This design comes from an exercise in tuning for small area on the open sky130 flow, not from production work. At most, simulation tests tie the RTL to the original design; equivalence was not proved. The series may have gaps, and a smaller design here may also do less where the tests do not look. Only the layout flow was run in runs 3 and 4; the RTL was not checked for function there.

### flow/design.v
module UC(
    input [17:0] sw,
    input ligar,
    input enviar,
    output [3:0] dest,
    output [3:0] src1,
    output [3:0] src2,
    output [15:0] imm_ext,
    output reg alu_src,
    output reg [2:0] alu_op,
    output reg write_enable,
	 output reg clear
);
    wire [2:0] opcode = sw[17:15];
    assign dest = sw[14:11];
    assign src1 = sw[10:7];
    assign src2 = sw[6:3];
    wire       sinal = sw[6];
    wire [5:0] valor = sw[5:0];
    assign imm_ext = (sinal) ? -{10'b0, valor} : {10'b0, valor};
    always @(*) begin
        write_enable = 0;
        alu_op = 3'b000;
        alu_src = 0;
		  clear=0;
        case (opcode)
            3'b000: begin  
                write_enable = 1;
                alu_src = 1;      
                alu_op = 3'b000;  
            end
            3'b001: begin  
                write_enable = 1;
                alu_src = 0;
                alu_op = 3'b001;
            end
            3'b010: begin  
                write_enable = 1;
                alu_src = 1;
                alu_op = 3'b001;   
            end
            3'b011: begin  
                write_enable = 1;
                alu_src = 0;
                alu_op = 3'b011;
            end
            3'b100: begin  
                write_enable = 1;
                alu_src = 1;
                alu_op = 3'b011;
            end
            3'b101: begin  
                write_enable = 1;
                alu_src = 0;
                alu_op = 3'b101;
            end
				3'b110: begin  
					write_enable = 1;
               alu_src = 0;
               alu_op = 3'b110;
					clear = 1;
				end
        endcase
    end
endmodule
module alu (
    input [15:0] A,
    input [15:0] B,
    input [2:0] op,
    output reg [15:0] result
);
    always @(*) begin
        case(op)
            3'b000: result = B;         
            3'b001: result = A + B;     
            3'b011: result = A - B;     
            3'b101: result = A * B;     
            default: result = 16'd0;
        endcase
    end
endmodule
module memory (
    input clock,
    input reset,           
    input write_enable,    
    input [3:0] addr_dest,  
    input [3:0] addr_src1,  
    input [3:0] addr_src2,  
    input [15:0] data_in,   
    output [15:0] out_src1,  
    output [15:0] out_src2   
);
    reg [15:0] ram [0:15];
    integer i;
    assign out_src1 = ram[addr_src1];
    assign out_src2 = ram[addr_src2];
    always @(posedge clock) begin
        if (reset) begin
            for (i = 0; i < 16; i = i + 1) begin
                ram[i] <= 16'b0;
            end
        end
        else if (write_enable) begin
            ram[addr_dest] <= data_in;
        end
    end
endmodule
module lcd_controller (
    input clk,
    input reset,
    input [7:0] data_in,
    input rs_in,
    input start,
    output reg done,
    output [7:0] LCD_DATA,
    output reg LCD_RS,
    output LCD_RW,
    output reg LCD_EN,
    output LCD_ON,
    output LCD_BLON
);
    assign LCD_RW   = 1'b0; 
    assign LCD_ON   = 1'b1; 
    assign LCD_BLON = 1'b1; 
    assign LCD_DATA = data_bus;
    reg [7:0] data_bus;
    reg [31:0] contador;  
    localparam IDLE      = 0;
    localparam SETUP     = 1; 
    localparam PULSE_HI  = 2; 
    localparam PULSE_LO  = 3; 
    localparam WAIT_HOLD = 4; 
    reg [2:0] estado;
    localparam DELAY_SAFE = 32'd250; 
    localparam PULSE_WIDTH = 32'd10;
    always @(posedge clk) begin
        if (reset) begin
            estado <= IDLE;
            LCD_EN <= 0;
            LCD_RS <= 0;
            done <= 0;
            data_bus <= 8'h00;
            contador <= 0;
        end 
        else begin
            case (estado)
                IDLE: begin
                    done <= 0;
                    LCD_EN <= 0;
                    if (start) begin
                        data_bus <= data_in;
                        LCD_RS   <= rs_in;
                        estado   <= SETUP;
                        contador <= 0;
                    end
                end
                SETUP: begin
                    LCD_EN <= 0;
                    if (contador < PULSE_WIDTH) begin
                        contador <= contador + 1'b1;
                    end else begin
                        estado <= PULSE_HI;
                        contador <= 0;
                    end
                end
                PULSE_HI: begin
                    LCD_EN <= 1;
                    if (contador < PULSE_WIDTH) begin
                        contador <= contador + 1'b1;
                    end else begin
                        estado <= PULSE_LO;
                        contador <= 0;
                    end
                end
                PULSE_LO: begin
                    LCD_EN <= 0;
                    estado <= WAIT_HOLD;
                    contador <= 0;
                end
                WAIT_HOLD: begin
                    if (contador < DELAY_SAFE) begin
                        contador <= contador + 1'b1;
                    end else begin
                        done <= 1;
                        estado <= IDLE;
                    end
                end
            endcase
        end
    end
endmodule
module lcd_ini (
    input clk,
    input reset,
    input [2:0] opcode_in,
    input [3:0] reg_index_in,
    input [15:0] reg_value_in,
    input update_in, 
    output [7:0] LCD_DATA,
    output LCD_RS, LCD_RW, LCD_EN, LCD_ON, LCD_BLON,
    output reg inicializado
);
    reg [7:0] lcd_data_in;
    reg lcd_rs_in;
    reg lcd_start;
    wire lcd_done;
	 reg [15:0] num;
	 reg sinal;
    lcd_controller u_lcd_driver (
        .clk(clk), .reset(reset),
        .data_in(lcd_data_in), .rs_in(lcd_rs_in), .start(lcd_start), .done(lcd_done),
        .LCD_DATA(LCD_DATA), .LCD_RS(LCD_RS), .LCD_RW(LCD_RW), .LCD_EN(LCD_EN),
        .LCD_ON(LCD_ON), .LCD_BLON(LCD_BLON)
    );
    reg [4:0] state; 
    reg [31:0] delay_boot; 
    reg [7:0] mensagem [0:31]; 
    reg [5:0] char_index;  
    reg update_prev;
    wire update_posedge;
    assign update_posedge = update_in && !update_prev; 
    integer i;
	 integer j;
    localparam CMD_INIT_FUNC = 8'h38;
    localparam CMD_DISPLAY   = 8'h0C;
    localparam CMD_CLEAR     = 8'h01;
    localparam CMD_ENTRY     = 8'h06;
    localparam CMD_NEW_LINE  = 8'hC0;
    localparam CMD_HOME      = 8'h02;
    always @(posedge clk) begin
        if (reset) begin
            state <= 0;
            lcd_start <= 0;
            inicializado <= 0;
            delay_boot <= 0;
            char_index <= 0;
            update_prev <= 0;
            for(i=0; i<32; i=i+1) mensagem[i] <= " ";
        end else begin
            update_prev <= update_in;
            case (state)
                0: begin 
                    if (delay_boot < 32'd1_000) delay_boot <= delay_boot + 1'b1; 
                    else state <= 1; 
                end
                1: begin lcd_data_in <= CMD_INIT_FUNC; lcd_rs_in <= 0; lcd_start <= 1; state <= 2; end
                2: begin if (lcd_start) lcd_start <= 0; if (lcd_done) state <= 3; end
                3: begin lcd_data_in <= CMD_DISPLAY;   lcd_rs_in <= 0; lcd_start <= 1; state <= 4; end
                4: begin if (lcd_start) lcd_start <= 0; if (lcd_done) state <= 5; end
                5: begin lcd_data_in <= CMD_CLEAR;     lcd_rs_in <= 0; lcd_start <= 1; state <= 6; end
                6: begin if (lcd_start) lcd_start <= 0; if (lcd_done) state <= 7; end
                7: begin lcd_data_in <= CMD_ENTRY;     lcd_rs_in <= 0; lcd_start <= 1; state <= 8; end
                8: begin 
                    if (lcd_start) lcd_start <= 0; 
                    if (lcd_done) begin 
                        inicializado <= 1; 
                        state <= 11;  
                    end 
                end
                11: begin
                    if (update_posedge) begin
                        state <= 12; 
                    end
                end
                12: begin
                    for(i=0; i<32; i=i+1) mensagem[i] = " ";
                    case(opcode_in)
                        3'b000: begin mensagem[0]="L"; mensagem[1]="O"; mensagem[2]="A"; mensagem[3]="D"; end
                        3'b001: begin mensagem[0]="A"; mensagem[1]="D"; mensagem[2]="D"; end
                        3'b010: begin mensagem[0]="A"; mensagem[1]="D"; mensagem[2]="D"; mensagem[3]="I"; end
                        3'b011: begin mensagem[0]="S"; mensagem[1]="U"; mensagem[2]="B"; end
                        3'b100: begin mensagem[0]="S"; mensagem[1]="U"; mensagem[2]="B"; mensagem[3]="I"; end
                        3'b101: begin mensagem[0]="M"; mensagem[1]="U"; mensagem[2]="L"; end
                        3'b110: begin mensagem[0]="C"; mensagem[1]="L"; mensagem[2]="R"; mensagem[3]="R"; end
                        default:begin mensagem[0]="?"; end
                    endcase
                    mensagem[10] = "[";
						  mensagem[11] = reg_index_in[3]? "1" : "0";
						  mensagem[12] = reg_index_in[2]? "1" : "0";
						  mensagem[13] = reg_index_in[1]? "1" : "0";
						  mensagem[14] = reg_index_in[0]? "1" : "0";
						  mensagem[15] = "]";
                    if (opcode_in == 3'b110) begin 
                         mensagem[16]="O"; mensagem[17]="K"; 
                    end else begin
								sinal = reg_value_in[15];
								if (sinal) begin
								  num = (~reg_value_in) + 1;  
								 end else begin
									  num = reg_value_in;
								 end
                         mensagem[31] = (num%10) + "0";
								 num=num/10;
                         mensagem[30] = (num%10) + "0";
								 num=num/10;
                         mensagem[29] = (num%10) + "0";
								 num=num/10;
                         mensagem[28] = (num%10) + "0";
								 num=num/10;
                         mensagem[27] = (num%10) + "0";
								 mensagem[26] = sinal?"-":"+";
                    end
                    state <= 13; 
                end
                13: begin lcd_data_in <= CMD_HOME; lcd_rs_in <= 0; lcd_start <= 1; state <= 14; end
                14: begin if (lcd_start) lcd_start <= 0; if (lcd_done) begin char_index <= 0; state <= 9; end end
                9: begin
                    if (char_index == 32) begin
                        state <= 11;  
                    end 
                    else if (char_index == 16) begin
                        lcd_data_in <= CMD_NEW_LINE; 
                        lcd_rs_in   <= 0;  
                        lcd_start   <= 1;
                        state       <= 15;  
                    end 
                    else begin
                        lcd_data_in <= mensagem[char_index];
                        lcd_rs_in   <= 1;  
                        lcd_start   <= 1;
                        state       <= 10;
                    end
                end
                10: begin 
                    if (lcd_start) lcd_start <= 0;
                    if (lcd_done) begin 
                        char_index <= char_index + 1'b1;
                        state <= 9; 
                    end
                end
                15: begin
                    if (lcd_start) lcd_start <= 0;
                    if (lcd_done) begin
                        lcd_data_in <= mensagem[16];
                        lcd_rs_in   <= 1;  
                        lcd_start   <= 1;
                        state       <= 16;  
                    end
                end
                16: begin
                    if (lcd_start) lcd_start <= 0;
                    if (lcd_done) begin
                        char_index <= 17;  
                        state <= 9;
                    end
                end
            endcase
        end
    end
endmodule
module mini_cpu (
    input clock,
    input reset,         
    input enviar,        
    input [17:0] sw,     
    output [15:0] ledr,  
    output [7:0] ledg,   
    output [7:0] LCD_DATA,
    output LCD_RS, LCD_RW, LCD_EN, LCD_ON, LCD_BLON
);
    wire [2:0] opcode; 
    assign opcode = sw[17:15]; 
    wire [3:0] dest, src1, src2;
    wire [15:0] imm_ext_uc;
    wire alu_src_uc;        
    wire [2:0] alu_op_uc;   
    wire write_enable_uc;   
    wire resetMemory;       
    wire [15:0] dado_reg1, dado_reg2;
    wire [15:0] entrada_b_ula; 
    wire [15:0] resultado_ula; 
    reg fsm_write_enable;        
    reg [15:0] dado_para_gravar; 
    reg [2:0]  lcd_opcode_reg;
    reg [3:0]  lcd_dest_reg;
    reg [15:0] lcd_value_reg;
    reg        lcd_update_signal;
    UC unidade_controle (
        .sw(sw),
        .ligar(1'b1), 
        .enviar(enviar),
        .dest(), .src1(src1), .src2(src2), 
        .imm_ext(imm_ext_uc),
        .alu_src(alu_src_uc),
        .alu_op(alu_op_uc),
        .write_enable(write_enable_uc),
        .clear(resetMemory)
    );
    assign dest = sw[14:11]; 
    memory banco_registradores (
        .clock(clock),
        .reset(~reset || resetMemory),       
        .write_enable(fsm_write_enable), 
        .addr_dest(dest),     
        .addr_src1(src1),     
        .addr_src2(src2),     
        .data_in(dado_para_gravar), 
        .out_src1(dado_reg1), 
        .out_src2(dado_reg2)  
    );
    assign entrada_b_ula = (alu_src_uc) ? imm_ext_uc : dado_reg2;
    alu ula (
        .A(dado_reg1),       
        .B(entrada_b_ula),   
        .op(alu_op_uc),      
        .result(resultado_ula)
    );
    wire lcd_pronto;
    lcd_ini meu_lcd (
        .clk(clock),
        .reset(~reset), 
        .opcode_in(opcode), 
        .reg_index_in(dest),
        .reg_value_in(lcd_value_reg),
        .update_in(lcd_update_signal), 
        .LCD_DATA(LCD_DATA),
        .LCD_RS(LCD_RS), .LCD_RW(LCD_RW), .LCD_EN(LCD_EN),
        .LCD_ON(LCD_ON), .LCD_BLON(LCD_BLON),
        .inicializado(lcd_pronto)
    );
    reg [2:0] estado;
    localparam IDLE     = 3'd0;
    localparam DECODE   = 3'd1;
    localparam EXECUTE  = 3'd2;
    localparam WRITE    = 3'd3;
    localparam WAIT_REL = 3'd4;
    assign ledg = {lcd_pronto, 4'b0, estado}; 
    assign ledr = dado_para_gravar; 
    always @(posedge clock) begin
        if (~reset) begin 
            estado <= IDLE;
            fsm_write_enable <= 0;
            dado_para_gravar <= 0;
            lcd_opcode_reg <= 3'b111;
            lcd_dest_reg <= 0;
            lcd_value_reg <= 0;
            lcd_update_signal <= 0;
        end else begin
            case (estado)
                IDLE: begin
                    fsm_write_enable <= 0;
                    lcd_update_signal <= 0; 
                    if (!enviar) estado <= DECODE; 
                end
                DECODE: begin
                    if (opcode == 3'b000) begin 
                        dado_para_gravar <= imm_ext_uc;
                        estado <= WRITE;
                    end else begin
                        estado <= EXECUTE; 
                    end
                end
                EXECUTE: begin
                    dado_para_gravar <= resultado_ula;
                    estado <= WRITE;
                end
                WRITE: begin
                    if (write_enable_uc) fsm_write_enable <= 1;
                    lcd_opcode_reg <= opcode;
                    lcd_dest_reg   <= dest;
                    lcd_value_reg  <= dado_para_gravar;
                    lcd_update_signal <= 1; 
                    estado <= WAIT_REL;
                end
                WAIT_REL: begin
                    fsm_write_enable <= 0; 
                    if (enviar) begin  
                        lcd_update_signal <= 0;  
                        estado <= IDLE;
                    end
                end
            endcase
        end
    end
endmodule
### flow/run.sh
#!/bin/bash
# synth_recipe.tcl (not shown) runs the flow's synth.tcl, then flattens the netlist and writes it again
# the make line also repeats each setting of config.mk as NAME=value (left out here)
make -C /OpenROAD-flow-scripts/flow DESIGN_CONFIG=/design/flow/config.mk WORK_HOME=/design/flow/orfs CLKGATE_MAP_FILE= SYNTH_SCRIPT=/design/flow/synth_recipe.tcl finish
### flow/config.mk
export PLATFORM = sky130hd
export DESIGN_NAME = mini_cpu
export DESIGN_NICKNAME = mini_cpu
export VERILOG_FILES = /design/flow/design.v
export SDC_FILE = /design/flow/constraint.sdc
export NUM_CORES = 4
export LEC_CHECK = 0
export CAP_MARGIN = 20
export CORE_MARGIN = 2
export CORE_UTILIZATION = 40
export SLEW_MARGIN = 20
### flow/constraint.sdc
create_clock -name core_clock -period 15.0 [get_ports {clock}]
set_input_delay 3.0000 -clock core_clock [delete_from_list [all_inputs] [get_ports {clock}]]
set_output_delay 3.0000 -clock core_clock [all_outputs]
set_load 0.01 [all_outputs]
==> results.toml, run 1 <==
[drt]
drt-total-wl_um = 92800
wl_met1_um = 42800
routed-via-count = 25300
routed.top_layer = "met4"
dr_wl_met3_um = 6400
drt_iter0_markers = 2431

[logic_synthesis]
synth-async-reset-ratio_pct = 0
synth_area_sq_mm = 0.0329
yosysWarnings = 7
yosys-top-cells-area = "edfxtp_1, dfxtp_1, mux4_2"
yosysTopAreaCell = "edfxtp_1"

[critical_path]
max_stage_delay_ps = 970
r2r_start = "lcd_value_reg[2]"
required_ps = 15530
startpoint_type = "input pin"
cp-end-kind = "register"
cp_common_cell = "xnor2_1"
path_class = "input pin to register"
reg2reg_depth = 33
r2r_slack_ps = 4370
cpMaxStageDelayCell = "a21oi_1"
crit_fanout = 40

[layout]
layout-drive-gt1-share_pct = 11.5
largest_register_ffs = 256
fillers = 7746
top_regs = "banco_registradores.ram: 256 flops, meu_lcd.mensagem: 71 flops"
area_growth_pct = 9.35
final_nets = 3470

[clock_tree]
hold_buffers = 0
cts_tree = "done"
clockBufferDepth = 3
clkLatencyLatePin_ps = 630
cts_resized = 0
htree_levels = 2
cts_setup_buffers = 0
cts_buffers = 48

[placed_design]
pre_cts_ws_ps = 3780
portBuffers = 50
dp_hpwl_um = 65600
gp_congestion = 0.927

[grt]
grt_start_max_net_pins = 82
grt_pass1_wl_um = 145000
grt_pass1_vias = 24300
grtUsageTotal_pct = 21.7
grt-ovfl-total = 0
antenna_found_initial = 2

[sta]
tns_ps = 0
worst_pin_slew_ps = 1210
rsz0062_at_grt = "false"
whs_ps = 450
max_freq_mhz = 93.8
hold_viol = 0

[die]
initial_utilization_pct = 40.2
dieArea_sq_mm = 0.0845

[min_path]
hold_end = "meu_lcd.mensagem[29][7]"

[job]
max_cap_viol_count = 0

[status]
status = "no timing/DRC/antenna violations"
-- run 1: metal layers --
layer / track usage [%] / up-vias
met5: 0 / -
met2: 33.9 / 860
met4: 6.18 / 0
met1: 31.4 / 12400
li1: - / 11900
met3: 3.11 / 143
-- run 1: cells in the mapped netlist (23+ instances only) --
library cell	number
a21oi_1	136
nand2b_1	32
o211a_1	28
a31oi_1	36
clkbuf_1	162
a21boi_0	47
xor2_1	48
fa_1	81
dfxtp_1	200
a21o_1	24
nand2_1	311
inv_1	159
and2_1	329
o211ai_1	23
nor3_1	49
nor2b_1	78
mux2i_1	32
nand3_1	79
ha_1	102
nor2_1	223
nand4_1	26
mux4_2	157
o21ai_0	130
edfxtp_1	265
xnor2_1	95
and3_1	27
a22oi_1	25
buf_1	27
-- run 1: worst max-delay path: cells and delay by family --
kind                       cells  cell delay, ps
AOI/OAI and AO/OA              4            1470
muxes                          2            1120
buffers and inverters          5            1420
xor gates and xnor gates       7            1170
adders and majority gates      6            2720
and+or+nand+nor                2             260
-- run 1: logic make-up after synthesis --
| family | after synthesis | share of synthesized area, % |
|---|---|---|
| xor gates and xnor gates | 143 | 3.81 |
| DFF | 465 | 36.4 |
| adders and majority gates | 185 | 8.88 |
| and+or+nand+nor | 1248 | 19.5 |
| AOI/OAI and AO/OA | 681 | 14.5 |
| buffers and inverters | 378 | 4.56 |
| other | 2 | 0.0229 |
| muxes | 205 | 12.3 |
-- run 1: cell usage in the layout, fill, tap and decap left out, types with 26 or more instances in the layout --
cell and n:
edfxtp_1 265, inv_1 159, clkbuf_16 48, ha_1 102, and3_1 27, nand2_1 311, xor2_1 48, nor2b_1 78
mux2i_1 32, mux4_2 157, o211a_1 28, nand4_1 26, a31oi_1 36, nand2b_1 32, clkdlybuf4s50_1 45, o21ai_0 113
nand3_1 79, nor3_1 45, and2_1 329, a21oi_1 135, xnor2_1 95, fa_1 81, nor2_1 222, dfxtp_1 200
a21boi_0 47, buf_4 66
-- run 1: worst max-delay path by stage --
stage                               to             start  cells after the start
2_1_floorplan     dado_para_gravar[15]             sw[3]                     29
3_3_place_gp      dado_para_gravar[15]             sw[3]                     26
3_5_place_dp      dado_para_gravar[15]             sw[3]                     26
4_1_cts           dado_para_gravar[15]             sw[3]                     26
5_1_grt        meu_lcd.mensagem[30][6]  lcd_value_reg[2]                     33
6_report          dado_para_gravar[15]             sw[3]                     26
-- run 1: area by class of cell --
class | instances | area [sq um] | area share, %
clock inverters | 21 | 206 | 0.574
inverters | 168 | 644 | 1.79
repair buffers | 113 | 966 | 2.69
well taps | 1070 | 1340 | 3.73
clock buffers | 68 | 1290 | 3.58
multi-input cells | 2470 | 19500 | 54.4
flip-flops and latches | 465 | 12000 | 33.3
-- run 1: stage by stage --
step | std cells | area (sq um) | utilization, %
after floorplan | 3313 | 32900 | -
final | 4375 | 35900 | 44.0
after detailed placement | 4286 | 34400 | 42.1
after global placement | 4284 | 34400 | 42.1
after CTS | 4375 | 35900 | 44.0
after global routing | 4375 | 35900 | 44.0
Figure 1. Logic cells by family (run 1).
Drawn at 3 px/um.
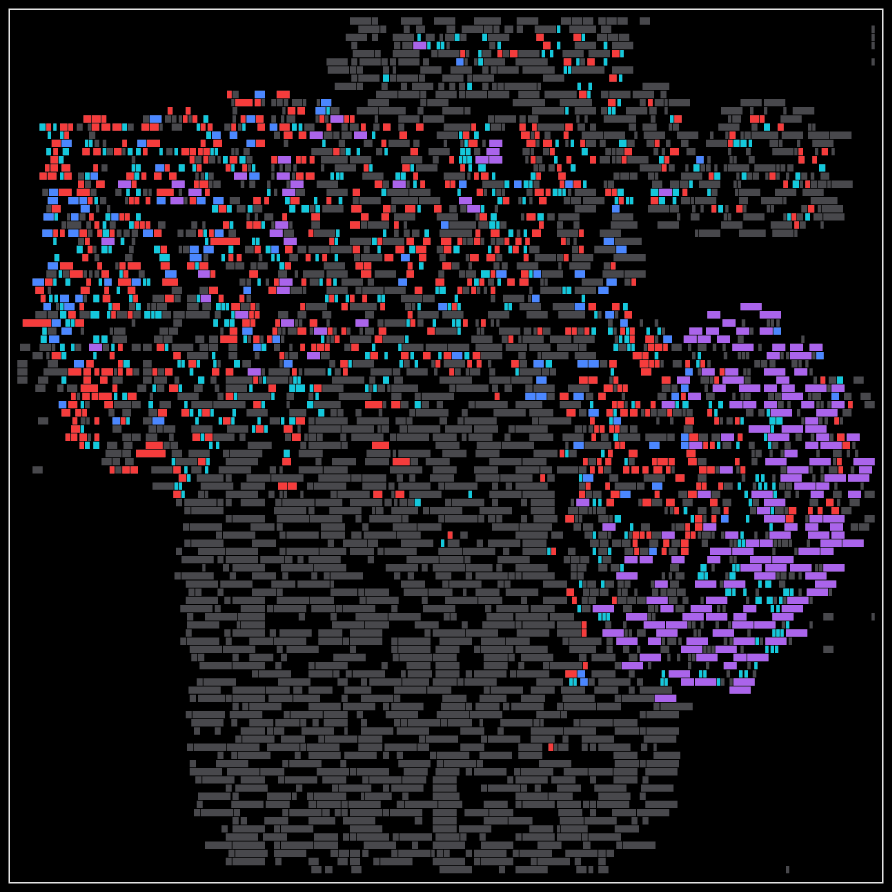
- inverting AOI/OAI gates: red (cells 578)
- AND-OR and OR-AND gates: blue (cells 103)
- adder and majority cells: purple (cells 185)
- NAND gates: cyan (cells 459)

Figure 2. Clock nets (run 1).
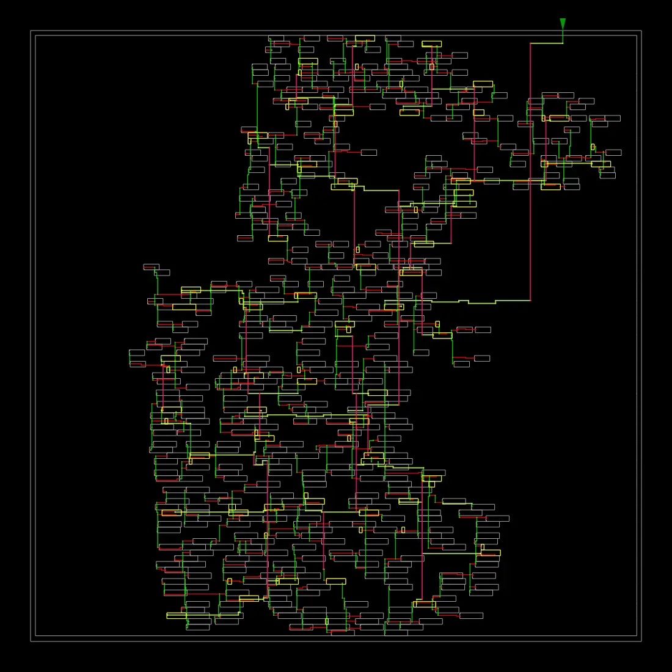
Worst Skew: 56.7 ps
FFs & Latches: 465
# clk buffers: 68
Sink Count: 465

Figure 3. Sequential cells coloured by instance or generate block (run 1).
Drawn at 2 px/um. Other sequential cells in the stronger grey, the rest of the logic in the fainter grey.
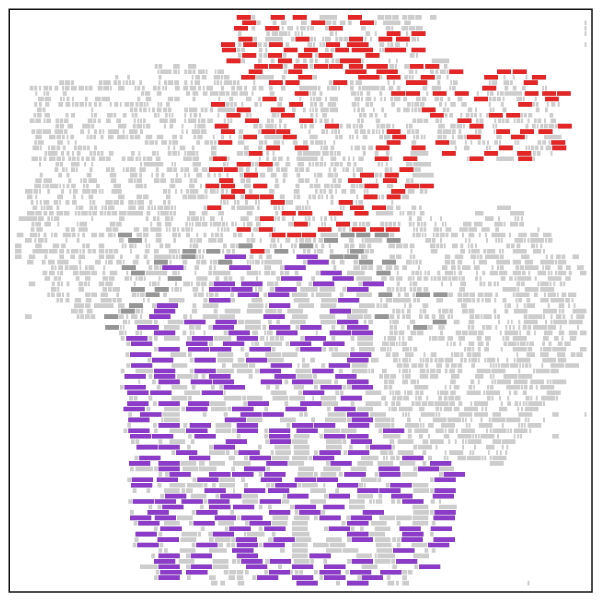
- meu_lcd: red (sequential cells 172)
- banco_registradores: purple (sequential cells 256)
- not coloured: 37

Figure 4. Power grid (run 1).
Drawn at 1.5 px/um. Pins as bars on the die edge. Tap cells in grey.
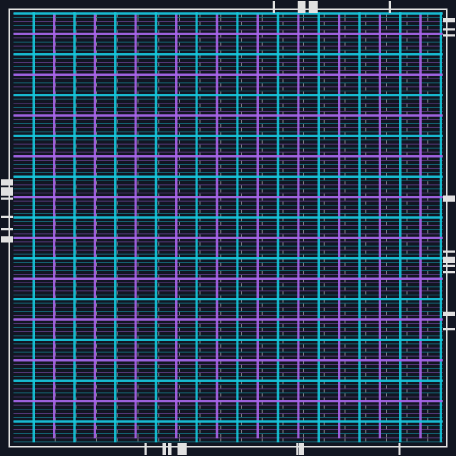

--- run 2 (changed files replaced; the others as in run 1) ---
==> flow/design.v <==
module UC (
    input clock,
    input reset,
    input enviar,
    input [2:0] opcode,
    output [2:0] estado,      
    output load_res,          
    output reg_we,            
    output upd                
);
    reg [2:0] st;
    always @(posedge clock) begin
        if (~reset) st <= 3'd0;
        else case (st)
            3'd0: st <= enviar ? 3'd0 : 3'd1;
            3'd1: st <= (opcode == 3'b000) ? 3'd3 : 3'd2;
            3'd2: st <= 3'd3;
            3'd3: st <= (opcode == 3'b111) ? 3'd6 : 3'd4;
            default: st <= enviar ? 3'd0 : 3'd5;
        endcase
    end
    assign estado   = {st[2], st[1] & ~st[2], st[0] & ~st[2]};
    assign load_res = (st == 3'd2) | ((st == 3'd1) & (opcode == 3'b000));
    assign reg_we   = (st == 3'd4);
    assign upd      = st[2] & ~st[0];
endmodule
module alu (
    input [15:0] A,
    input [15:0] R2,
    input [17:0] sw,
    output reg [15:0] result
);
    wire [15:0] imm = sw[6] ? -{10'b0, sw[5:0]} : {10'b0, sw[5:0]};
    always @(*) begin
        case (sw[17:15])
            3'b000: result = imm;
            3'b001: result = A + R2;
            3'b010: result = A + imm;
            3'b011: result = A - R2;
            3'b100: result = A - imm;
            3'b101: result = A * R2;
            3'b110: result = 16'd0;
            default: result = R2;
        endcase
    end
endmodule
module memory (
    input clock,
    input clear,
    input write_enable,
    input [3:0] addr_dest,
    input [3:0] addr_src1,
    input [3:0] addr_src2,
    input [15:0] data_in,
    output [15:0] out_src1,
    output [15:0] out_src2
);
    reg [15:0] ram [0:15];
    integer i;
    assign out_src1 = ram[addr_src1];
    assign out_src2 = ram[addr_src2];
    always @(posedge clock) begin
        for (i = 0; i < 16; i = i + 1)
            if (clear) ram[i] <= 16'd0;
            else if (write_enable && addr_dest == i) ram[i] <= data_in;
    end
endmodule
module lcd_controller (
    input clk,
    input sample,            
    input [15:0] value,
    input [5:0] seq,         
    input load_ev,           
    output reg [3:0] digit
);
    reg [15:0] m;
    reg [3:0]  b;            
    reg        cy;
    reg        act;          
    reg        fin;          
    reg        neg;          
    wire conv   = (seq[5:3] == 3'b111) & (seq[2:0] != 3'b000) & (seq[2:0] != 3'b111);
    wire negsl  = (seq[2:0] == 3'b001);
    wire addph  = seq[0] & ~negsl;
    wire bnd    = (b == 4'd15);
    reg [15:0] kc;
    always @(*) begin
        case (seq[2:0])
            3'b010: kc = ~16'd10000;
            3'b011: kc = 16'd1000;
            3'b100: kc = ~16'd100;
            3'b101: kc = 16'd10;
            3'b110: kc = ~16'd1;
            default: kc = 16'd0;
        endcase
    end
    wire a  = m[0] ^ (act & negsl);
    wire k  = act & kc[b];
    wire ci = (b == 4'd0) ? (act & ~addph) : cy;
    wire s  = a ^ k ^ ci;
    wire co = (a & k) | (a & ci) | (k & ci);
    wire term = negsl | (addph ? co : ~co);
    always @(posedge clk) begin
        cy <= co;
        if (sample) begin
            m <= value;
            b <= 4'd0;
            neg <= value[15];
        end else begin
            m <= {s, m[15:1]};
            b <= b + 4'd1;
        end
        if (load_ev) begin
            digit <= seq[0] ? 4'd10 : 4'd15;
            fin <= 1'b0;
        end else if (bnd & act) begin
            digit <= addph ? digit - 4'd1 : digit + 4'd1;
            if (term) fin <= 1'b1;
        end
        if (bnd) act <= conv & ~fin & ~(act & term) & (~negsl | neg);
    end
endmodule
module lcd_ini (
    input clk,
    input reset,                 
    input [2:0] opcode_in,
    input [3:0] reg_index_in,
    input [15:0] reg_value_in,
    input update_in,             
    output reg [7:0] LCD_DATA,
    output reg LCD_RS,
    output LCD_EN,
    output inicializado
);
    reg [5:0] seq;
    reg [9:0] t;
    localparam S_BOOT = 6'd0, S_IDLE = 6'd5, S_SAMPLE = 6'd6, S_HOME = 6'd7, S_NL = 6'd8;
    reg [2:0] op;
    reg [3:0] rd;
    reg       sgn;
    wire [3:0] digit;
    wire sample  = (seq == S_SAMPLE);
    wire load_ev = (t == 10'd1) & (seq != S_BOOT);
    lcd_controller conv (
        .clk(clk), .sample(sample), .value(reg_value_in),
        .seq(seq), .load_ev(load_ev), .digit(digit)
    );
    wire slot_end = (seq == S_BOOT) ? (t == 10'd1000) :
                    (seq == S_NL)   ? (t == 10'd275)  :
                    (seq == 6'h3F)  ? (t == 10'd277)  :
                                      (t == 10'd276);
    always @(posedge clk) begin
        if (reset) begin
            seq <= S_BOOT;
            t <= 10'd0;
        end else if (seq == S_IDLE) begin
            t <= 10'd0;
            if (update_in) seq <= S_SAMPLE;
        end else if (seq == S_SAMPLE) begin
            t <= 10'd0;
            seq <= S_HOME;
        end else if (slot_end) begin
            t <= 10'd0;
            case (seq)
                6'd4:    seq <= S_IDLE;
                S_HOME:  seq <= 6'h20;
                6'h2F:   seq <= S_NL;
                S_NL:    seq <= 6'h30;
                6'h3F:   seq <= S_IDLE;
                default: seq <= seq + 6'd1;
            endcase
        end else begin
            t <= t + 10'd1;
        end
    end
    always @(posedge clk) begin
        if (sample) begin
            op  <= opcode_in;
            rd  <= reg_index_in;
            sgn <= reg_value_in[15];
        end
    end
    wire clr = (op == 3'b110);
    reg [7:0] ch;
    always @(*) begin
        ch = " ";
        case (seq[4:0])
            5'd0: case (op)
                      3'b000: ch = "L";
                      3'b001, 3'b010: ch = "A";
                      3'b011, 3'b100: ch = "S";
                      3'b101: ch = "M";
                      3'b110: ch = "C";
                      default: ch = "?";
                  endcase
            5'd1: case (op)
                      3'b000: ch = "O";
                      3'b001, 3'b010: ch = "D";
                      3'b011, 3'b100: ch = "U";
                      3'b101: ch = "U";
                      3'b110: ch = "L";
                      default: ch = " ";
                  endcase
            5'd2: case (op)
                      3'b000: ch = "A";
                      3'b001, 3'b010: ch = "D";
                      3'b011, 3'b100: ch = "B";
                      3'b101: ch = "L";
                      3'b110: ch = "R";
                      default: ch = " ";
                  endcase
            5'd3: case (op)
                      3'b000: ch = "D";
                      3'b010, 3'b100: ch = "I";
                      3'b110: ch = "R";
                      default: ch = " ";
                  endcase
            5'd10: ch = "[";
            5'd11: ch = rd[3] ? "1" : "0";
            5'd12: ch = rd[2] ? "1" : "0";
            5'd13: ch = rd[1] ? "1" : "0";
            5'd14: ch = rd[0] ? "1" : "0";
            5'd15: ch = "]";
            5'd16: ch = clr ? "O" : " ";
            5'd17: ch = clr ? "K" : " ";
            5'd26: ch = clr ? " " : (sgn ? "-" : "+");
            5'd27, 5'd28, 5'd29, 5'd30, 5'd31: ch = clr ? " " : {4'h3, digit};
            default: ch = " ";
        endcase
    end
    reg [7:0] byte_out;
    always @(*) begin
        if (seq[5]) byte_out = ch;
        else case (seq[3:0])
            4'd1: byte_out = 8'h38;
            4'd2: byte_out = 8'h0C;
            4'd3: byte_out = 8'h01;
            4'd4: byte_out = 8'h06;
            4'd7: byte_out = 8'h02;
            default: byte_out = 8'hC0;
        endcase
    end
    always @(posedge clk) begin
        if (reset) begin
            LCD_DATA <= 8'h00;
            LCD_RS <= 1'b0;
        end else if (load_ev) begin
            LCD_DATA <= byte_out;
            LCD_RS <= seq[5];
        end
    end
    assign LCD_EN = (seq != S_BOOT) & (t >= 10'd14) & (t <= 10'd24);
    assign inicializado = seq[5] | (seq[4:0] > 5'd4);
endmodule
module mini_cpu (
    input clock,
    input reset,         
    input enviar,        
    input [17:0] sw,
    output [15:0] ledr,
    output [7:0] ledg,
    output [7:0] LCD_DATA,
    output LCD_RS, LCD_RW, LCD_EN, LCD_ON, LCD_BLON
);
    wire [2:0] opcode = sw[17:15];
    wire [3:0] dest = sw[14:11];
    wire [2:0] estado;
    wire load_res;
    wire reg_we;
    wire upd;
    UC unidade_controle (
        .clock(clock), .reset(reset), .enviar(enviar), .opcode(opcode),
        .estado(estado), .load_res(load_res), .reg_we(reg_we), .upd(upd)
    );
    wire [15:0] dado_reg1, dado_reg2;
    reg  [15:0] dado_para_gravar;
    wire [15:0] resultado_ula;
    memory banco_registradores (
        .clock(clock),
        .clear(~reset | (opcode == 3'b110)),
        .write_enable(reg_we),
        .addr_dest(dest),
        .addr_src1(sw[10:7]),
        .addr_src2(sw[6:3]),
        .data_in(dado_para_gravar),
        .out_src1(dado_reg1),
        .out_src2(dado_reg2)
    );
    alu ula (
        .A(dado_reg1),
        .R2(dado_reg2),
        .sw(sw),
        .result(resultado_ula)
    );
    always @(posedge clock) begin
        if (~reset) dado_para_gravar <= 16'd0;
        else if (load_res) dado_para_gravar <= resultado_ula;
    end
    wire lcd_pronto;
    lcd_ini meu_lcd (
        .clk(clock),
        .reset(~reset),
        .opcode_in(opcode),
        .reg_index_in(dest),
        .reg_value_in(dado_para_gravar),
        .update_in(upd),
        .LCD_DATA(LCD_DATA),
        .LCD_RS(LCD_RS), .LCD_EN(LCD_EN),
        .inicializado(lcd_pronto)
    );
    assign LCD_RW   = 1'b0;
    assign LCD_ON   = 1'b1;
    assign LCD_BLON = 1'b1;
    assign ledg = {lcd_pronto, 4'b0, estado};
    assign ledr = dado_para_gravar;
endmodule
Figure 5. Power grid (run 2).
Drawn at 2 px/um. Pins as bars on the die edge. Tap cells in grey.
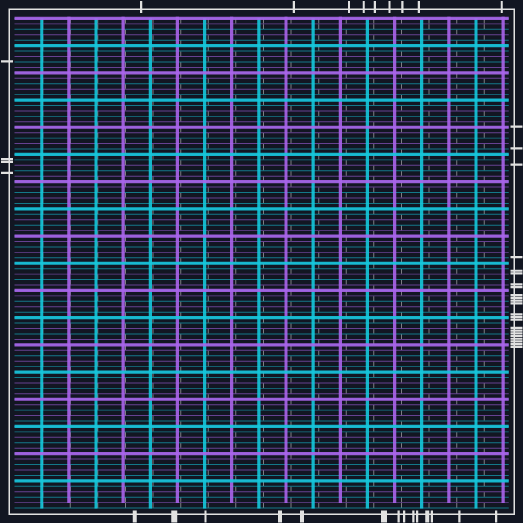
- VSS: cyan
- VDD: purple
- rows: 90
- met1 rails: 91

Figure 6. Sequential cells coloured by instance or generate block (run 2).
Drawn at 2 px/um. Other sequential cells in the stronger grey, the rest of the logic in the fainter grey.
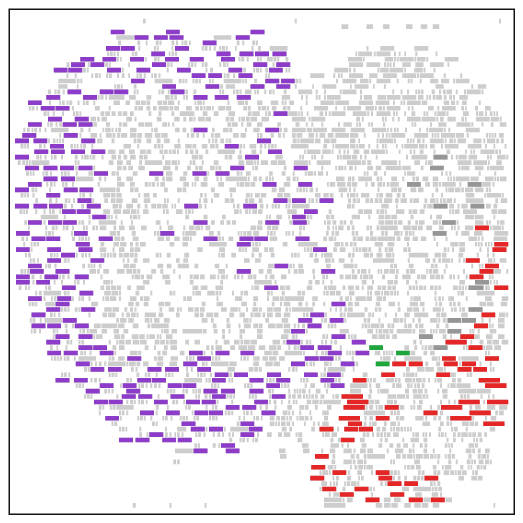
- meu_lcd: red (sequential cells 60)
- unidade_controle: green (sequential cells 3)
- banco_registradores: purple (sequential cells 256)

Figure 7. Logic cells by family (run 2).
Drawn at 3 px/um.
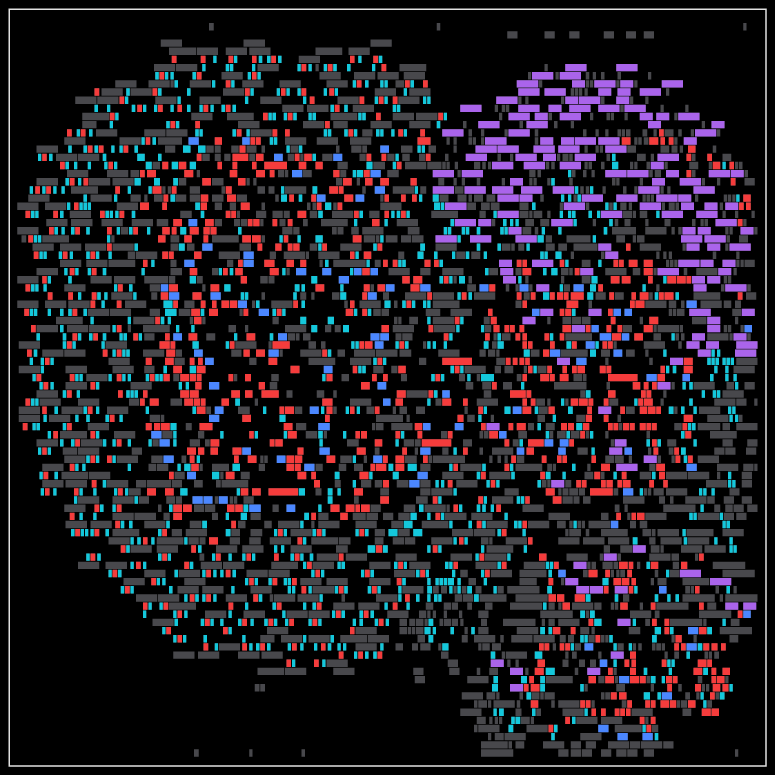
- inverting AOI/OAI gates: red (cells 771; where all over the die)
- AND-OR and OR-AND gates: blue (cells 103)
- NAND gates: cyan (cells 875; where all over the die)
- adder and majority cells: purple (cells 165)
multi-input gate share of the layout cell area: 59.4%
fin cells: 4016

==> run 2 against run 1 <==
Net effect:
- cell count shrank 8.2%
- largest cell class unchanged
- via count down 0.79%
- still clean on timing, DRC and antenna
- critical path type unchanged
- design area shrank 25%
- first-iteration DRC count grew 38%
- register-to-register slack improved by 3400 ps
- non-clock buffer count increased by 2
- global-route usage rose by 11 points
- wire length up 15%
==> results.toml, run 2 <==
[sta]
fin_crit_ps = 10700
worst_pin_slew_ps = 1190
rsz0062_at_grt = "false"
max_freq_mhz = 93.5
hold_viol = 0
slew_violations = 0
tns_ps = 0
fin_skew_ps = 33.4
fin_ws_ps = 4300

[logic_synthesis]
synthDistinctLibCells = 109
yosysWarnings = 7
synth-seq-area-share_pct = 27.8
yosysTopAreaCell = "dfxtp_1"
synth_area_sq_mm = 0.0246
synth_commonest_cells = "nand2_1, a21oi_1, dfxtp_1"
yosys-top-cells-area = "dfxtp_1, nand2_1, a21oi_1"
synth_seq_cells = 335
synth-async-reset-ratio_pct = 0
yosysMostFrequentCell = "nand2_1"

[die]
rows = 90
dieArea_sq_mm = 0.0634
initial_utilization_pct = 40.6
die_y_um = 252

[placed_design]
dp_hpwl_um = 75000
gp_congestion = 1.07
placed_cell_area_sq_mm = 0.0254
portBuffers = 50
pre_cts_ws_ps = 3920
dp.cells = 3940

[clock_tree]
clk_pin_slew_worst_paths_ps = 60
clkLatencyLatePin_ps = 600
cts_tree = "done"
hold_buffers = 0
cts_setup_buffers = 0
clock_sinks = 335
cts-root-buf = "clkbuf_16"
clockBufferDepth = 3
cts_buffers = 42
cts_resized = 0
htree_levels = 2

[critical_path]
arrival_ps = 11170
startpoint_type = "input pin"
cp-end-kind = "register"
r2r_slack_ps = 7810
required_ps = 15470
reg2reg_depth = 27
path_class = "input pin to register"
r2r_start = "banco_registradores.ram[1][1]"
crit_fanout = 53

[grt]
grt_util_met1_pct = 43.9
grt_pass1_vias = 23300
grt_start_max_net_pins = 98
grt_use_met2_pct = 49.5
grt-ovfl-total = 0
grt.busiest_layer = "met2"
grtUsageMet3_pct = 6.80
antenna_found_initial = 1
grtUsageTotal_pct = 32.9
grt_pass1_wl_um = 156000

[status]
status = "no timing/DRC/antenna violations"

[drt]
routed-via-count = 25100
wl_per_cell_um = 26.5
drtPass1Iterations = 9
drt_iter0_markers = 3351
drt-total-wl_um = 106000

[layout]
largest_register_ffs = 256
final_common_cell = "nand2_1"
area_growth_pct = 9.43
layout_common_cells = "nand2_1, a21oi_1, dfxtp_1"
stdcell_area_sq_mm = 0.0269
multi_input_area_sq_mm = 0.0160
final_nets = 3388
seqCellArea_sq_mm = 0.00684
fillers = 6180
layout-drive-gt1-share_pct = 7.21
top_regs = "banco_registradores.ram: 256 flops, dado_para_gravar: 16 flops, meu_lcd.conv.m: 16 flops"

[job]
max_cap_viol_count = 0

[min_path]
hold_end = "meu_lcd.conv.m[8]"
## run 2: cell types whose count changed after synthesis, moves of 39 or more
| cell | previous run | this run |
|---|---|---|
| a21boi_0 | 47 | 4 |
| a21oi_1 | 136 | 375 |
| and2_1 | 329 | 18 |
| dfxtp_1 | 200 | 322 |
| edfxtp_1 | 265 | 13 |
| mux4_2 | 157 | 3 |
| nand2_1 | 311 | 753 |
| xnor2_1 | 95 | 56 |
## run 2: stage by stage
step | hold WS (ps) | utilization, %
global route | 445 | 44.4
floorplan | 399 | -
CTS | 424 | 44.4
detailed placement | 410 | 42.0
finish | 417 | 44.4
global placement | 405 | 42.0
## run 2: area by class of cell
type / instances / share of cell area (%)
well taps: 782 / 3.64
clock buffers: 58 / 4.43
flip-flops and latches: 335 / 25.5
multi-input cells: 2526 / 59.4
inverters: 183 / 2.56
diodes: 2 / 0.0186
clock inverters: 15 / 0.904
repair buffers: 115 / 3.57
## run 2: layer usage
layer / up-vias / wire length [um]
met3: 390 / 11500
met1: 11900 / 42700
met4: 0 / 6960
li1: 11200 / -
met5: - / 0
met2: 1601 / 45200
## run 2: worst max-delay path by stage
| stage | end | startpoint | slack [ps] |
|---|---|---|---|
| floorplan | dado_para_gravar[15] | sw[5] | 5350 |
| global placement | dado_para_gravar[15] | sw[10] | 3950 |
| detailed placement | dado_para_gravar[15] | sw[10] | 3920 |
| CTS | dado_para_gravar[15] | sw[10] | 4450 |
| global route | dado_para_gravar[14] | sw[4] | 3940 |
| finish | dado_para_gravar[15] | sw[10] | 4300 |
## run 2: logic make-up (layout without fill, tap and decap cells)
logic type	Yosys count	count (layout)	share of synthesized area, %
adder cells (fa/ha/maj)	165	165	10.9
XOR/XNOR	81	81	3.06
AO/OA/AOI/OAI	874	874	23.3
buffers and inverters	423	371	7.39
flip-flops	335	335	27.8
other	2	9	0.0306
AND/OR/NAND/NOR	1311	1311	23.5
multiplexers	88	88	3.91
## run 2: critical path: stages
cell and delay, ps:
buf_2 350, buf_4 620, inv_1 590, a32o_1 410, a31oi_1 130, o211ai_1 110
o22ai_1 650, inv_1 240, nand2_1 140, fa_1 450, fa_1 530, inv_1 60
fa_1 490, fa_1 490, inv_1 50, fa_1 450, fa_1 400, xor2_1 170
xnor2_1 200, xnor2_1 160, xnor2_1 160, xnor2_1 160, xnor2_1 150, xnor2_1 140
xnor3_1 440, xnor2_1 140, a21oi_1 150, a21oi_1 80
Figure 8. Clock nets (run 2).
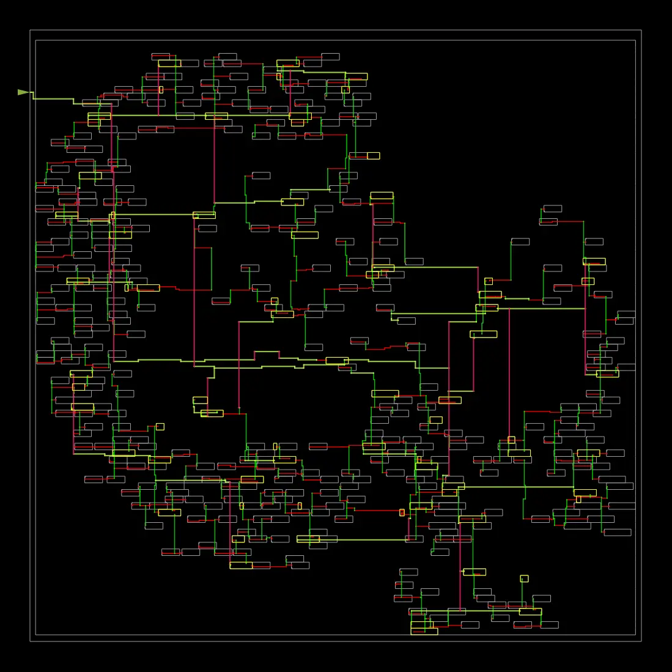

## Run 3: files that changed since run 2, shown whole
removed: flow/run.sh
==> flow/design.v <==
module UC (
    input clock,
    input reset,
    input enviar,
    input [2:0] opcode,
    output [2:0] estado,      
    output load_res,          
    output reg_we,            
    output upd                
);
    reg [2:0] st;
    always @(posedge clock) begin
        if (~reset) st <= 3'd0;
        else case (st)
            3'd0: st <= enviar ? 3'd0 : 3'd1;
            3'd1: st <= (opcode == 3'b000) ? 3'd3 : 3'd2;
            3'd2: st <= 3'd3;
            3'd3: st <= (opcode == 3'b111) ? 3'd6 : 3'd4;
            default: st <= enviar ? 3'd0 : 3'd5;
        endcase
    end
    assign estado   = {st[2], st[1] & ~st[2], st[0] & ~st[2]};
    assign load_res = (st == 3'd2) | ((st == 3'd1) & (opcode == 3'b000));
    assign reg_we   = (st == 3'd4);
    assign upd      = st[2] & ~st[0];
endmodule
module alu (
    input [15:0] A,
    input [15:0] R2,
    input [17:0] sw,
    output [15:0] result
);
    wire [2:0] op = sw[17:15];
    wire mul    = (op == 3'b101);
    wire addsub = (op == 3'b001) | (op == 3'b010) | (op == 3'b011) | (op == 3'b100);
    wire useimm = (op == 3'b000) | (op == 3'b010) | (op == 3'b100);
    wire sub    = (op == 3'b011) | (op == 3'b100);
    wire zero   = mul | (op == 3'b110);
    wire negf   = (sub ^ (useimm & sw[6])) & ~zero;
    wire [15:0] Bv = useimm ? {10'b0, sw[5:0]} : R2;
    wire [15:0] N  = (Bv & {16{~zero}}) ^ {16{negf}};
    wire [15:0] M  = mul ? R2 : {15'b0, addsub};
    wire one0 = M[0] ^ 1'b0;
    wire two0 = (M[1] & ~M[0] & ~1'b0) | (~M[1] & M[0] & 1'b0);
    wire neg0 = M[1] & ~(M[0] & 1'b0);
    wire pp0_0 = ((one0 & A[0]) | (two0 & 1'b0)) ^ neg0;
    wire pp0_1 = ((one0 & A[1]) | (two0 & A[0])) ^ neg0;
    wire pp0_2 = ((one0 & A[2]) | (two0 & A[1])) ^ neg0;
    wire pp0_3 = ((one0 & A[3]) | (two0 & A[2])) ^ neg0;
    wire pp0_4 = ((one0 & A[4]) | (two0 & A[3])) ^ neg0;
    wire pp0_5 = ((one0 & A[5]) | (two0 & A[4])) ^ neg0;
    wire pp0_6 = ((one0 & A[6]) | (two0 & A[5])) ^ neg0;
    wire pp0_7 = ((one0 & A[7]) | (two0 & A[6])) ^ neg0;
    wire pp0_8 = ((one0 & A[8]) | (two0 & A[7])) ^ neg0;
    wire pp0_9 = ((one0 & A[9]) | (two0 & A[8])) ^ neg0;
    wire pp0_10 = ((one0 & A[10]) | (two0 & A[9])) ^ neg0;
    wire pp0_11 = ((one0 & A[11]) | (two0 & A[10])) ^ neg0;
    wire pp0_12 = ((one0 & A[12]) | (two0 & A[11])) ^ neg0;
    wire pp0_13 = ((one0 & A[13]) | (two0 & A[12])) ^ neg0;
    wire pp0_14 = ((one0 & A[14]) | (two0 & A[13])) ^ neg0;
    wire pp0_15 = ((one0 & A[15]) | (two0 & A[14])) ^ neg0;
    wire one1 = M[2] ^ M[1];
    wire two1 = (M[3] & ~M[2] & ~M[1]) | (~M[3] & M[2] & M[1]);
    wire neg1 = M[3] & ~(M[2] & M[1]);
    wire pp1_2 = ((one1 & A[0]) | (two1 & 1'b0)) ^ neg1;
    wire pp1_3 = ((one1 & A[1]) | (two1 & A[0])) ^ neg1;
    wire pp1_4 = ((one1 & A[2]) | (two1 & A[1])) ^ neg1;
    wire pp1_5 = ((one1 & A[3]) | (two1 & A[2])) ^ neg1;
    wire pp1_6 = ((one1 & A[4]) | (two1 & A[3])) ^ neg1;
    wire pp1_7 = ((one1 & A[5]) | (two1 & A[4])) ^ neg1;
    wire pp1_8 = ((one1 & A[6]) | (two1 & A[5])) ^ neg1;
    wire pp1_9 = ((one1 & A[7]) | (two1 & A[6])) ^ neg1;
    wire pp1_10 = ((one1 & A[8]) | (two1 & A[7])) ^ neg1;
    wire pp1_11 = ((one1 & A[9]) | (two1 & A[8])) ^ neg1;
    wire pp1_12 = ((one1 & A[10]) | (two1 & A[9])) ^ neg1;
    wire pp1_13 = ((one1 & A[11]) | (two1 & A[10])) ^ neg1;
    wire pp1_14 = ((one1 & A[12]) | (two1 & A[11])) ^ neg1;
    wire pp1_15 = ((one1 & A[13]) | (two1 & A[12])) ^ neg1;
    wire one2 = M[4] ^ M[3];
    wire two2 = (M[5] & ~M[4] & ~M[3]) | (~M[5] & M[4] & M[3]);
    wire neg2 = M[5] & ~(M[4] & M[3]);
    wire pp2_4 = ((one2 & A[0]) | (two2 & 1'b0)) ^ neg2;
    wire pp2_5 = ((one2 & A[1]) | (two2 & A[0])) ^ neg2;
    wire pp2_6 = ((one2 & A[2]) | (two2 & A[1])) ^ neg2;
    wire pp2_7 = ((one2 & A[3]) | (two2 & A[2])) ^ neg2;
    wire pp2_8 = ((one2 & A[4]) | (two2 & A[3])) ^ neg2;
    wire pp2_9 = ((one2 & A[5]) | (two2 & A[4])) ^ neg2;
    wire pp2_10 = ((one2 & A[6]) | (two2 & A[5])) ^ neg2;
    wire pp2_11 = ((one2 & A[7]) | (two2 & A[6])) ^ neg2;
    wire pp2_12 = ((one2 & A[8]) | (two2 & A[7])) ^ neg2;
    wire pp2_13 = ((one2 & A[9]) | (two2 & A[8])) ^ neg2;
    wire pp2_14 = ((one2 & A[10]) | (two2 & A[9])) ^ neg2;
    wire pp2_15 = ((one2 & A[11]) | (two2 & A[10])) ^ neg2;
    wire one3 = M[6] ^ M[5];
    wire two3 = (M[7] & ~M[6] & ~M[5]) | (~M[7] & M[6] & M[5]);
    wire neg3 = M[7] & ~(M[6] & M[5]);
    wire pp3_6 = ((one3 & A[0]) | (two3 & 1'b0)) ^ neg3;
    wire pp3_7 = ((one3 & A[1]) | (two3 & A[0])) ^ neg3;
    wire pp3_8 = ((one3 & A[2]) | (two3 & A[1])) ^ neg3;
    wire pp3_9 = ((one3 & A[3]) | (two3 & A[2])) ^ neg3;
    wire pp3_10 = ((one3 & A[4]) | (two3 & A[3])) ^ neg3;
    wire pp3_11 = ((one3 & A[5]) | (two3 & A[4])) ^ neg3;
    wire pp3_12 = ((one3 & A[6]) | (two3 & A[5])) ^ neg3;
    wire pp3_13 = ((one3 & A[7]) | (two3 & A[6])) ^ neg3;
    wire pp3_14 = ((one3 & A[8]) | (two3 & A[7])) ^ neg3;
    wire pp3_15 = ((one3 & A[9]) | (two3 & A[8])) ^ neg3;
    wire one4 = M[8] ^ M[7];
    wire two4 = (M[9] & ~M[8] & ~M[7]) | (~M[9] & M[8] & M[7]);
    wire neg4 = M[9] & ~(M[8] & M[7]);
    wire pp4_8 = ((one4 & A[0]) | (two4 & 1'b0)) ^ neg4;
    wire pp4_9 = ((one4 & A[1]) | (two4 & A[0])) ^ neg4;
    wire pp4_10 = ((one4 & A[2]) | (two4 & A[1])) ^ neg4;
    wire pp4_11 = ((one4 & A[3]) | (two4 & A[2])) ^ neg4;
    wire pp4_12 = ((one4 & A[4]) | (two4 & A[3])) ^ neg4;
    wire pp4_13 = ((one4 & A[5]) | (two4 & A[4])) ^ neg4;
    wire pp4_14 = ((one4 & A[6]) | (two4 & A[5])) ^ neg4;
    wire pp4_15 = ((one4 & A[7]) | (two4 & A[6])) ^ neg4;
    wire one5 = M[10] ^ M[9];
    wire two5 = (M[11] & ~M[10] & ~M[9]) | (~M[11] & M[10] & M[9]);
    wire neg5 = M[11] & ~(M[10] & M[9]);
    wire pp5_10 = ((one5 & A[0]) | (two5 & 1'b0)) ^ neg5;
    wire pp5_11 = ((one5 & A[1]) | (two5 & A[0])) ^ neg5;
    wire pp5_12 = ((one5 & A[2]) | (two5 & A[1])) ^ neg5;
    wire pp5_13 = ((one5 & A[3]) | (two5 & A[2])) ^ neg5;
    wire pp5_14 = ((one5 & A[4]) | (two5 & A[3])) ^ neg5;
    wire pp5_15 = ((one5 & A[5]) | (two5 & A[4])) ^ neg5;
    wire one6 = M[12] ^ M[11];
    wire two6 = (M[13] & ~M[12] & ~M[11]) | (~M[13] & M[12] & M[11]);
    wire neg6 = M[13] & ~(M[12] & M[11]);
    wire pp6_12 = ((one6 & A[0]) | (two6 & 1'b0)) ^ neg6;
    wire pp6_13 = ((one6 & A[1]) | (two6 & A[0])) ^ neg6;
    wire pp6_14 = ((one6 & A[2]) | (two6 & A[1])) ^ neg6;
    wire pp6_15 = ((one6 & A[3]) | (two6 & A[2])) ^ neg6;
    wire one7 = M[14] ^ M[13];
    wire two7 = (M[15] & ~M[14] & ~M[13]) | (~M[15] & M[14] & M[13]);
    wire neg7 = M[15] & ~(M[14] & M[13]);
    wire pp7_14 = ((one7 & A[0]) | (two7 & 1'b0)) ^ neg7;
    wire pp7_15 = ((one7 & A[1]) | (two7 & A[0])) ^ neg7;
    wire t1 = pp0_14 ^ pp1_14;
    wire t2 = pp0_14 & pp1_14;
    wire t3 = pp0_15 ^ pp1_15;
    wire t5 = pp0_8 ^ pp1_8;
    wire t6 = pp0_8 & pp1_8;
    wire t7 = pp0_9 ^ pp1_9;
    wire t8 = pp0_9 & pp1_9;
    wire t9 = pp0_10 ^ pp1_10 ^ pp2_10;
    wire t10 = (pp0_10 & pp1_10) | (pp0_10 & pp2_10) | (pp1_10 & pp2_10);
    wire t11 = pp3_10 ^ pp4_10;
    wire t12 = pp3_10 & pp4_10;
    wire t13 = pp0_11 ^ pp1_11 ^ pp2_11;
    wire t14 = (pp0_11 & pp1_11) | (pp0_11 & pp2_11) | (pp1_11 & pp2_11);
    wire t15 = pp3_11 ^ pp4_11;
    wire t16 = pp3_11 & pp4_11;
    wire t17 = pp0_12 ^ pp1_12 ^ pp2_12;
    wire t18 = (pp0_12 & pp1_12) | (pp0_12 & pp2_12) | (pp1_12 & pp2_12);
    wire t19 = pp3_12 ^ pp4_12 ^ pp5_12;
    wire t20 = (pp3_12 & pp4_12) | (pp3_12 & pp5_12) | (pp4_12 & pp5_12);
    wire t21 = pp6_12 ^ neg6;
    wire t22 = pp6_12 & neg6;
    wire t23 = pp0_13 ^ pp1_13 ^ pp2_13;
    wire t24 = (pp0_13 & pp1_13) | (pp0_13 & pp2_13) | (pp1_13 & pp2_13);
    wire t25 = pp3_13 ^ pp4_13 ^ pp5_13;
    wire t26 = (pp3_13 & pp4_13) | (pp3_13 & pp5_13) | (pp4_13 & pp5_13);
    wire t27 = pp6_13 ^ N[13];
    wire t28 = pp6_13 & N[13];
    wire t29 = pp2_14 ^ pp3_14 ^ pp4_14;
    wire t30 = (pp2_14 & pp3_14) | (pp2_14 & pp4_14) | (pp3_14 & pp4_14);
    wire t31 = pp5_14 ^ pp6_14 ^ pp7_14;
    wire t32 = (pp5_14 & pp6_14) | (pp5_14 & pp7_14) | (pp6_14 & pp7_14);
    wire t33 = neg7 ^ N[14] ^ t1;
    wire t34 = (neg7 & N[14]) | (neg7 & t1) | (N[14] & t1);
    wire t35 = pp2_15 ^ pp3_15 ^ pp4_15;
    wire t37 = pp5_15 ^ pp6_15 ^ pp7_15;
    wire t39 = N[15] ^ t3 ^ t2;
    wire t41 = pp0_4 ^ pp1_4;
    wire t42 = pp0_4 & pp1_4;
    wire t43 = pp0_5 ^ pp1_5;
    wire t44 = pp0_5 & pp1_5;
    wire t45 = pp0_6 ^ pp1_6 ^ pp2_6;
    wire t46 = (pp0_6 & pp1_6) | (pp0_6 & pp2_6) | (pp1_6 & pp2_6);
    wire t47 = pp3_6 ^ neg3;
    wire t48 = pp3_6 & neg3;
    wire t49 = pp0_7 ^ pp1_7 ^ pp2_7;
    wire t50 = (pp0_7 & pp1_7) | (pp0_7 & pp2_7) | (pp1_7 & pp2_7);
    wire t51 = pp3_7 ^ N[7];
    wire t52 = pp3_7 & N[7];
    wire t53 = pp2_8 ^ pp3_8 ^ pp4_8;
    wire t54 = (pp2_8 & pp3_8) | (pp2_8 & pp4_8) | (pp3_8 & pp4_8);
    wire t55 = neg4 ^ N[8] ^ t5;
    wire t56 = (neg4 & N[8]) | (neg4 & t5) | (N[8] & t5);
    wire t57 = pp2_9 ^ pp3_9 ^ pp4_9;
    wire t58 = (pp2_9 & pp3_9) | (pp2_9 & pp4_9) | (pp3_9 & pp4_9);
    wire t59 = N[9] ^ t6 ^ t7;
    wire t60 = (N[9] & t6) | (N[9] & t7) | (t6 & t7);
    wire t61 = pp5_10 ^ neg5 ^ N[10];
    wire t62 = (pp5_10 & neg5) | (pp5_10 & N[10]) | (neg5 & N[10]);
    wire t63 = t8 ^ t9 ^ t11;
    wire t64 = (t8 & t9) | (t8 & t11) | (t9 & t11);
    wire t65 = pp5_11 ^ N[11] ^ t10;
    wire t66 = (pp5_11 & N[11]) | (pp5_11 & t10) | (N[11] & t10);
    wire t67 = t12 ^ t13 ^ t15;
    wire t68 = (t12 & t13) | (t12 & t15) | (t13 & t15);
    wire t69 = N[12] ^ t14 ^ t16;
    wire t70 = (N[12] & t14) | (N[12] & t16) | (t14 & t16);
    wire t71 = t17 ^ t19 ^ t21;
    wire t72 = (t17 & t19) | (t17 & t21) | (t19 & t21);
    wire t73 = t18 ^ t20 ^ t22;
    wire t74 = (t18 & t20) | (t18 & t22) | (t20 & t22);
    wire t75 = t23 ^ t25 ^ t27;
    wire t76 = (t23 & t25) | (t23 & t27) | (t25 & t27);
    wire t77 = t24 ^ t26 ^ t28;
    wire t78 = (t24 & t26) | (t24 & t28) | (t26 & t28);
    wire t79 = t29 ^ t31 ^ t33;
    wire t80 = (t29 & t31) | (t29 & t33) | (t31 & t33);
    wire t81 = t35 ^ t37 ^ t39;
    wire t83 = t30 ^ t32 ^ t34;
    wire t85 = pp0_0 ^ neg0;
    wire t86 = pp0_0 & neg0;
    wire t87 = pp0_2 ^ pp1_2;
    wire t88 = pp0_2 & pp1_2;
    wire t89 = pp0_3 ^ pp1_3;
    wire t90 = pp0_3 & pp1_3;
    wire t91 = pp2_4 ^ neg2 ^ N[4];
    wire t92 = (pp2_4 & neg2) | (pp2_4 & N[4]) | (neg2 & N[4]);
    wire t93 = pp2_5 ^ N[5] ^ t42;
    wire t94 = (pp2_5 & N[5]) | (pp2_5 & t42) | (N[5] & t42);
    wire t95 = N[6] ^ t44 ^ t45;
    wire t96 = (N[6] & t44) | (N[6] & t45) | (t44 & t45);
    wire t97 = t46 ^ t48 ^ t49;
    wire t98 = (t46 & t48) | (t46 & t49) | (t48 & t49);
    wire t99 = t50 ^ t52 ^ t53;
    wire t100 = (t50 & t52) | (t50 & t53) | (t52 & t53);
    wire t101 = t54 ^ t56 ^ t57;
    wire t102 = (t54 & t56) | (t54 & t57) | (t56 & t57);
    wire t103 = t58 ^ t60 ^ t61;
    wire t104 = (t58 & t60) | (t58 & t61) | (t60 & t61);
    wire t105 = t62 ^ t64 ^ t65;
    wire t106 = (t62 & t64) | (t62 & t65) | (t64 & t65);
    wire t107 = t66 ^ t68 ^ t69;
    wire t108 = (t66 & t68) | (t66 & t69) | (t68 & t69);
    wire t109 = t70 ^ t72 ^ t73;
    wire t110 = (t70 & t72) | (t70 & t73) | (t72 & t73);
    wire t111 = t74 ^ t76 ^ t77;
    wire t112 = (t74 & t76) | (t74 & t77) | (t76 & t77);
    wire t113 = t81 ^ t83 ^ t78;
    wire t115 = N[0] ^ negf;
    wire t116 = N[0] & negf;
    wire t117 = pp0_1 ^ N[1] ^ t86;
    wire t118 = (pp0_1 & N[1]) | (pp0_1 & t86) | (N[1] & t86);
    wire t119 = neg1 ^ N[2] ^ t87;
    wire t120 = (neg1 & N[2]) | (neg1 & t87) | (N[2] & t87);
    wire t121 = N[3] ^ t88 ^ t89;
    wire t122 = (N[3] & t88) | (N[3] & t89) | (t88 & t89);
    wire t123 = t41 ^ t90 ^ t91;
    wire t124 = (t41 & t90) | (t41 & t91) | (t90 & t91);
    wire t125 = t43 ^ t92 ^ t93;
    wire t126 = (t43 & t92) | (t43 & t93) | (t92 & t93);
    wire t127 = t47 ^ t94 ^ t95;
    wire t128 = (t47 & t94) | (t47 & t95) | (t94 & t95);
    wire t129 = t51 ^ t96 ^ t97;
    wire t130 = (t51 & t96) | (t51 & t97) | (t96 & t97);
    wire t131 = t55 ^ t98 ^ t99;
    wire t132 = (t55 & t98) | (t55 & t99) | (t98 & t99);
    wire t133 = t59 ^ t100 ^ t101;
    wire t134 = (t59 & t100) | (t59 & t101) | (t100 & t101);
    wire t135 = t63 ^ t102 ^ t103;
    wire t136 = (t63 & t102) | (t63 & t103) | (t102 & t103);
    wire t137 = t67 ^ t104 ^ t105;
    wire t138 = (t67 & t104) | (t67 & t105) | (t104 & t105);
    wire t139 = t71 ^ t106 ^ t107;
    wire t140 = (t71 & t106) | (t71 & t107) | (t106 & t107);
    wire t141 = t75 ^ t108 ^ t109;
    wire t142 = (t75 & t108) | (t75 & t109) | (t108 & t109);
    wire t143 = t79 ^ t110 ^ t111;
    wire t144 = (t79 & t110) | (t79 & t111) | (t110 & t111);
    wire t145 = t80 ^ t113 ^ t112;
    wire t147 = t85 ^ t115;
    wire t148 = t85 & t115;
    wire t149 = t116 ^ t117 ^ t148;
    wire t150 = (t116 & t117) | (t116 & t148) | (t117 & t148);
    wire t151 = t118 ^ t119 ^ t150;
    wire t152 = (t118 & t119) | (t118 & t150) | (t119 & t150);
    wire t153 = t120 ^ t121 ^ t152;
    wire t154 = (t120 & t121) | (t120 & t152) | (t121 & t152);
    wire t155 = t122 ^ t123 ^ t154;
    wire t156 = (t122 & t123) | (t122 & t154) | (t123 & t154);
    wire t157 = t124 ^ t125 ^ t156;
    wire t158 = (t124 & t125) | (t124 & t156) | (t125 & t156);
    wire t159 = t126 ^ t127 ^ t158;
    wire t160 = (t126 & t127) | (t126 & t158) | (t127 & t158);
    wire t161 = t128 ^ t129 ^ t160;
    wire t162 = (t128 & t129) | (t128 & t160) | (t129 & t160);
    wire t163 = t130 ^ t131 ^ t162;
    wire t164 = (t130 & t131) | (t130 & t162) | (t131 & t162);
    wire t165 = t132 ^ t133 ^ t164;
    wire t166 = (t132 & t133) | (t132 & t164) | (t133 & t164);
    wire t167 = t134 ^ t135 ^ t166;
    wire t168 = (t134 & t135) | (t134 & t166) | (t135 & t166);
    wire t169 = t136 ^ t137 ^ t168;
    wire t170 = (t136 & t137) | (t136 & t168) | (t137 & t168);
    wire t171 = t138 ^ t139 ^ t170;
    wire t172 = (t138 & t139) | (t138 & t170) | (t139 & t170);
    wire t173 = t140 ^ t141 ^ t172;
    wire t174 = (t140 & t141) | (t140 & t172) | (t141 & t172);
    wire t175 = t142 ^ t143 ^ t174;
    wire t176 = (t142 & t143) | (t142 & t174) | (t143 & t174);
    wire t177 = t145 ^ t144 ^ t176;
    assign result = {t177, t175, t173, t171, t169, t167, t165, t163, t161, t159, t157, t155, t153, t151, t149, t147};
endmodule
module memory (
    input clock,
    input clear,
    input write_enable,
    input [3:0] addr_dest,
    input [3:0] addr_src1,
    input [3:0] addr_src2,
    input [15:0] data_in,
    output [15:0] out_src1,
    output [15:0] out_src2
);
    reg [15:0] ram [0:15];
    wire [15:0] wd = data_in & {16{~clear}};
    reg [15:0] o1, o2;
    integer i;
    always @(*) begin
        o1 = 16'd0; o2 = 16'd0;
        for (i = 0; i < 16; i = i + 1) begin
            o1 = o1 | (ram[i] & {16{addr_src1 == i}});
            o2 = o2 | (ram[i] & {16{addr_src2 == i}});
        end
    end
    assign out_src1 = o1;
    assign out_src2 = o2;
    genvar r;
    generate for (r = 0; r < 16; r = r + 1) begin : row
        wire sel = clear | (write_enable & (addr_dest == r));
        always @(posedge clock) ram[r] <= (ram[r] & {16{~sel}}) | (wd & {16{sel}});
    end endgenerate
endmodule
module lcd_controller (
    input clk,
    input sample,            
    input [15:0] value,
    input [5:0] seq,         
    input [9:0] t,           
    input load_ev,           
    output reg [3:0] digit,
    output reg neg           
);
    reg [15:0] m;
    reg [3:0]  b;            
    reg        cy;
    reg        act;          
    wire conv   = (seq[5:3] == 3'b111) & (seq[2:0] != 3'b000) & (seq[2:0] != 3'b111);
    wire negsl  = (seq[2:0] == 3'b001);
    wire addph  = seq[0] & ~negsl;
    wire bnd    = (b == 4'd15);
    wire start_win = (t >= 10'd1) & (t <= 10'd16);
    reg [15:0] kc;
    always @(*) begin
        case (seq[2:0])
            3'b010: kc = ~16'd10000;
            3'b011: kc = 16'd1000;
            3'b100: kc = ~16'd100;
            3'b101: kc = 16'd10;
            3'b110: kc = ~16'd1;
            default: kc = 16'd0;
        endcase
    end
    wire a  = m[0] ^ (act & negsl);
    wire k  = act & kc[b];
    wire ci = (b == 4'd0) ? (act & ~addph) : cy;
    wire s  = a ^ k ^ ci;
    wire co = (a & k) | (a & ci) | (k & ci);
    wire term = negsl | (addph ? co : ~co);
    always @(posedge clk) begin
        cy <= co;
        if (sample) begin
            m <= value;
            b <= 4'd0;
            neg <= value[15];
        end else begin
            m <= {s, m[15:1]};
            b <= b + 4'd1;
        end
        if (load_ev) digit <= seq[0] ? 4'd10 : 4'd15;
        else if (bnd & act) digit <= addph ? digit - 4'd1 : digit + 4'd1;
        if (bnd) act <= conv & (act ? ~term : (start_win & (~negsl | neg)));
    end
endmodule
module lcd_ini (
    input clk,
    input reset,                 
    input [2:0] opcode_in,
    input [3:0] reg_index_in,
    input [15:0] reg_value_in,
    input update_in,             
    output reg [7:0] LCD_DATA,
    output reg LCD_RS,
    output LCD_EN,
    output inicializado
);
    reg [5:0] seq;
    reg [9:0] t;
    localparam S_BOOT = 6'd0, S_IDLE = 6'd5, S_SAMPLE = 6'd6, S_HOME = 6'd7, S_NL = 6'd8;
    reg [2:0] op;
    reg [3:0] rd;
    wire [3:0] digit;
    wire       sgn;
    wire sample  = (seq == S_SAMPLE);
    wire load_ev = (t == 10'd1) & (seq != S_BOOT);
    lcd_controller conv (
        .clk(clk), .sample(sample), .value(reg_value_in),
        .seq(seq), .t(t), .load_ev(load_ev), .digit(digit), .neg(sgn)
    );
    wire slot_end = (seq == S_BOOT) ? (t == 10'd1000) :
                    (seq == S_NL)   ? (t == 10'd275)  :
                    (seq == 6'h3F)  ? (t == 10'd277)  :
                                      (t == 10'd276);
    always @(posedge clk) begin
        if (reset) begin
            seq <= S_BOOT;
            t <= 10'd0;
        end else if (seq == S_IDLE) begin
            t <= 10'd0;
            if (update_in) seq <= S_SAMPLE;
        end else if (seq == S_SAMPLE) begin
            t <= 10'd0;
            seq <= S_HOME;
        end else if (slot_end) begin
            t <= 10'd0;
            case (seq)
                6'd4:    seq <= S_IDLE;
                S_HOME:  seq <= 6'h20;
                6'h2F:   seq <= S_NL;
                S_NL:    seq <= 6'h30;
                6'h3F:   seq <= S_IDLE;
                default: seq <= seq + 6'd1;
            endcase
        end else begin
            t <= t + 10'd1;
        end
    end
    always @(posedge clk) begin
        if (sample) begin
            op  <= opcode_in;
            rd  <= reg_index_in;
        end
    end
    wire clr = (op == 3'b110);
    reg [7:0] ch;
    always @(*) begin
        ch = " ";
        case (seq[4:0])
            5'd0: case (op)
                      3'b000: ch = "L";
                      3'b001, 3'b010: ch = "A";
                      3'b011, 3'b100: ch = "S";
                      3'b101: ch = "M";
                      3'b110: ch = "C";
                      default: ch = "?";
                  endcase
            5'd1: case (op)
                      3'b000: ch = "O";
                      3'b001, 3'b010: ch = "D";
                      3'b011, 3'b100: ch = "U";
                      3'b101: ch = "U";
                      3'b110: ch = "L";
                      default: ch = " ";
                  endcase
            5'd2: case (op)
                      3'b000: ch = "A";
                      3'b001, 3'b010: ch = "D";
                      3'b011, 3'b100: ch = "B";
                      3'b101: ch = "L";
                      3'b110: ch = "R";
                      default: ch = " ";
                  endcase
            5'd3: case (op)
                      3'b000: ch = "D";
                      3'b010, 3'b100: ch = "I";
                      3'b110: ch = "R";
                      default: ch = " ";
                  endcase
            5'd10: ch = "[";
            5'd11: ch = rd[3] ? "1" : "0";
            5'd12: ch = rd[2] ? "1" : "0";
            5'd13: ch = rd[1] ? "1" : "0";
            5'd14: ch = rd[0] ? "1" : "0";
            5'd15: ch = "]";
            5'd16: ch = clr ? "O" : " ";
            5'd17: ch = clr ? "K" : " ";
            5'd26: ch = clr ? " " : (sgn ? "-" : "+");
            5'd27, 5'd28, 5'd29, 5'd30, 5'd31: ch = clr ? " " : {4'h3, digit};
            default: ch = " ";
        endcase
    end
    reg [7:0] byte_out;
    always @(*) begin
        if (seq[5]) byte_out = ch;
        else case (seq[3:0])
            4'd1: byte_out = 8'h38;
            4'd2: byte_out = 8'h0C;
            4'd3: byte_out = 8'h01;
            4'd4: byte_out = 8'h06;
            4'd7: byte_out = 8'h02;
            default: byte_out = 8'hC0;
        endcase
    end
    always @(posedge clk) begin
        if (reset) begin
            LCD_DATA <= 8'h00;
            LCD_RS <= 1'b0;
        end else if (load_ev) begin
            LCD_DATA <= byte_out;
            LCD_RS <= seq[5];
        end
    end
    assign LCD_EN = (seq != S_BOOT) & (t >= 10'd14) & (t <= 10'd24);
    assign inicializado = seq[5] | (seq[4:0] > 5'd4);
endmodule
module mini_cpu (
    input clock,
    input reset,         
    input enviar,        
    input [17:0] sw,
    output [15:0] ledr,
    output [7:0] ledg,
    output [7:0] LCD_DATA,
    output LCD_RS, LCD_RW, LCD_EN, LCD_ON, LCD_BLON
);
    wire [2:0] opcode = sw[17:15];
    wire [3:0] dest = sw[14:11];
    wire [2:0] estado;
    wire load_res;
    wire reg_we;
    wire upd;
    UC unidade_controle (
        .clock(clock), .reset(reset), .enviar(enviar), .opcode(opcode),
        .estado(estado), .load_res(load_res), .reg_we(reg_we), .upd(upd)
    );
    wire [15:0] dado_reg1, dado_reg2;
    reg  [15:0] dado_para_gravar;
    wire [15:0] resultado_ula;
    memory banco_registradores (
        .clock(clock),
        .clear(~reset | (opcode == 3'b110)),
        .write_enable(reg_we),
        .addr_dest(dest),
        .addr_src1(sw[10:7]),
        .addr_src2(sw[6:3]),
        .data_in(dado_para_gravar),
        .out_src1(dado_reg1),
        .out_src2(dado_reg2)
    );
    alu ula (
        .A(dado_reg1),
        .R2(dado_reg2),
        .sw(sw),
        .result(resultado_ula)
    );
    always @(posedge clock) begin
        if (~reset) dado_para_gravar <= 16'd0;
        else if (load_res) dado_para_gravar <= resultado_ula;
    end
    wire lcd_pronto;
    lcd_ini meu_lcd (
        .clk(clock),
        .reset(~reset),
        .opcode_in(opcode),
        .reg_index_in(dest),
        .reg_value_in(dado_para_gravar),
        .update_in(upd),
        .LCD_DATA(LCD_DATA),
        .LCD_RS(LCD_RS), .LCD_EN(LCD_EN),
        .inicializado(lcd_pronto)
    );
    assign LCD_RW   = 1'b0;
    assign LCD_ON   = 1'b1;
    assign LCD_BLON = 1'b1;
    assign ledg = {lcd_pronto, 4'b0, estado};
    assign ledr = dado_para_gravar;
endmodule
==> flow/flow/run.sh <==
#!/bin/bash
# Own layout flow: the standard flow (standard.sh) with two changes:
#  - synthesis maps the logic with an area-oriented ABC script (flow/area.abc);
#    everything before ABC, including the flip-flop mapping, is ORFS's synthesis
#    unchanged, so the registers are the standard synthesis's;
#  - port buffers use sky130_fd_sc_hd__buf_1.
# Each tool's full output goes to the ORFS logs under orfs/logs, and make's to flow_make.log.
set -euo pipefail
W=$(pwd)
F=$W/flow

sed 's|^\( *\)log_cmd abc {\*}\$abc_args|\1set abc_args [lreplace $abc_args 1 1 '"$F"'/area.abc]\n\1log_cmd abc {*}$abc_args|' \
    "$FLOW_HOME/scripts/synth.tcl" > "$W/own_synth.tcl"
grep -q 'area.abc' "$W/own_synth.tcl"
sed "s|source \$::env(SCRIPTS_DIR)/synth.tcl|source $W/own_synth.tcl|" "$W/synth_recipe.tcl" > "$W/own_synth_recipe.tcl"
grep -q 'own_synth.tcl' "$W/own_synth_recipe.tcl"

bash "$W/standard.sh" "SYNTH_SCRIPT=$W/own_synth_recipe.tcl" \
    "BUFFER_PORTS_ARGS=-buffer_cell sky130_fd_sc_hd__buf_1" \
    finish > "$W/flow_make.log" 2>&1
==> flow/flow/area.abc <==
strash
&get -n
&st
&dch -f
&nf -R 1000
&put
strash
&get -n
&dch -f
&nf -R 1000
&put
==> flow/standard.sh <==
#!/bin/bash
# synth_recipe.tcl (not shown) runs the flow's synth.tcl, then flattens the netlist and writes it again
# the make line also repeats each setting of config.mk as NAME=value (left out here)
make -C /OpenROAD-flow-scripts/flow DESIGN_CONFIG=/design/flow/config.mk WORK_HOME=/design/flow/orfs CLKGATE_MAP_FILE= SYNTH_SCRIPT=/design/flow/synth_recipe.tcl "${@:-finish}"
Figure 9. Clock nets (run 3).
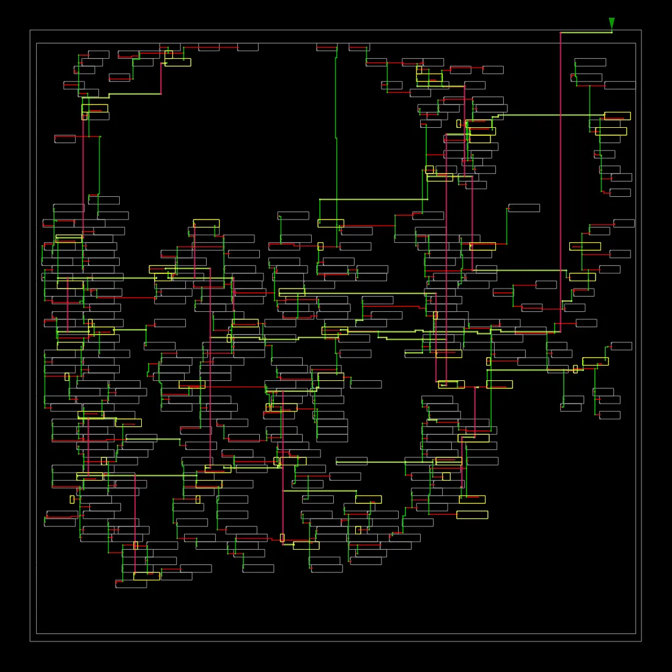
Worst Skew: 19.0 ps
FFs & Latches: 334

Figure 10. Signal wires on met4 (run 3).
Drawn at 3 px/um.
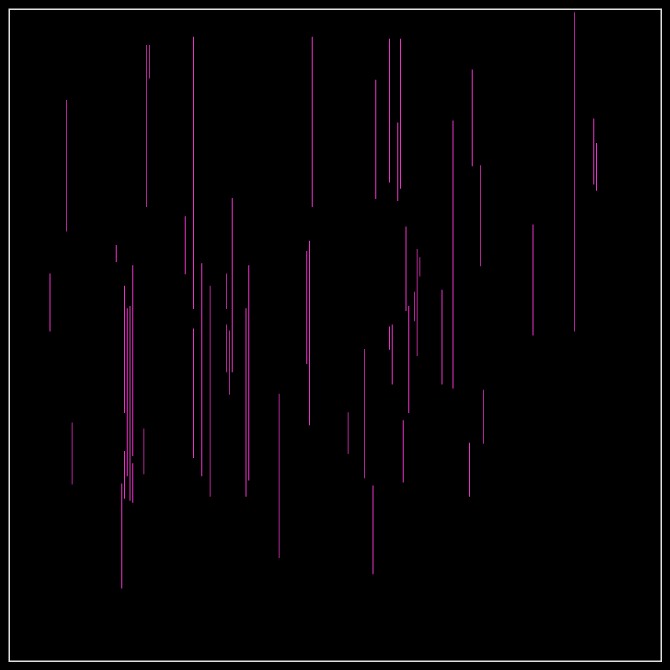
- wire length on this layer: 2010 um
- longest straight run: 106 um

Figure 11. Met2 routing (run 3).
Drawn at 1.5 px/um.
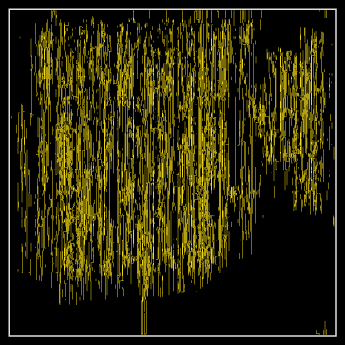
- nets with wire on the layer: 1567
- main direction: vertical
- share of all routed wire: 46%
DRT Wirelength: 56000 um
grt met2 use: 38.5%

==> run 3 against run 2 <==
Net effect:
- synthesized cell count is 52% lower
- clock skew is 14 ps lower
- clock-buffer cell count is 15 lower
- first-iteration DRC count is 39% lower
- design area is 23% lower
==> results.toml, run 3 <==
[layout]
layout_common_cells = "edfxtp_1, nor2_1, nand2_1"
final_cells = 2318
fillers = 4109
n_antenna_cell = 0
final_common_cell = "edfxtp_1"
final_nets = 1825
seqCellArea_sq_mm = 0.00938
area_growth_pct = 14.3

[clock_tree]
cts_setup_buffers = 0
cts-root-buf = "clkbuf_16"
clockBufferDepth = 3
cts_tree = "done"
clk_pin_slew_worst_paths_ps = 60
hold_buffers = 0
cts_buffers = 37

[die]
initial_utilization_pct = 40.7
rows = 77
die_y_um = 217

[placed_design]
dp_hpwl_um = 38100
gp_congestion = 0.904
pre_cts_ws_ps = 1140
portBuffers = 50

[sta]
fin_ws_ps = 1570
max_freq_mhz = 74.4
slew_violations = 0

[critical_path]
crit_fanout = 18
crit_buf_inv = 10
cp_common_cell = "fa_1"
cp_top_family = "adder cells"
path_class = "input pin to register"
arrival_ps = 13830
cpMaxStageDelayCell = "a31oi_1"
max_stage_delay_ps = 620

[status]
status = "no timing/DRC/antenna violations"

[logic_synthesis]
synth-seq-area-share_pct = 51.8
synthDistinctLibCells = 53
yosys-top-cells-area = "edfxtp_1, dfxtp_1, fa_1"
synth_seq_cells = 334
yosysTopAreaCell = "edfxtp_1"
yosysWarnings = 6

[grt]
grt_pass1_vias = 14100
grt-ovfl-total = 0

[drt]
drtPass1Iterations = 9
wl_per_cell_um = 24.2
==> run 3: cell families (layout without fill, tap and decap cells) <==
| kind of cell | count (synthesis) | after routing | share of synthesized area [%] |
|---|---|---|---|
| buffers and inverters | 96 | 256 | 2.18 |
| multiplexers | 18 | 18 | 1.10 |
| XOR/XNOR | 119 | 119 | 5.75 |
| flip-flops | 334 | 334 | 51.8 |
| adder cells (fa/ha/maj) | 103 | 103 | 9.76 |
| AO/OA/AOI/OAI | 447 | 447 | 17.6 |
| AND/OR/NAND/NOR | 442 | 442 | 11.8 |
| other | 2 | 7 | 0.0414 |
==> run 3: metal layers <==
metal | global-route usage, % | share of wire, %
met4 | 9.66 | 3.6
met1 | 32.7 | 41
met5 | 0 | 0
met3 | 3.77 | 8.9
met2 | 38.5 | 46
==> run 3: cell type report <==
cell class,count,area share (%)
Clock buffer,43,4.58
Clock inverter,21,1.12
Inverter,87,1.58
Multi-Input combinational cell,1136,41.0
Sequential cell,334,45.3
Tap cell,592,3.58
Timing Repair Buffer,105,2.90
==> run 3: path summary, 6_finish.rpt <==
path                          endpoint  slack, ps  depth (start not counted)
setup / recovery  dado_para_gravar[15]       1570                         42
hold / removal      meu_lcd.conv.m[12]        430                          1
setup reg to reg  dado_para_gravar[15]       4690                         38
hold reg to reg     meu_lcd.conv.m[12]        430                          1
==> run 3: stage by stage <==
step                      utilization (%)  cell area [sq um]
after floorplan                         -              18100
after global placement               43.9              19500
after detailed placement             43.9              19500
after CTS                            46.5              20700
after global routing                 46.5              20700
final                                46.5              20700
Figure 12. Power grid (run 3).
Drawn at 2 px/um. Pins as bars on the die edge. Tap cells in grey.
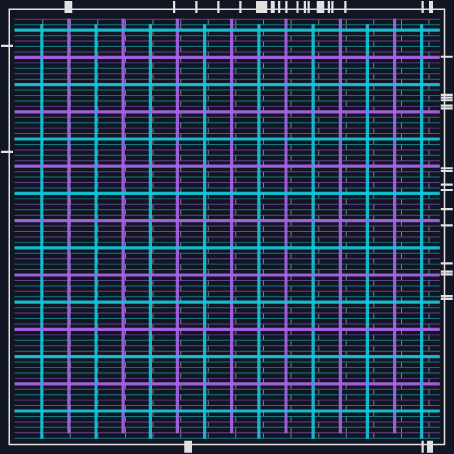

--- run 4: outline of the changes from run 3 ---
flow/design.v: 583 -> 554 lines; modules unchanged: 5
  alu: edited, 283 -> 254 lines
--- a/flow/flow/run.sh
+++ b/flow/flow/run.sh
@@ -1,8 +1,9 @@
 #!/bin/bash
-# Own layout flow: the standard flow (standard.sh) with two changes:
+# Own layout flow: the standard flow (standard.sh) with these changes:
 #  - synthesis maps the logic with an area-oriented ABC script (flow/area.abc);
 #    everything before ABC, including the flip-flop mapping, is ORFS's synthesis
 #    unchanged, so the registers are the standard synthesis's;
-#  - port buffers use sky130_fd_sc_hd__buf_1.
+#  - port buffers are sky130_fd_sc_hd__buf_1;
+#  - clock tree synthesis without dummy loads, from sky130_fd_sc_hd__clkbuf_4.
 # Each tool's full output goes to the ORFS logs under orfs/logs, and make's to flow_make.log.
 set -euo pipefail
@@ -18,3 +19,4 @@
 bash "$W/standard.sh" "SYNTH_SCRIPT=$W/own_synth_recipe.tcl" \
     "BUFFER_PORTS_ARGS=-buffer_cell sky130_fd_sc_hd__buf_1" \
+    "CTS_ARGS=-sink_clustering_enable -repair_clock_nets -dont_use_dummy_load -buf_list sky130_fd_sc_hd__clkbuf_4" \
     finish > "$W/flow_make.log" 2>&1
--- a/flow/config.mk
+++ b/flow/config.mk
@@ -6,6 +6,6 @@
 export NUM_CORES = 4
 export LEC_CHECK = 0
-export CAP_MARGIN = 20
+export CAP_MARGIN = 5
 export CORE_MARGIN = 2
 export CORE_UTILIZATION = 40
-export SLEW_MARGIN = 20
+export SLEW_MARGIN = 5
Figure 13. Power grid (run 4).
Drawn at 2 px/um. Pins as bars on the die edge. Tap cells in grey.
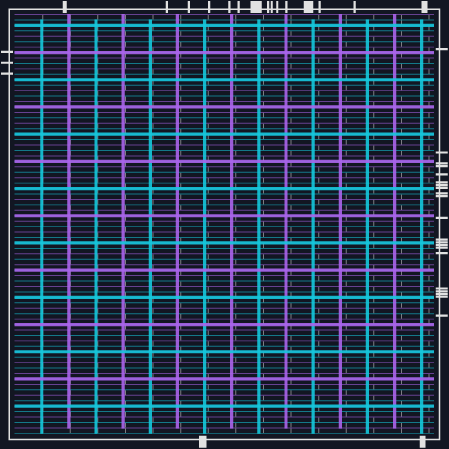
- VSS: cyan
- VDD: purple
- met1 rails: 78
- met5 straps: 15
core area: 0.0439 sq mm
die width: 214 um

Figure 14. Clock nets (run 4).
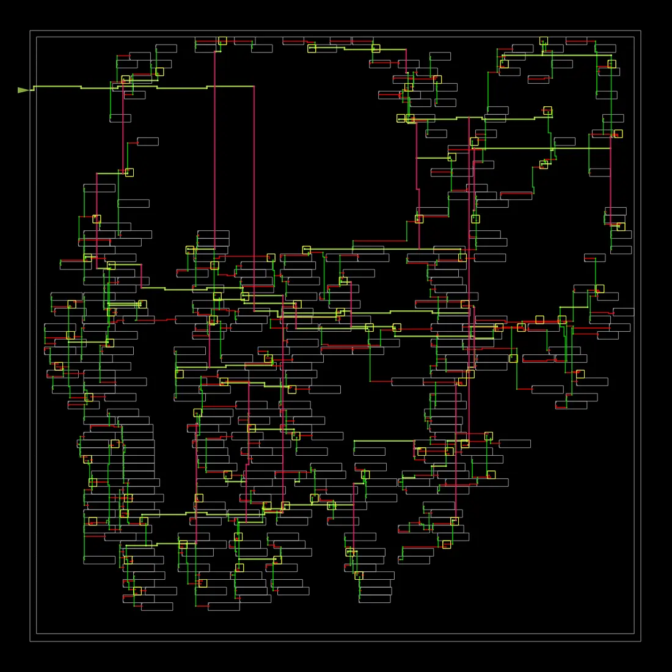
Sink Count: 334
Worst Skew: 109 ps

==> run 4 against run 3 <==
Net effect:
- still clean
- wire length grew 1.9%
- design area shrank 4.4%
- synthesized cell count shrank 0.58%
- first-iteration DRC count grew 2.3%
- critical endpoint unchanged
- largest cell class unchanged
==> results.toml, run 4 <==
[status]
status = "no timing/DRC/antenna violations"

[grt]
grt_pass1_vias = 14500
grtUsageMet3_pct = 4.85
grt_util_met1_pct = 32.2
grt.busiest_layer = "met2"
grt_use_met2_pct = 39.2
grt-ovfl-total = 0
grtUsageTotal_pct = 24.9

[critical_path]
r2r_slack_ps = 5130
max_stage_delay_ps = 820
arrival_ps = 13430
cpMaxStageDelayCell = "nor2_1"
path_class = "input pin to register"
startpoint_type = "input pin"
cp_common_cell = "fa_1"
required_ps = 15680
crit_buf_inv = 5
crit_fanout = 17
cp_top_family = "adder cells"

[die]
rows = 77
io_pins = 58
initial_utilization_pct = 40.3

[placed_design]
gp_congestion = 0.926
pre_cts_ws_ps = 1670
dp_hpwl_um = 38300
portBuffers = 50

[sta]
whs_ps = 397
max_freq_mhz = 78.4
fin_crit_ps = 12750
slew_violations = 0
max_slew_margin_pct = 12.3
tns_ps = 0
setup_viol_count_final = 0
fin_ws_ps = 2250

[clock_tree]
hold_buffers = 0
cts_setup_buffers = 0
cts_buffers = 91
cts_tree = "done"
cts-root-buf = "clkbuf_4"
clkLatencyLatePin_ps = 830
htree_levels = 3
clockBufferDepth = 3
cts_resized = 0
clk_pin_slew_worst_paths_ps = 50

[drt]
drc_errors = 0
drtPass1Iterations = 17
routed-via-count = 14500
ant_nets = 0
drt_iter0_markers = 2092
wl_per_cell_um = 24.4
drt-total-wl_um = 57100

[logic_synthesis]
synth_area_sq_mm = 0.0177
synthDistinctLibCells = 49
synth-seq-area-share_pct = 53.0
yosys-top-cells-area = "edfxtp_1, dfxtp_1, a222oi_1"
synth_commonest_cells = "edfxtp_1, nand2_1, a22oi_1"
yosysTopAreaCell = "edfxtp_1"
yosysTopAreaCellShare_pct = 45.6
yosysWarnings = 6
synth_seq_cells = 334
avgSynthCellArea_sq_um = 11.4
yosysMostFrequentCell = "edfxtp_1"

[layout]
seqCellArea_sq_mm = 0.00938
fillers = 4167
final_common_cell = "edfxtp_1"
layout_common_cells = "edfxtp_1, nand2_1, a22oi_1"
area_growth_pct = 11.8
final_nets = 1853

[job]
max_cap_viol_count = 0
Figure 15. Logic cells by family (run 4).
Drawn at 4 px/um.
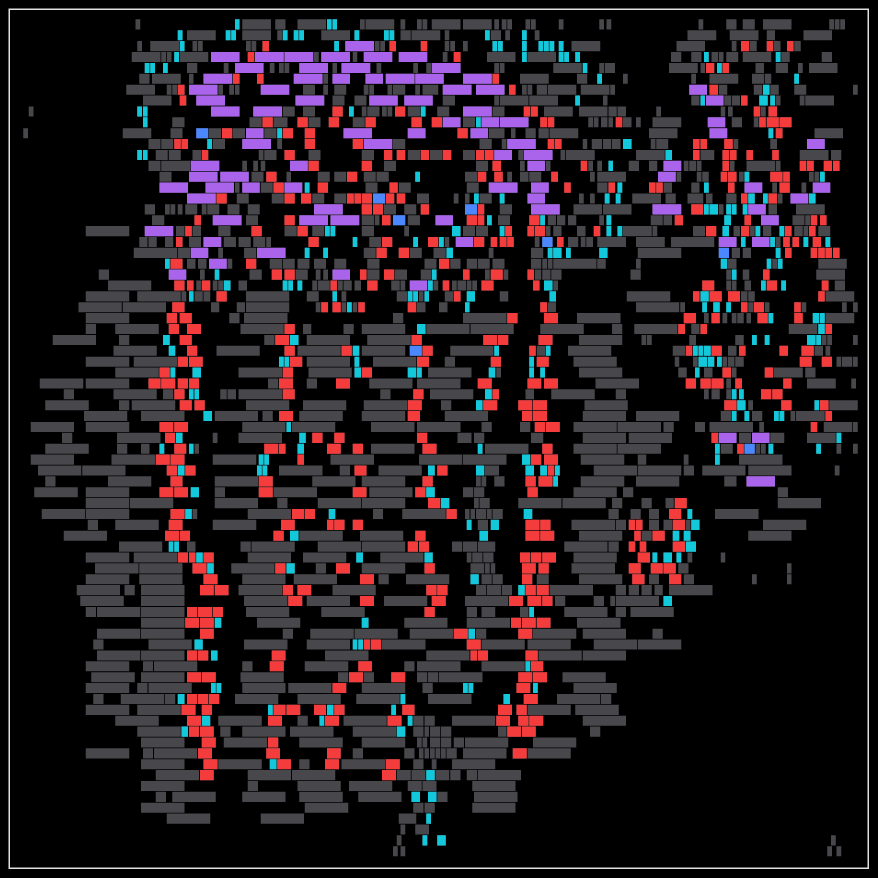
- AND-OR and OR-AND gates: blue (cells 8)
- NAND gates: cyan (cells 261; where all over the die)
- adder and majority cells: purple (cells 87; where a band across the top)
- inverting AOI/OAI gates: red (cells 431; where all over the die)

-- run 4: stage by stage --
stage          utilization (%)  area, sq um  std cells
6_report                  45.1        19800       2338
4_1_cts                   45.1        19800       2335
2_1_floorplan                -        17700       1557
3_5_place_dp              43.5        19100       2244
5_1_grt                   45.1        19800       2338
3_3_place_gp              43.5        19100       2244
-- run 4: final cells by class --
class | count | area share [%]
repair buffers | 104 | 3.00
diodes | 3 | 0.0379
flip-flops and latches | 334 | 47.4
clock buffers | 91 | 3.45
inverters | 74 | 1.40
well taps | 592 | 3.74
multi-input cells | 1140 | 41.0
-- run 4: final timing paths --
| path | cells after the start | from | to |
|---|---|---|---|
| max | 37 | sw[4] | dado_para_gravar[15] |
| min | 2 | meu_lcd.conv.m[11] | meu_lcd.conv.m[10] |
| max reg2reg | 33 | register | dado_para_gravar[15] |
| min reg2reg | 2 | meu_lcd.conv.m[11] | meu_lcd.conv.m[10] |
-- run 4: tightest hold or removal path: cells and delay by family, from the launching register on --
| family | cells | cell delay [ps] |
|---|---|---|
| flip-flops | 1 | 300 |
| AND/OR/NAND/NOR | 2 | 90 |
-- run 4: per-layer routing --
layer  up-vias  wire, um
met4         0      3250
met2       884     26100
met5         -         0
met3       189      5530
li1       6494         -
met1      6934     22200
-- run 4: kinds of logic after synthesis --
| family | after synthesis | share of synthesized area [%] |
|---|---|---|
| compound gates | 439 | 18.2 |
| xor+xnor | 111 | 5.49 |
| fa+ha+maj | 87 | 8.23 |
| buf+inv | 83 | 1.95 |
| flops | 334 | 53.0 |
| mux | 6 | 0.360 |
| other cells | 2 | 0.0424 |
| simple gates | 490 | 12.7 |
Figure 16. Signal wires on met4 (run 4).
Drawn at 3 px/um.
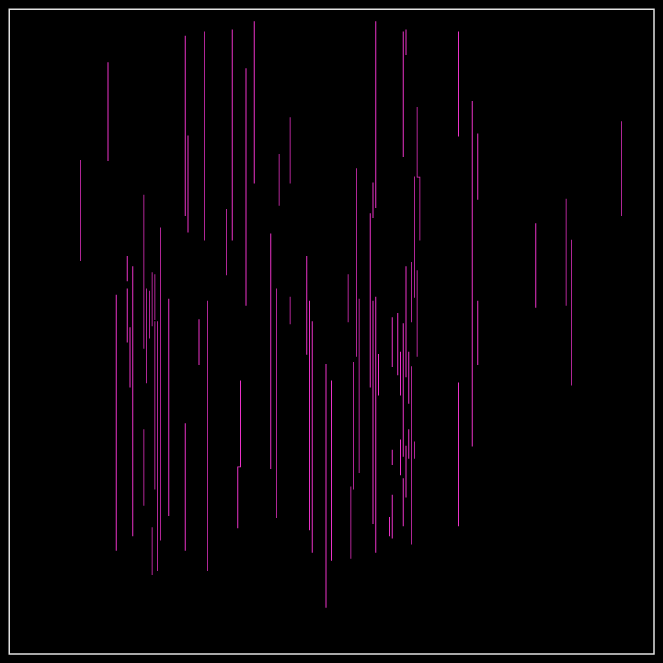

## Run 5: what changed since run 4
--- a/flow/design.v
+++ b/flow/design.v
@@ -293,13 +293,16 @@
     wire [15:0] wd = data_in & {16{~clear}};
-    reg [15:0] o1, o2;
-    integer i;
-    always @(*) begin
-        o1 = 16'd0; o2 = 16'd0;
-        for (i = 0; i < 16; i = i + 1) begin
-            o1 = o1 | (ram[i] & {16{addr_src1 == i}});
-            o2 = o2 | (ram[i] & {16{addr_src2 == i}});
-        end
-    end
-    assign out_src1 = o1;
-    assign out_src2 = o2;
+    function [15:0] mux4;
+        input [1:0] s; input [15:0] a, b, c, d;
+        mux4 = s[1] ? (s[0] ? d : c) : (s[0] ? b : a);
+    endfunction
+    wire [15:0] l1a = mux4(addr_src1[1:0], ram[0], ram[1], ram[2], ram[3]);
+    wire [15:0] l1b = mux4(addr_src1[1:0], ram[4], ram[5], ram[6], ram[7]);
+    wire [15:0] l1c = mux4(addr_src1[1:0], ram[8], ram[9], ram[10], ram[11]);
+    wire [15:0] l1d = mux4(addr_src1[1:0], ram[12], ram[13], ram[14], ram[15]);
+    assign out_src1 = mux4(addr_src1[3:2], l1a, l1b, l1c, l1d);
+    wire [15:0] l2a = mux4(addr_src2[1:0], ram[0], ram[1], ram[2], ram[3]);
+    wire [15:0] l2b = mux4(addr_src2[1:0], ram[4], ram[5], ram[6], ram[7]);
+    wire [15:0] l2c = mux4(addr_src2[1:0], ram[8], ram[9], ram[10], ram[11]);
+    wire [15:0] l2d = mux4(addr_src2[1:0], ram[12], ram[13], ram[14], ram[15]);
+    assign out_src2 = mux4(addr_src2[3:2], l2a, l2b, l2c, l2d);
     genvar r;
@@ -307,3 +310,3 @@
         wire sel = clear | (write_enable & (addr_dest == r));
-        always @(posedge clock) ram[r] <= (ram[r] & {16{~sel}}) | (wd & {16{sel}});
+        always @(posedge clock) if (sel) ram[r] <= wd;
     end endgenerate
==> flow/run.sh (new file) <==
#!/bin/bash
# synth_recipe.tcl (not shown) runs the flow's synth.tcl, then flattens the netlist and writes it again
# the make line also repeats each setting of config.mk as NAME=value (left out here)
make -C /OpenROAD-flow-scripts/flow DESIGN_CONFIG=/design/flow/config.mk WORK_HOME=/design/flow/orfs CLKGATE_MAP_FILE= SYNTH_SCRIPT=/design/flow/synth_recipe.tcl finish
--- a/flow/config.mk
+++ b/flow/config.mk
@@ -7,5 +7,6 @@
 export LEC_CHECK = 0
-export CAP_MARGIN = 5
+export CAP_MARGIN = 20
 export CORE_MARGIN = 2
 export CORE_UTILIZATION = 40
-export SLEW_MARGIN = 5
+export CTS_BUF_LIST = sky130_fd_sc_hd__clkbuf_4
+export SLEW_MARGIN = 20
removed: flow/flow/run.sh
removed: flow/flow/area.abc
removed: flow/standard.sh
Figure 17. Signal wires on met4 (run 5).
Drawn at 3 px/um.
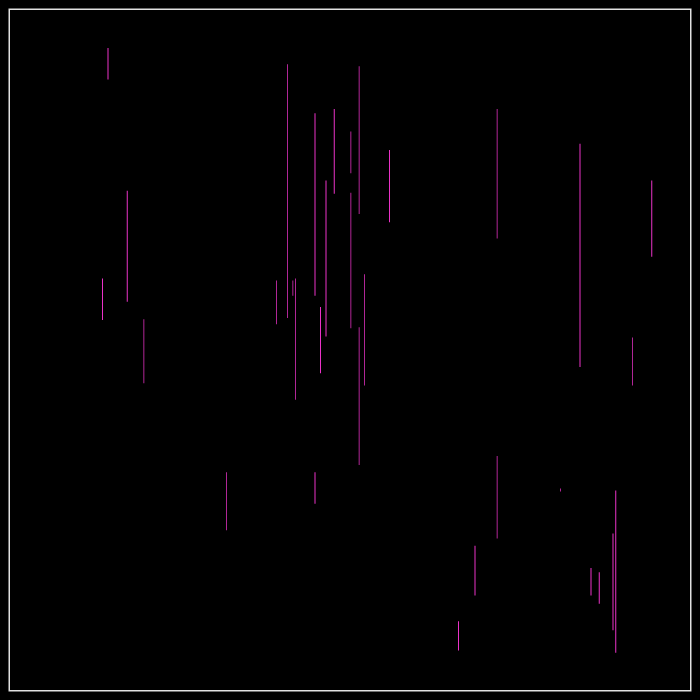
- nets with wire on the layer: 22
- wire length on this layer: 946 um
- share of all routed wire: 1.8%
- main direction: vertical
DRT Wirelength: 53800 um
routed vias: 13400

Figure 18. Sequential cells coloured by instance or generate block (run 5).
Drawn at 2 px/um. Other sequential cells in the stronger grey, the rest of the logic in the fainter grey.
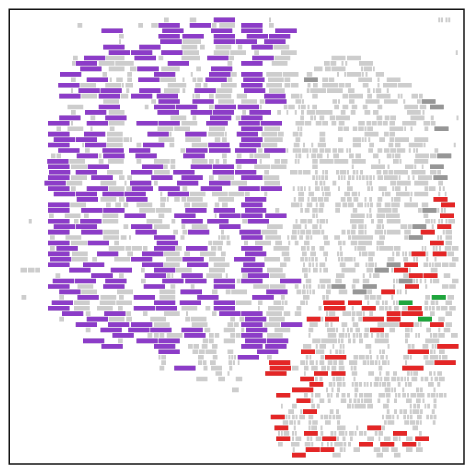
- banco_registradores: purple (sequential cells 256)
- meu_lcd: red (sequential cells 59)
- unidade_controle: green (sequential cells 3)
- not coloured: 16

==> run 5 against run 4 <==
Net effect:
- still clean on timing, DRC and antenna
- wire length decreased by 5.7%
- worst setup slack improved by 190 ps
- global-route usage decreased by 3.5 points
- die area increased by 12%
- synthesized area increased by 12%
==> results.toml, run 5 <==
[clock_tree]
cts_buffers = 88
cts_setup_buffers = 0
clock_sinks = 334
htree_levels = 3
cts_tree = "done"
clockBufferDepth = 3
cts_resized = 0
clkLatencyLatePin_ps = 860
hold_buffers = 0

[logic_synthesis]
avgSynthCellArea_sq_um = 12.9
synth_seq_cells = 334
synth_commonest_cells = "edfxtp_1, nand2_1, mux4_2"
synth-seq-area-share_pct = 47.3
yosys-top-cells-area = "edfxtp_1, mux4_2, dfxtp_1"
yosysTopAreaCell = "edfxtp_1"
synth_area_sq_mm = 0.0198
yosysWarnings = 6
yosysMostFrequentCell = "edfxtp_1"

[critical_path]
max_stage_delay_ps = 930
r2r_slack_ps = 5060
crit_end = "dado_para_gravar[15]"
required_ps = 15790
cp_common_cell = "fa_1"
reg2reg_depth = 33
cp-startpoint = "sw[5]"
crit_fanout = 29
cpMaxStageDelayCell = "clkdlybuf4s50_1"
path_class = "input pin to register"
reg2reg_to = "dado_para_gravar[15]"
r2r_start = "banco_registradores.ram[15][1]"
startpoint_type = "input pin"
arrival_ps = 13350

[drt]
drt_iter0_markers = 1353
ant_nets = 0
drtPass1Iterations = 5
drc_errors = 0

[layout]
final_nets = 1705
stdcell_area_sq_mm = 0.0220
final_cells = 2326
fillers = 4446
final_common_cell = "edfxtp_1"

[grt]
grt-ovfl-total = 0
grt_pass1_vias = 13200
grtUsageTotal_pct = 21.5

[sta]
slew_violations = 0
fin_skew_ps = 109
fin_crit_ps = 12550
tns_ps = 0
max_slew_margin_pct = 34.2
setup_viol_count_final = 0

[placed_design]
dp_hpwl_um = 35600
placed_cell_area_sq_mm = 0.0210
portBuffers = 50
gp_congestion = 0.876
dp.cells = 2171

[die]
die_w_um = 227
io_pins = 58
core_sq_mm = 0.0490
initial_utilization_pct = 40.5
rows = 81

[job]
max_cap_viol_count = 0

[status]
status = "no timing/DRC/antenna violations"
Figure 19. Power grid (run 5).
Drawn at 2 px/um. Pins as bars on the die edge. Tap cells in grey.
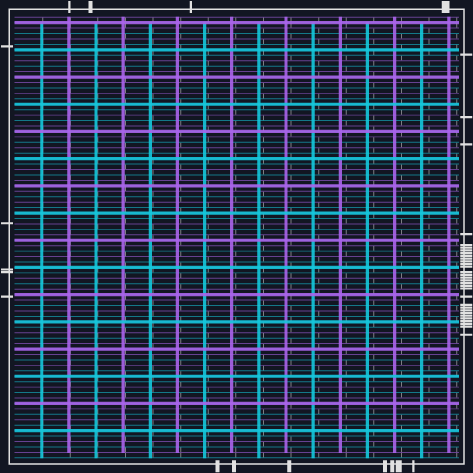
- VSS: cyan
- VDD: purple
- met1 rails: 82
- signal pins: 58
- tap cells: 664
- met4 straps: 16

run 5: layout make-up:
class                   instances  area (sq um)  share of cell area (%)
multi-input cells            1022          9780                    44.4
diodes                          2          5.00                  0.0227
inverters                      69           259                    1.17
repair buffers                 82           728                    3.30
well taps                     664           831                    3.77
clock buffers                 109           818                    3.71
clock inverters                44           245                    1.11
flip-flops and latches        334          9380                    42.5
run 5: worst min-delay path by stage:
stage                  startpoint  cells past startpoint                  to  slack [ps]
5_1_grt        meu_lcd.conv.m[11]                      2  meu_lcd.conv.m[10]         410
3_5_place_dp   meu_lcd.conv.m[13]                      2  meu_lcd.conv.m[12]         410
2_1_floorplan   meu_lcd.conv.m[1]                      2   meu_lcd.conv.m[0]         400
6_report       meu_lcd.conv.m[11]                      2  meu_lcd.conv.m[10]         360
3_3_place_gp   meu_lcd.conv.m[13]                      2  meu_lcd.conv.m[12]         410
4_1_cts        meu_lcd.conv.m[11]                      2  meu_lcd.conv.m[10]         360
run 5: critical path: cells and delay by family:
family	cells	cell delay (ps)
AOI/OAI and AO/OA	2	430
xor gates and xnor gates	7	1320
adders and majority gates	15	5350
buffers and inverters	4	1870
muxes	3	840
and+or+nand+nor	3	500
run 5: through the flow:
| stage | utilization [%] | hold slack (ps) |
|---|---|---|
| CTS | 45.0 | 363 |
| floorplan | - | 399 |
| finish | 45.0 | 364 |
| detailed placement | 42.8 | 409 |
| global placement | 42.8 | 408 |
| global route | 45.0 | 409 |
run 5: routing by layer:
layer	track usage [%]	part of all wire [%]	vias to the layer above
met4	6.18	1.8	2
met2	34.3	47	589
li1	-	-	5968
met1	29.7	42	6814
met5	0	0.020	-
met3	4.30	8.8	69
run 5: cell families (layout without fill, tap and decap cells):
family	count (synthesis)	after routing	share of synthesized area, %
muxes	177	177	18.2
other	2	9	0.0379
and+or+nand+nor	401	401	9.53
adders and majority gates	87	87	7.35
AOI/OAI and AO/OA	252	252	8.94
xor gates and xnor gates	98	98	4.61
DFF	334	334	47.3
buffers and inverters	184	304	4.05
Figure 20. Clock nets (run 5).
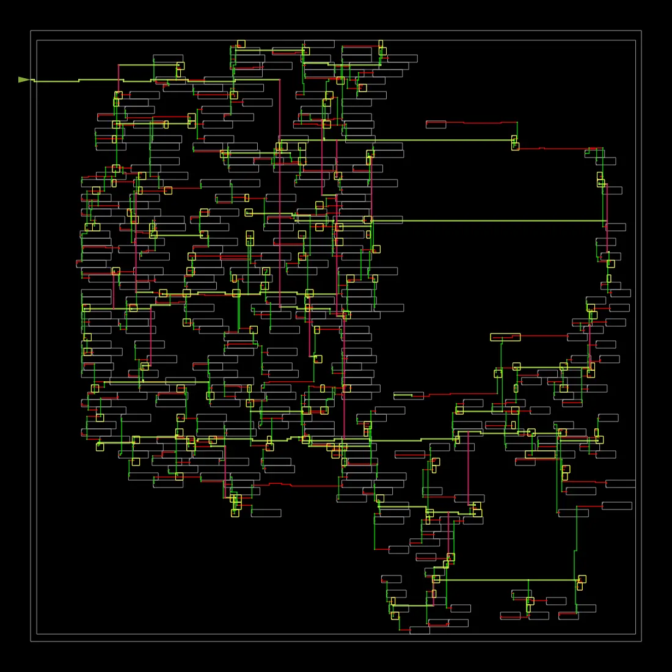

--- run 6: outline of the changes from run 5 ---
flow/design.v: 557 -> 537 lines; modules unchanged: 2
  alu: edited, 254 -> 256 lines
  memory: edited, 33 -> 30 lines
  lcd_controller: edited, 51 -> 53 lines
  lcd_ini: edited, 131 -> 110 lines
==> module lcd_controller as of run 6 <==
module lcd_controller (
    input clk,
    input sample,            
    input [15:0] value,
    input [5:0] seq,         
    input [9:0] t,           
    input load_ev,           
    output [3:0] digit,
    output reg neg           
);
    reg [15:0] m;
    reg [3:0]  cnt;
    assign digit = cnt ^ {4{~seq[0]}};
    reg [3:0]  b;            
    reg        cy;
    reg        act;          
    wire conv   = (seq[5:3] == 3'b111) & (seq[2:0] != 3'b000) & (seq[2:0] != 3'b111);
    wire negsl  = (seq[2:0] == 3'b001);
    wire addph  = seq[0] & ~negsl;
    wire bnd    = (b == 4'd15);
    wire start_win = (t >= 10'd1) & (t <= 10'd16);
    reg [15:0] kc;
    always @(*) begin
        case (seq[2:0])
            3'b010: kc = ~16'd10000;
            3'b011: kc = 16'd1000;
            3'b100: kc = ~16'd100;
            3'b101: kc = 16'd10;
            3'b110: kc = ~16'd1;
            default: kc = 16'd0;
        endcase
    end
    wire a  = m[0] ^ (act & negsl);
    wire k  = act & kc[b];
    wire ci = (b == 4'd0) ? (act & ~addph) : cy;
    wire s  = a ^ k ^ ci;
    wire co = (a & k) | (a & ci) | (k & ci);
    wire term = negsl | (addph ? co : ~co);
    always @(posedge clk) begin
        cy <= co;
        if (sample) begin
            m <= value;
            b <= 4'd0;
            neg <= value[15];
        end else begin
            m <= {s, m[15:1]};
            b <= b + 4'd1;
        end
        if (load_ev) cnt <= {~seq[0], 1'b1, ~seq[0], 1'b1};
        else if (bnd & act) cnt <= cnt + 4'd1;
        if (bnd) act <= conv & (act ? ~term : (start_win & (~negsl | neg)));
    end
endmodule
==> module memory as of run 6 <==
module memory (
    input clock,
    input clear,
    input write_enable,
    input [3:0] addr_dest,
    input [3:0] addr_src1,
    input [3:0] addr_src2,
    input [15:0] data_in,
    output [15:0] out_src1,
    output [15:0] out_src2
);
    reg [255:0] ram;
    wire [15:0] wd = data_in & {16{~clear}};
    reg [15:0] o1, o2;
    integer i;
    always @(*) begin
        o1 = 16'd0; o2 = 16'd0;
        for (i = 0; i < 16; i = i + 1) begin
            o1 = o1 | (ram[16*i +: 16] & {16{addr_src1 == i}});
            o2 = o2 | (ram[16*i +: 16] & {16{addr_src2 == i}});
        end
    end
    assign out_src1 = o1;
    assign out_src2 = o2;
    genvar r;
    generate for (r = 0; r < 16; r = r + 1) begin : row
        wire sel = clear | (write_enable & (addr_dest == r));
        always @(posedge clock) if (sel) ram[16*r +: 16] <= wd;
    end endgenerate
endmodule
==> flow/flow/run.sh (new file) <==
#!/bin/bash
# Own layout flow: the standard flow (standard.sh) with these changes:
#  - synthesis maps the logic with an area-oriented ABC script (flow/area.abc);
#    everything before ABC, including the flip-flop mapping, is ORFS's synthesis
#    unchanged, so the registers are the standard synthesis's;
#  - port buffers are sky130_fd_sc_hd__buf_1;
#  - clock tree synthesis without dummy loads, from sky130_fd_sc_hd__clkbuf_4,
#    with sink clusters of at most 8 flip-flops within 50 um;
#  - after global routing, cells on paths with positive slack are downsized
#    (RECOVER_POWER=100).
# Each tool's full output goes to the ORFS logs under orfs/logs, and make's to flow_make.log.
set -euo pipefail
W=$(pwd)
F=$W/flow

sed 's|^\( *\)log_cmd abc {\*}\$abc_args|\1set abc_args [lreplace $abc_args 1 1 '"$F"'/area.abc]\n\1log_cmd abc {*}$abc_args|' \
    "$FLOW_HOME/scripts/synth.tcl" > "$W/own_synth.tcl"
grep -q 'area.abc' "$W/own_synth.tcl"
sed "s|source \$::env(SCRIPTS_DIR)/synth.tcl|source $W/own_synth.tcl|" "$W/synth_recipe.tcl" > "$W/own_synth_recipe.tcl"
grep -q 'own_synth.tcl' "$W/own_synth_recipe.tcl"

bash "$W/standard.sh" "SYNTH_SCRIPT=$W/own_synth_recipe.tcl" \
    "BUFFER_PORTS_ARGS=-buffer_cell sky130_fd_sc_hd__buf_1" \
    "CTS_ARGS=-sink_clustering_enable -repair_clock_nets -dont_use_dummy_load -buf_list sky130_fd_sc_hd__clkbuf_4 -sink_clustering_size 8 -sink_clustering_max_diameter 50" \
    RECOVER_POWER=100 \
    finish > "$W/flow_make.log" 2>&1
==> flow/flow/area.abc (new file) <==
strash
&get -n
&st
&dch -f
&nf -R 1000
&put
strash
&get -n
&dch -f
&nf -R 1000
&put
==> flow/standard.sh (new file) <==
#!/bin/bash
# synth_recipe.tcl (not shown) runs the flow's synth.tcl, then flattens the netlist and writes it again
# the make line also repeats each setting of config.mk as NAME=value (left out here)
make -C /OpenROAD-flow-scripts/flow DESIGN_CONFIG=/design/flow/config.mk WORK_HOME=/design/flow/orfs CLKGATE_MAP_FILE= SYNTH_SCRIPT=/design/flow/synth_recipe.tcl "${@:-finish}"
==> flow/config.mk (replaced) <==
export PLATFORM = sky130hd
export DESIGN_NAME = mini_cpu
export DESIGN_NICKNAME = mini_cpu
export VERILOG_FILES = /design/flow/design.v
export SDC_FILE = /design/flow/constraint.sdc
export NUM_CORES = 4
export LEC_CHECK = 0
export CAP_MARGIN = 5
export CORE_MARGIN = 2
export CORE_UTILIZATION = 60
export SLEW_MARGIN = 5
removed: flow/run.sh
Figure 21. Clock nets (run 6).
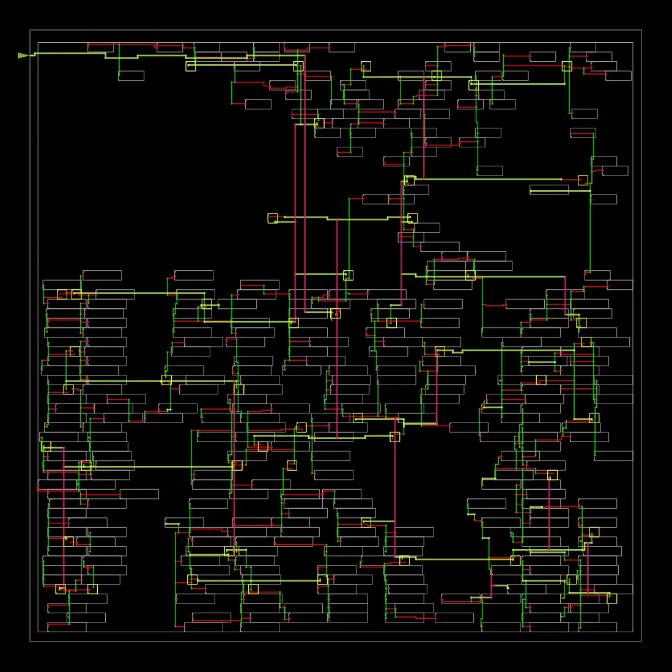
Worst Skew: 141 ps
Worst-Skew Late Latency: 740 ps
# clk buffers: 50
cts bufs inserted: 50

Figure 22. Power grid (run 6).
Drawn at 3 px/um. Pins as bars on the die edge. Tap cells in grey.
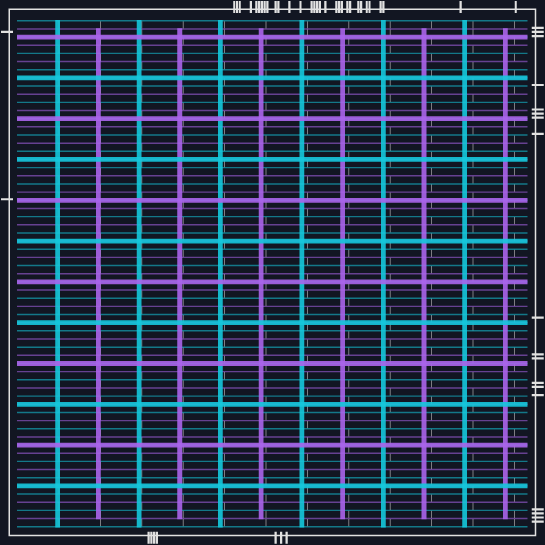
- VDD: purple
- VSS: cyan
- met1 rails: 63
- signal pins: 58
- tap cells: 384
core area: 0.0287 sq mm
die width: 175 um
Die Span Y: 175 um

Figure 23. Signal wires on met4 (run 6).
Drawn at 4 px/um.
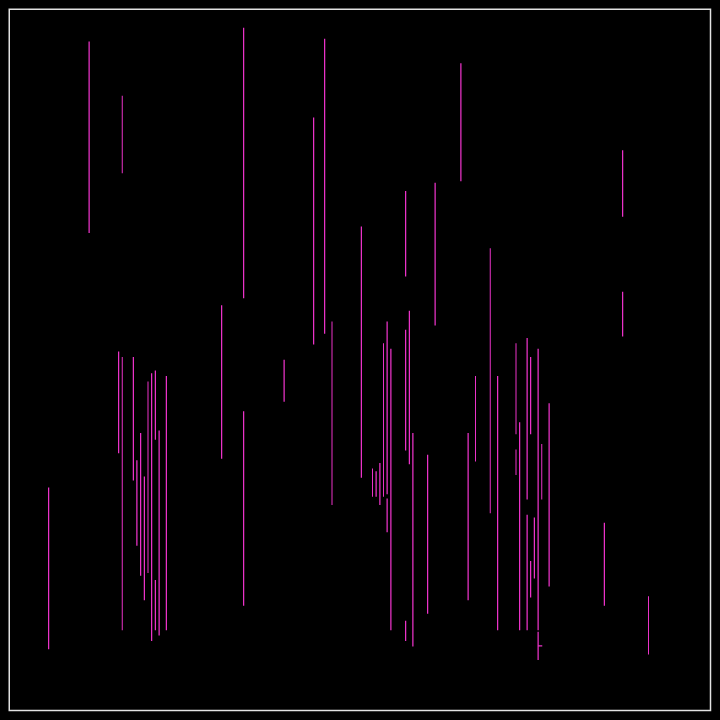
- nets with wire on the layer: 48
- share of all routed wire: 3.7%
routed vias: 14400
DRT Wirelength: 54500 um

==> run 6 against run 5 <==
Net effect:
- the layout now fails its checks (capacitance limit, slew limit)
- synthesized cell count up 0.33%
- sequential share of layout area up 6.8 points
- global-route usage up 14 points
- core utilization up 21 points
- critical endpoint unchanged
- sequential cell count did not move
- non-clock buffer count up 23
- cell count down 11%
==> results.toml, run 6 <==
[grt]
grt_pass1_vias = 13900
grtUsageTotal_pct = 35.7
grt-ovfl-total = 0

[min_path]
hold_end = "meu_lcd.conv.m[13]"
hold_start = "meu_lcd.conv.m[14]"

[clock_tree]
hold_buffers = 0
htree_levels = 2
clock_sinks = 334
cts_tree = "done"

[critical_path]
reg2reg_depth = 34
crit_fanout = 20
cp_common_cell = "fa_1"
arrival_ps = 13640
path_class = "input pin to register"
reg2reg_to = "dado_para_gravar[15]"
startpoint_type = "input pin"
r2r_slack_ps = 4500
r2r_start = "banco_registradores.ram[1]"
required_ps = 15500
max_stage_delay_ps = 910
cpMaxStageDelayCell = "clkbuf_1"

[drt]
drtPass1Iterations = 10
ant_nets = 0
drt_iter0_markers = 2431

[sta]
max_slew_margin_pct = -130
fin_crit_ps = 13130
slew_violations = 34

[placed_design]
dp_hpwl_um = 36900
gp_congestion = 0.937
portBuffers = 50

[status]
so_faults = "capacitance limit, slew limit"
status = "complete, but fails checks"

[logic_synthesis]
yosysTopAreaCell = "edfxtp_1"
yosysWarnings = 5
synth-seq-area-share_pct = 53.4
yosys-top-cells-area = "edfxtp_1, dfxtp_1, fa_1"
synth_area_sq_mm = 0.0175
synth_seq_cells = 334
yosysMostFrequentCell = "edfxtp_1"

[die]
rows = 62
initial_utilization_pct = 61.1

[layout]
final_nets = 1797
final_common_cell = "edfxtp_1"

[job]
max_cap_viol_count = 2
-- run 6: cell types whose count changed in the layout (fill, tap and decap cells not counted), sizes merged, moves of 46 or more --
cell | previous run | this run
inv | 72 | 0
a222oi | 1 | 92
nor2 | 92 | 165
clkdlybuf4s50 | 46 | 0
buf | 36 | 84
mux4 | 144 | 0
-- run 6: worst max path at each step --
stage / from / to / slack, ps / cells past startpoint
detailed placement: sw[4] / dado_para_gravar[15] / 1950 / 38
floorplan: sw[4] / dado_para_gravar[15] / 2610 / 35
CTS: sw[4] / dado_para_gravar[15] / 2630 / 38
finish: sw[4] / dado_para_gravar[15] / 1870 / 38
global route: sw[4] / dado_para_gravar[15] / 1310 / 38
global placement: sw[4] / dado_para_gravar[15] / 2220 / 38
-- run 6: logic make-up after synthesis --
| logic type | count (synthesis) | share of synthesized area [%] |
|---|---|---|
| AOI/OAI and AO/OA | 445 | 18.3 |
| xor gates and xnor gates | 104 | 5.20 |
| adders and majority gates | 83 | 7.98 |
| buffers and inverters | 77 | 1.84 |
| DFF | 334 | 53.4 |
| muxes | 1 | 0.0571 |
| other | 2 | 0.0428 |
| and+or+nand+nor | 494 | 13.2 |
-- run 6: per-stage QoR --
step	setup slack (ps)	instance area [sq um]	utilization, %	std cells
after floorplan	2610	17600	-	1545
after detailed placement	1950	18700	65.0	2025
after global placement	2220	18700	65.0	2025
final	1870	18900	66.0	2077
after global routing	1310	18900	66.0	2077
after CTS	2630	19000	66.3	2075
-- run 6: routing by layer --
metal / part of all wire (%) / vias up / global-route usage, %
li1: - / 6326 / -
met1: 39 / 6952 / 50.5
met2: 45 / 1031 / 54.7
met3: 12 / 136 / 7.70
met4: 3.7 / 0 / 13.3
met5: 0 / - / 0
-- run 6: area by class of cell --
cell class / instances / area (sq um)
antenna: 2 / 5.00
fill: 2305 / 9750
multi-input combinational: 1134 / 7940
clock buffer: 50 / 375
tap: 384 / 480
inverter: 68 / 255
timing repair buffer: 105 / 533
sequential: 334 / 9360
-- run 6: worst max-delay path, delay by kind of cell --
| kind | cells | cell delay (ps) |
|---|---|---|
| buffers and inverters | 6 | 1880 |
| AO/OA/AOI/OAI | 4 | 1010 |
| adder cells (fa/ha/maj) | 15 | 4990 |
| XOR/XNOR | 6 | 1030 |
| AND/OR/NAND/NOR | 7 | 1710 |

==> layout pictures side by side <==
Logic cells by family.
shot_01.png
Drawn at 3 px/um.
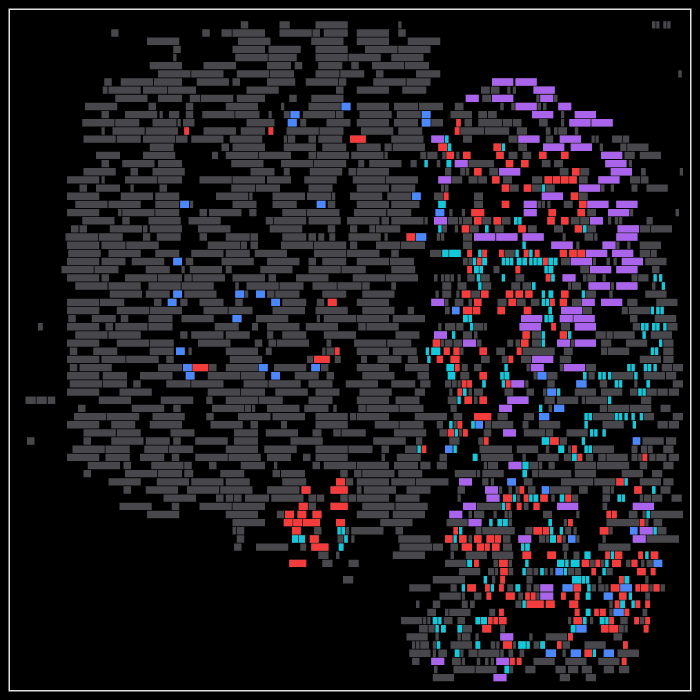
shot_02.png
Drawn at 4 px/um.
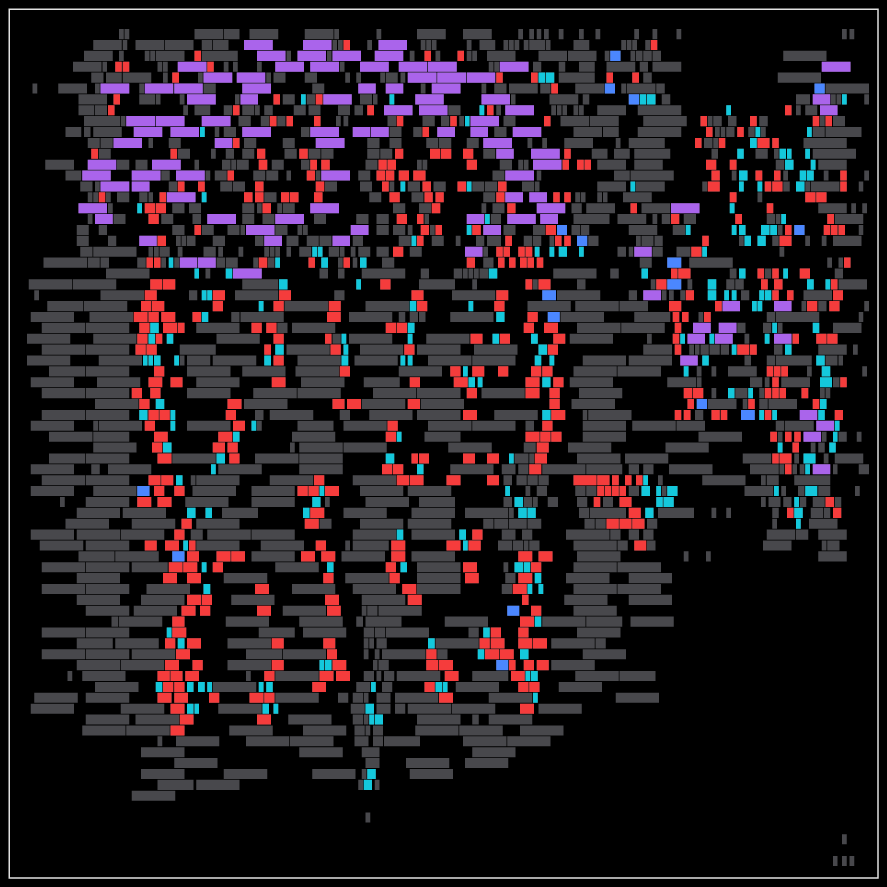
shot_03.png
Drawn at 4 px/um.
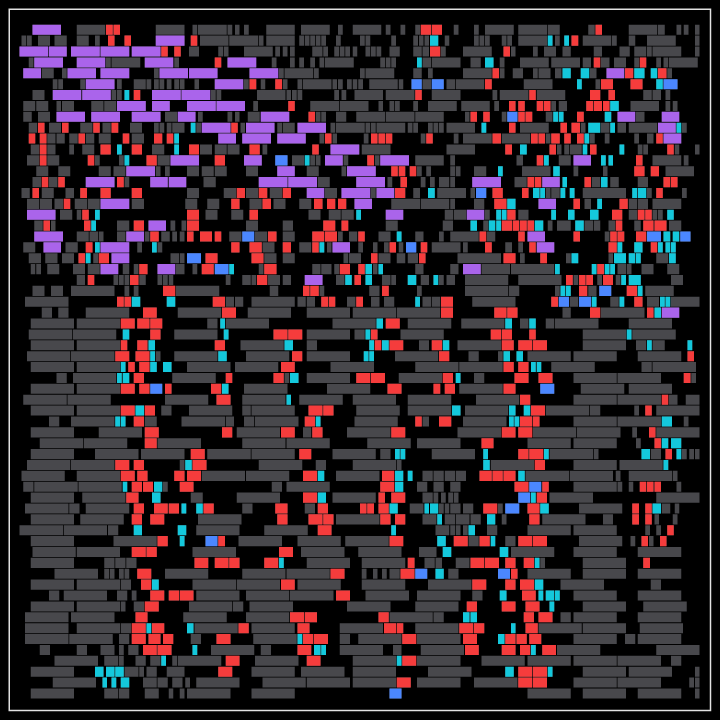
| picture | from |
|---|---|
| shot_02.png | run 3 |
| shot_01.png | run 5 |
| shot_03.png | run 6 |
Of these, smallest die: shot_03.png

==> re-timing with driven ports <==
Ports are ideal in the flow. The routed layouts listed here were re-timed in OpenROAD.
Step 1, drivers: a clkbuf_16 drives clock and a buf_2 each remaining input, both assumed.
Step 2 also shifts input and output timing later by t, the mid clock arrival at the registers, as if the neighbouring blocks saw the same clock.
Three values: no drivers, after step 1, after step 2; two values: the first two.
run	shift t [ns]	setup slack, ns	hold slack, ns	clock arrival spread, ns	worst data-port slew with drivers (ns)
run 1	0.657	4.337 / 4.368 / 3.712	0.450 / 0.450 / 0.450	0.058 / 0.059	0.03
run 2	0.656	4.302 / 4.338 / 3.682	0.417 / 0.417 / 0.417	0.036 / 0.036	0.08
run 3	0.615	1.567 / 1.600 / 0.985	0.433 / 0.433 / 0.433	0.023 / 0.022	0.07
run 4	0.846	2.252 / 2.247 / 1.401	0.397 / 0.397 / 0.397	0.144 / 0.144	0.08
run 5	0.862	2.447 / 2.451 / 1.589	0.364 / 0.364 / 0.364	0.119 / 0.120	0.08
run 6	0.720	1.868 / 1.868 / 1.149	0.408 / 0.408 / 0.408	0.143 / 0.143	0.08
For run 5, which loses most, drivers alone change the setup slack by +0.004 ns; drivers and shift together by -0.858 ns.
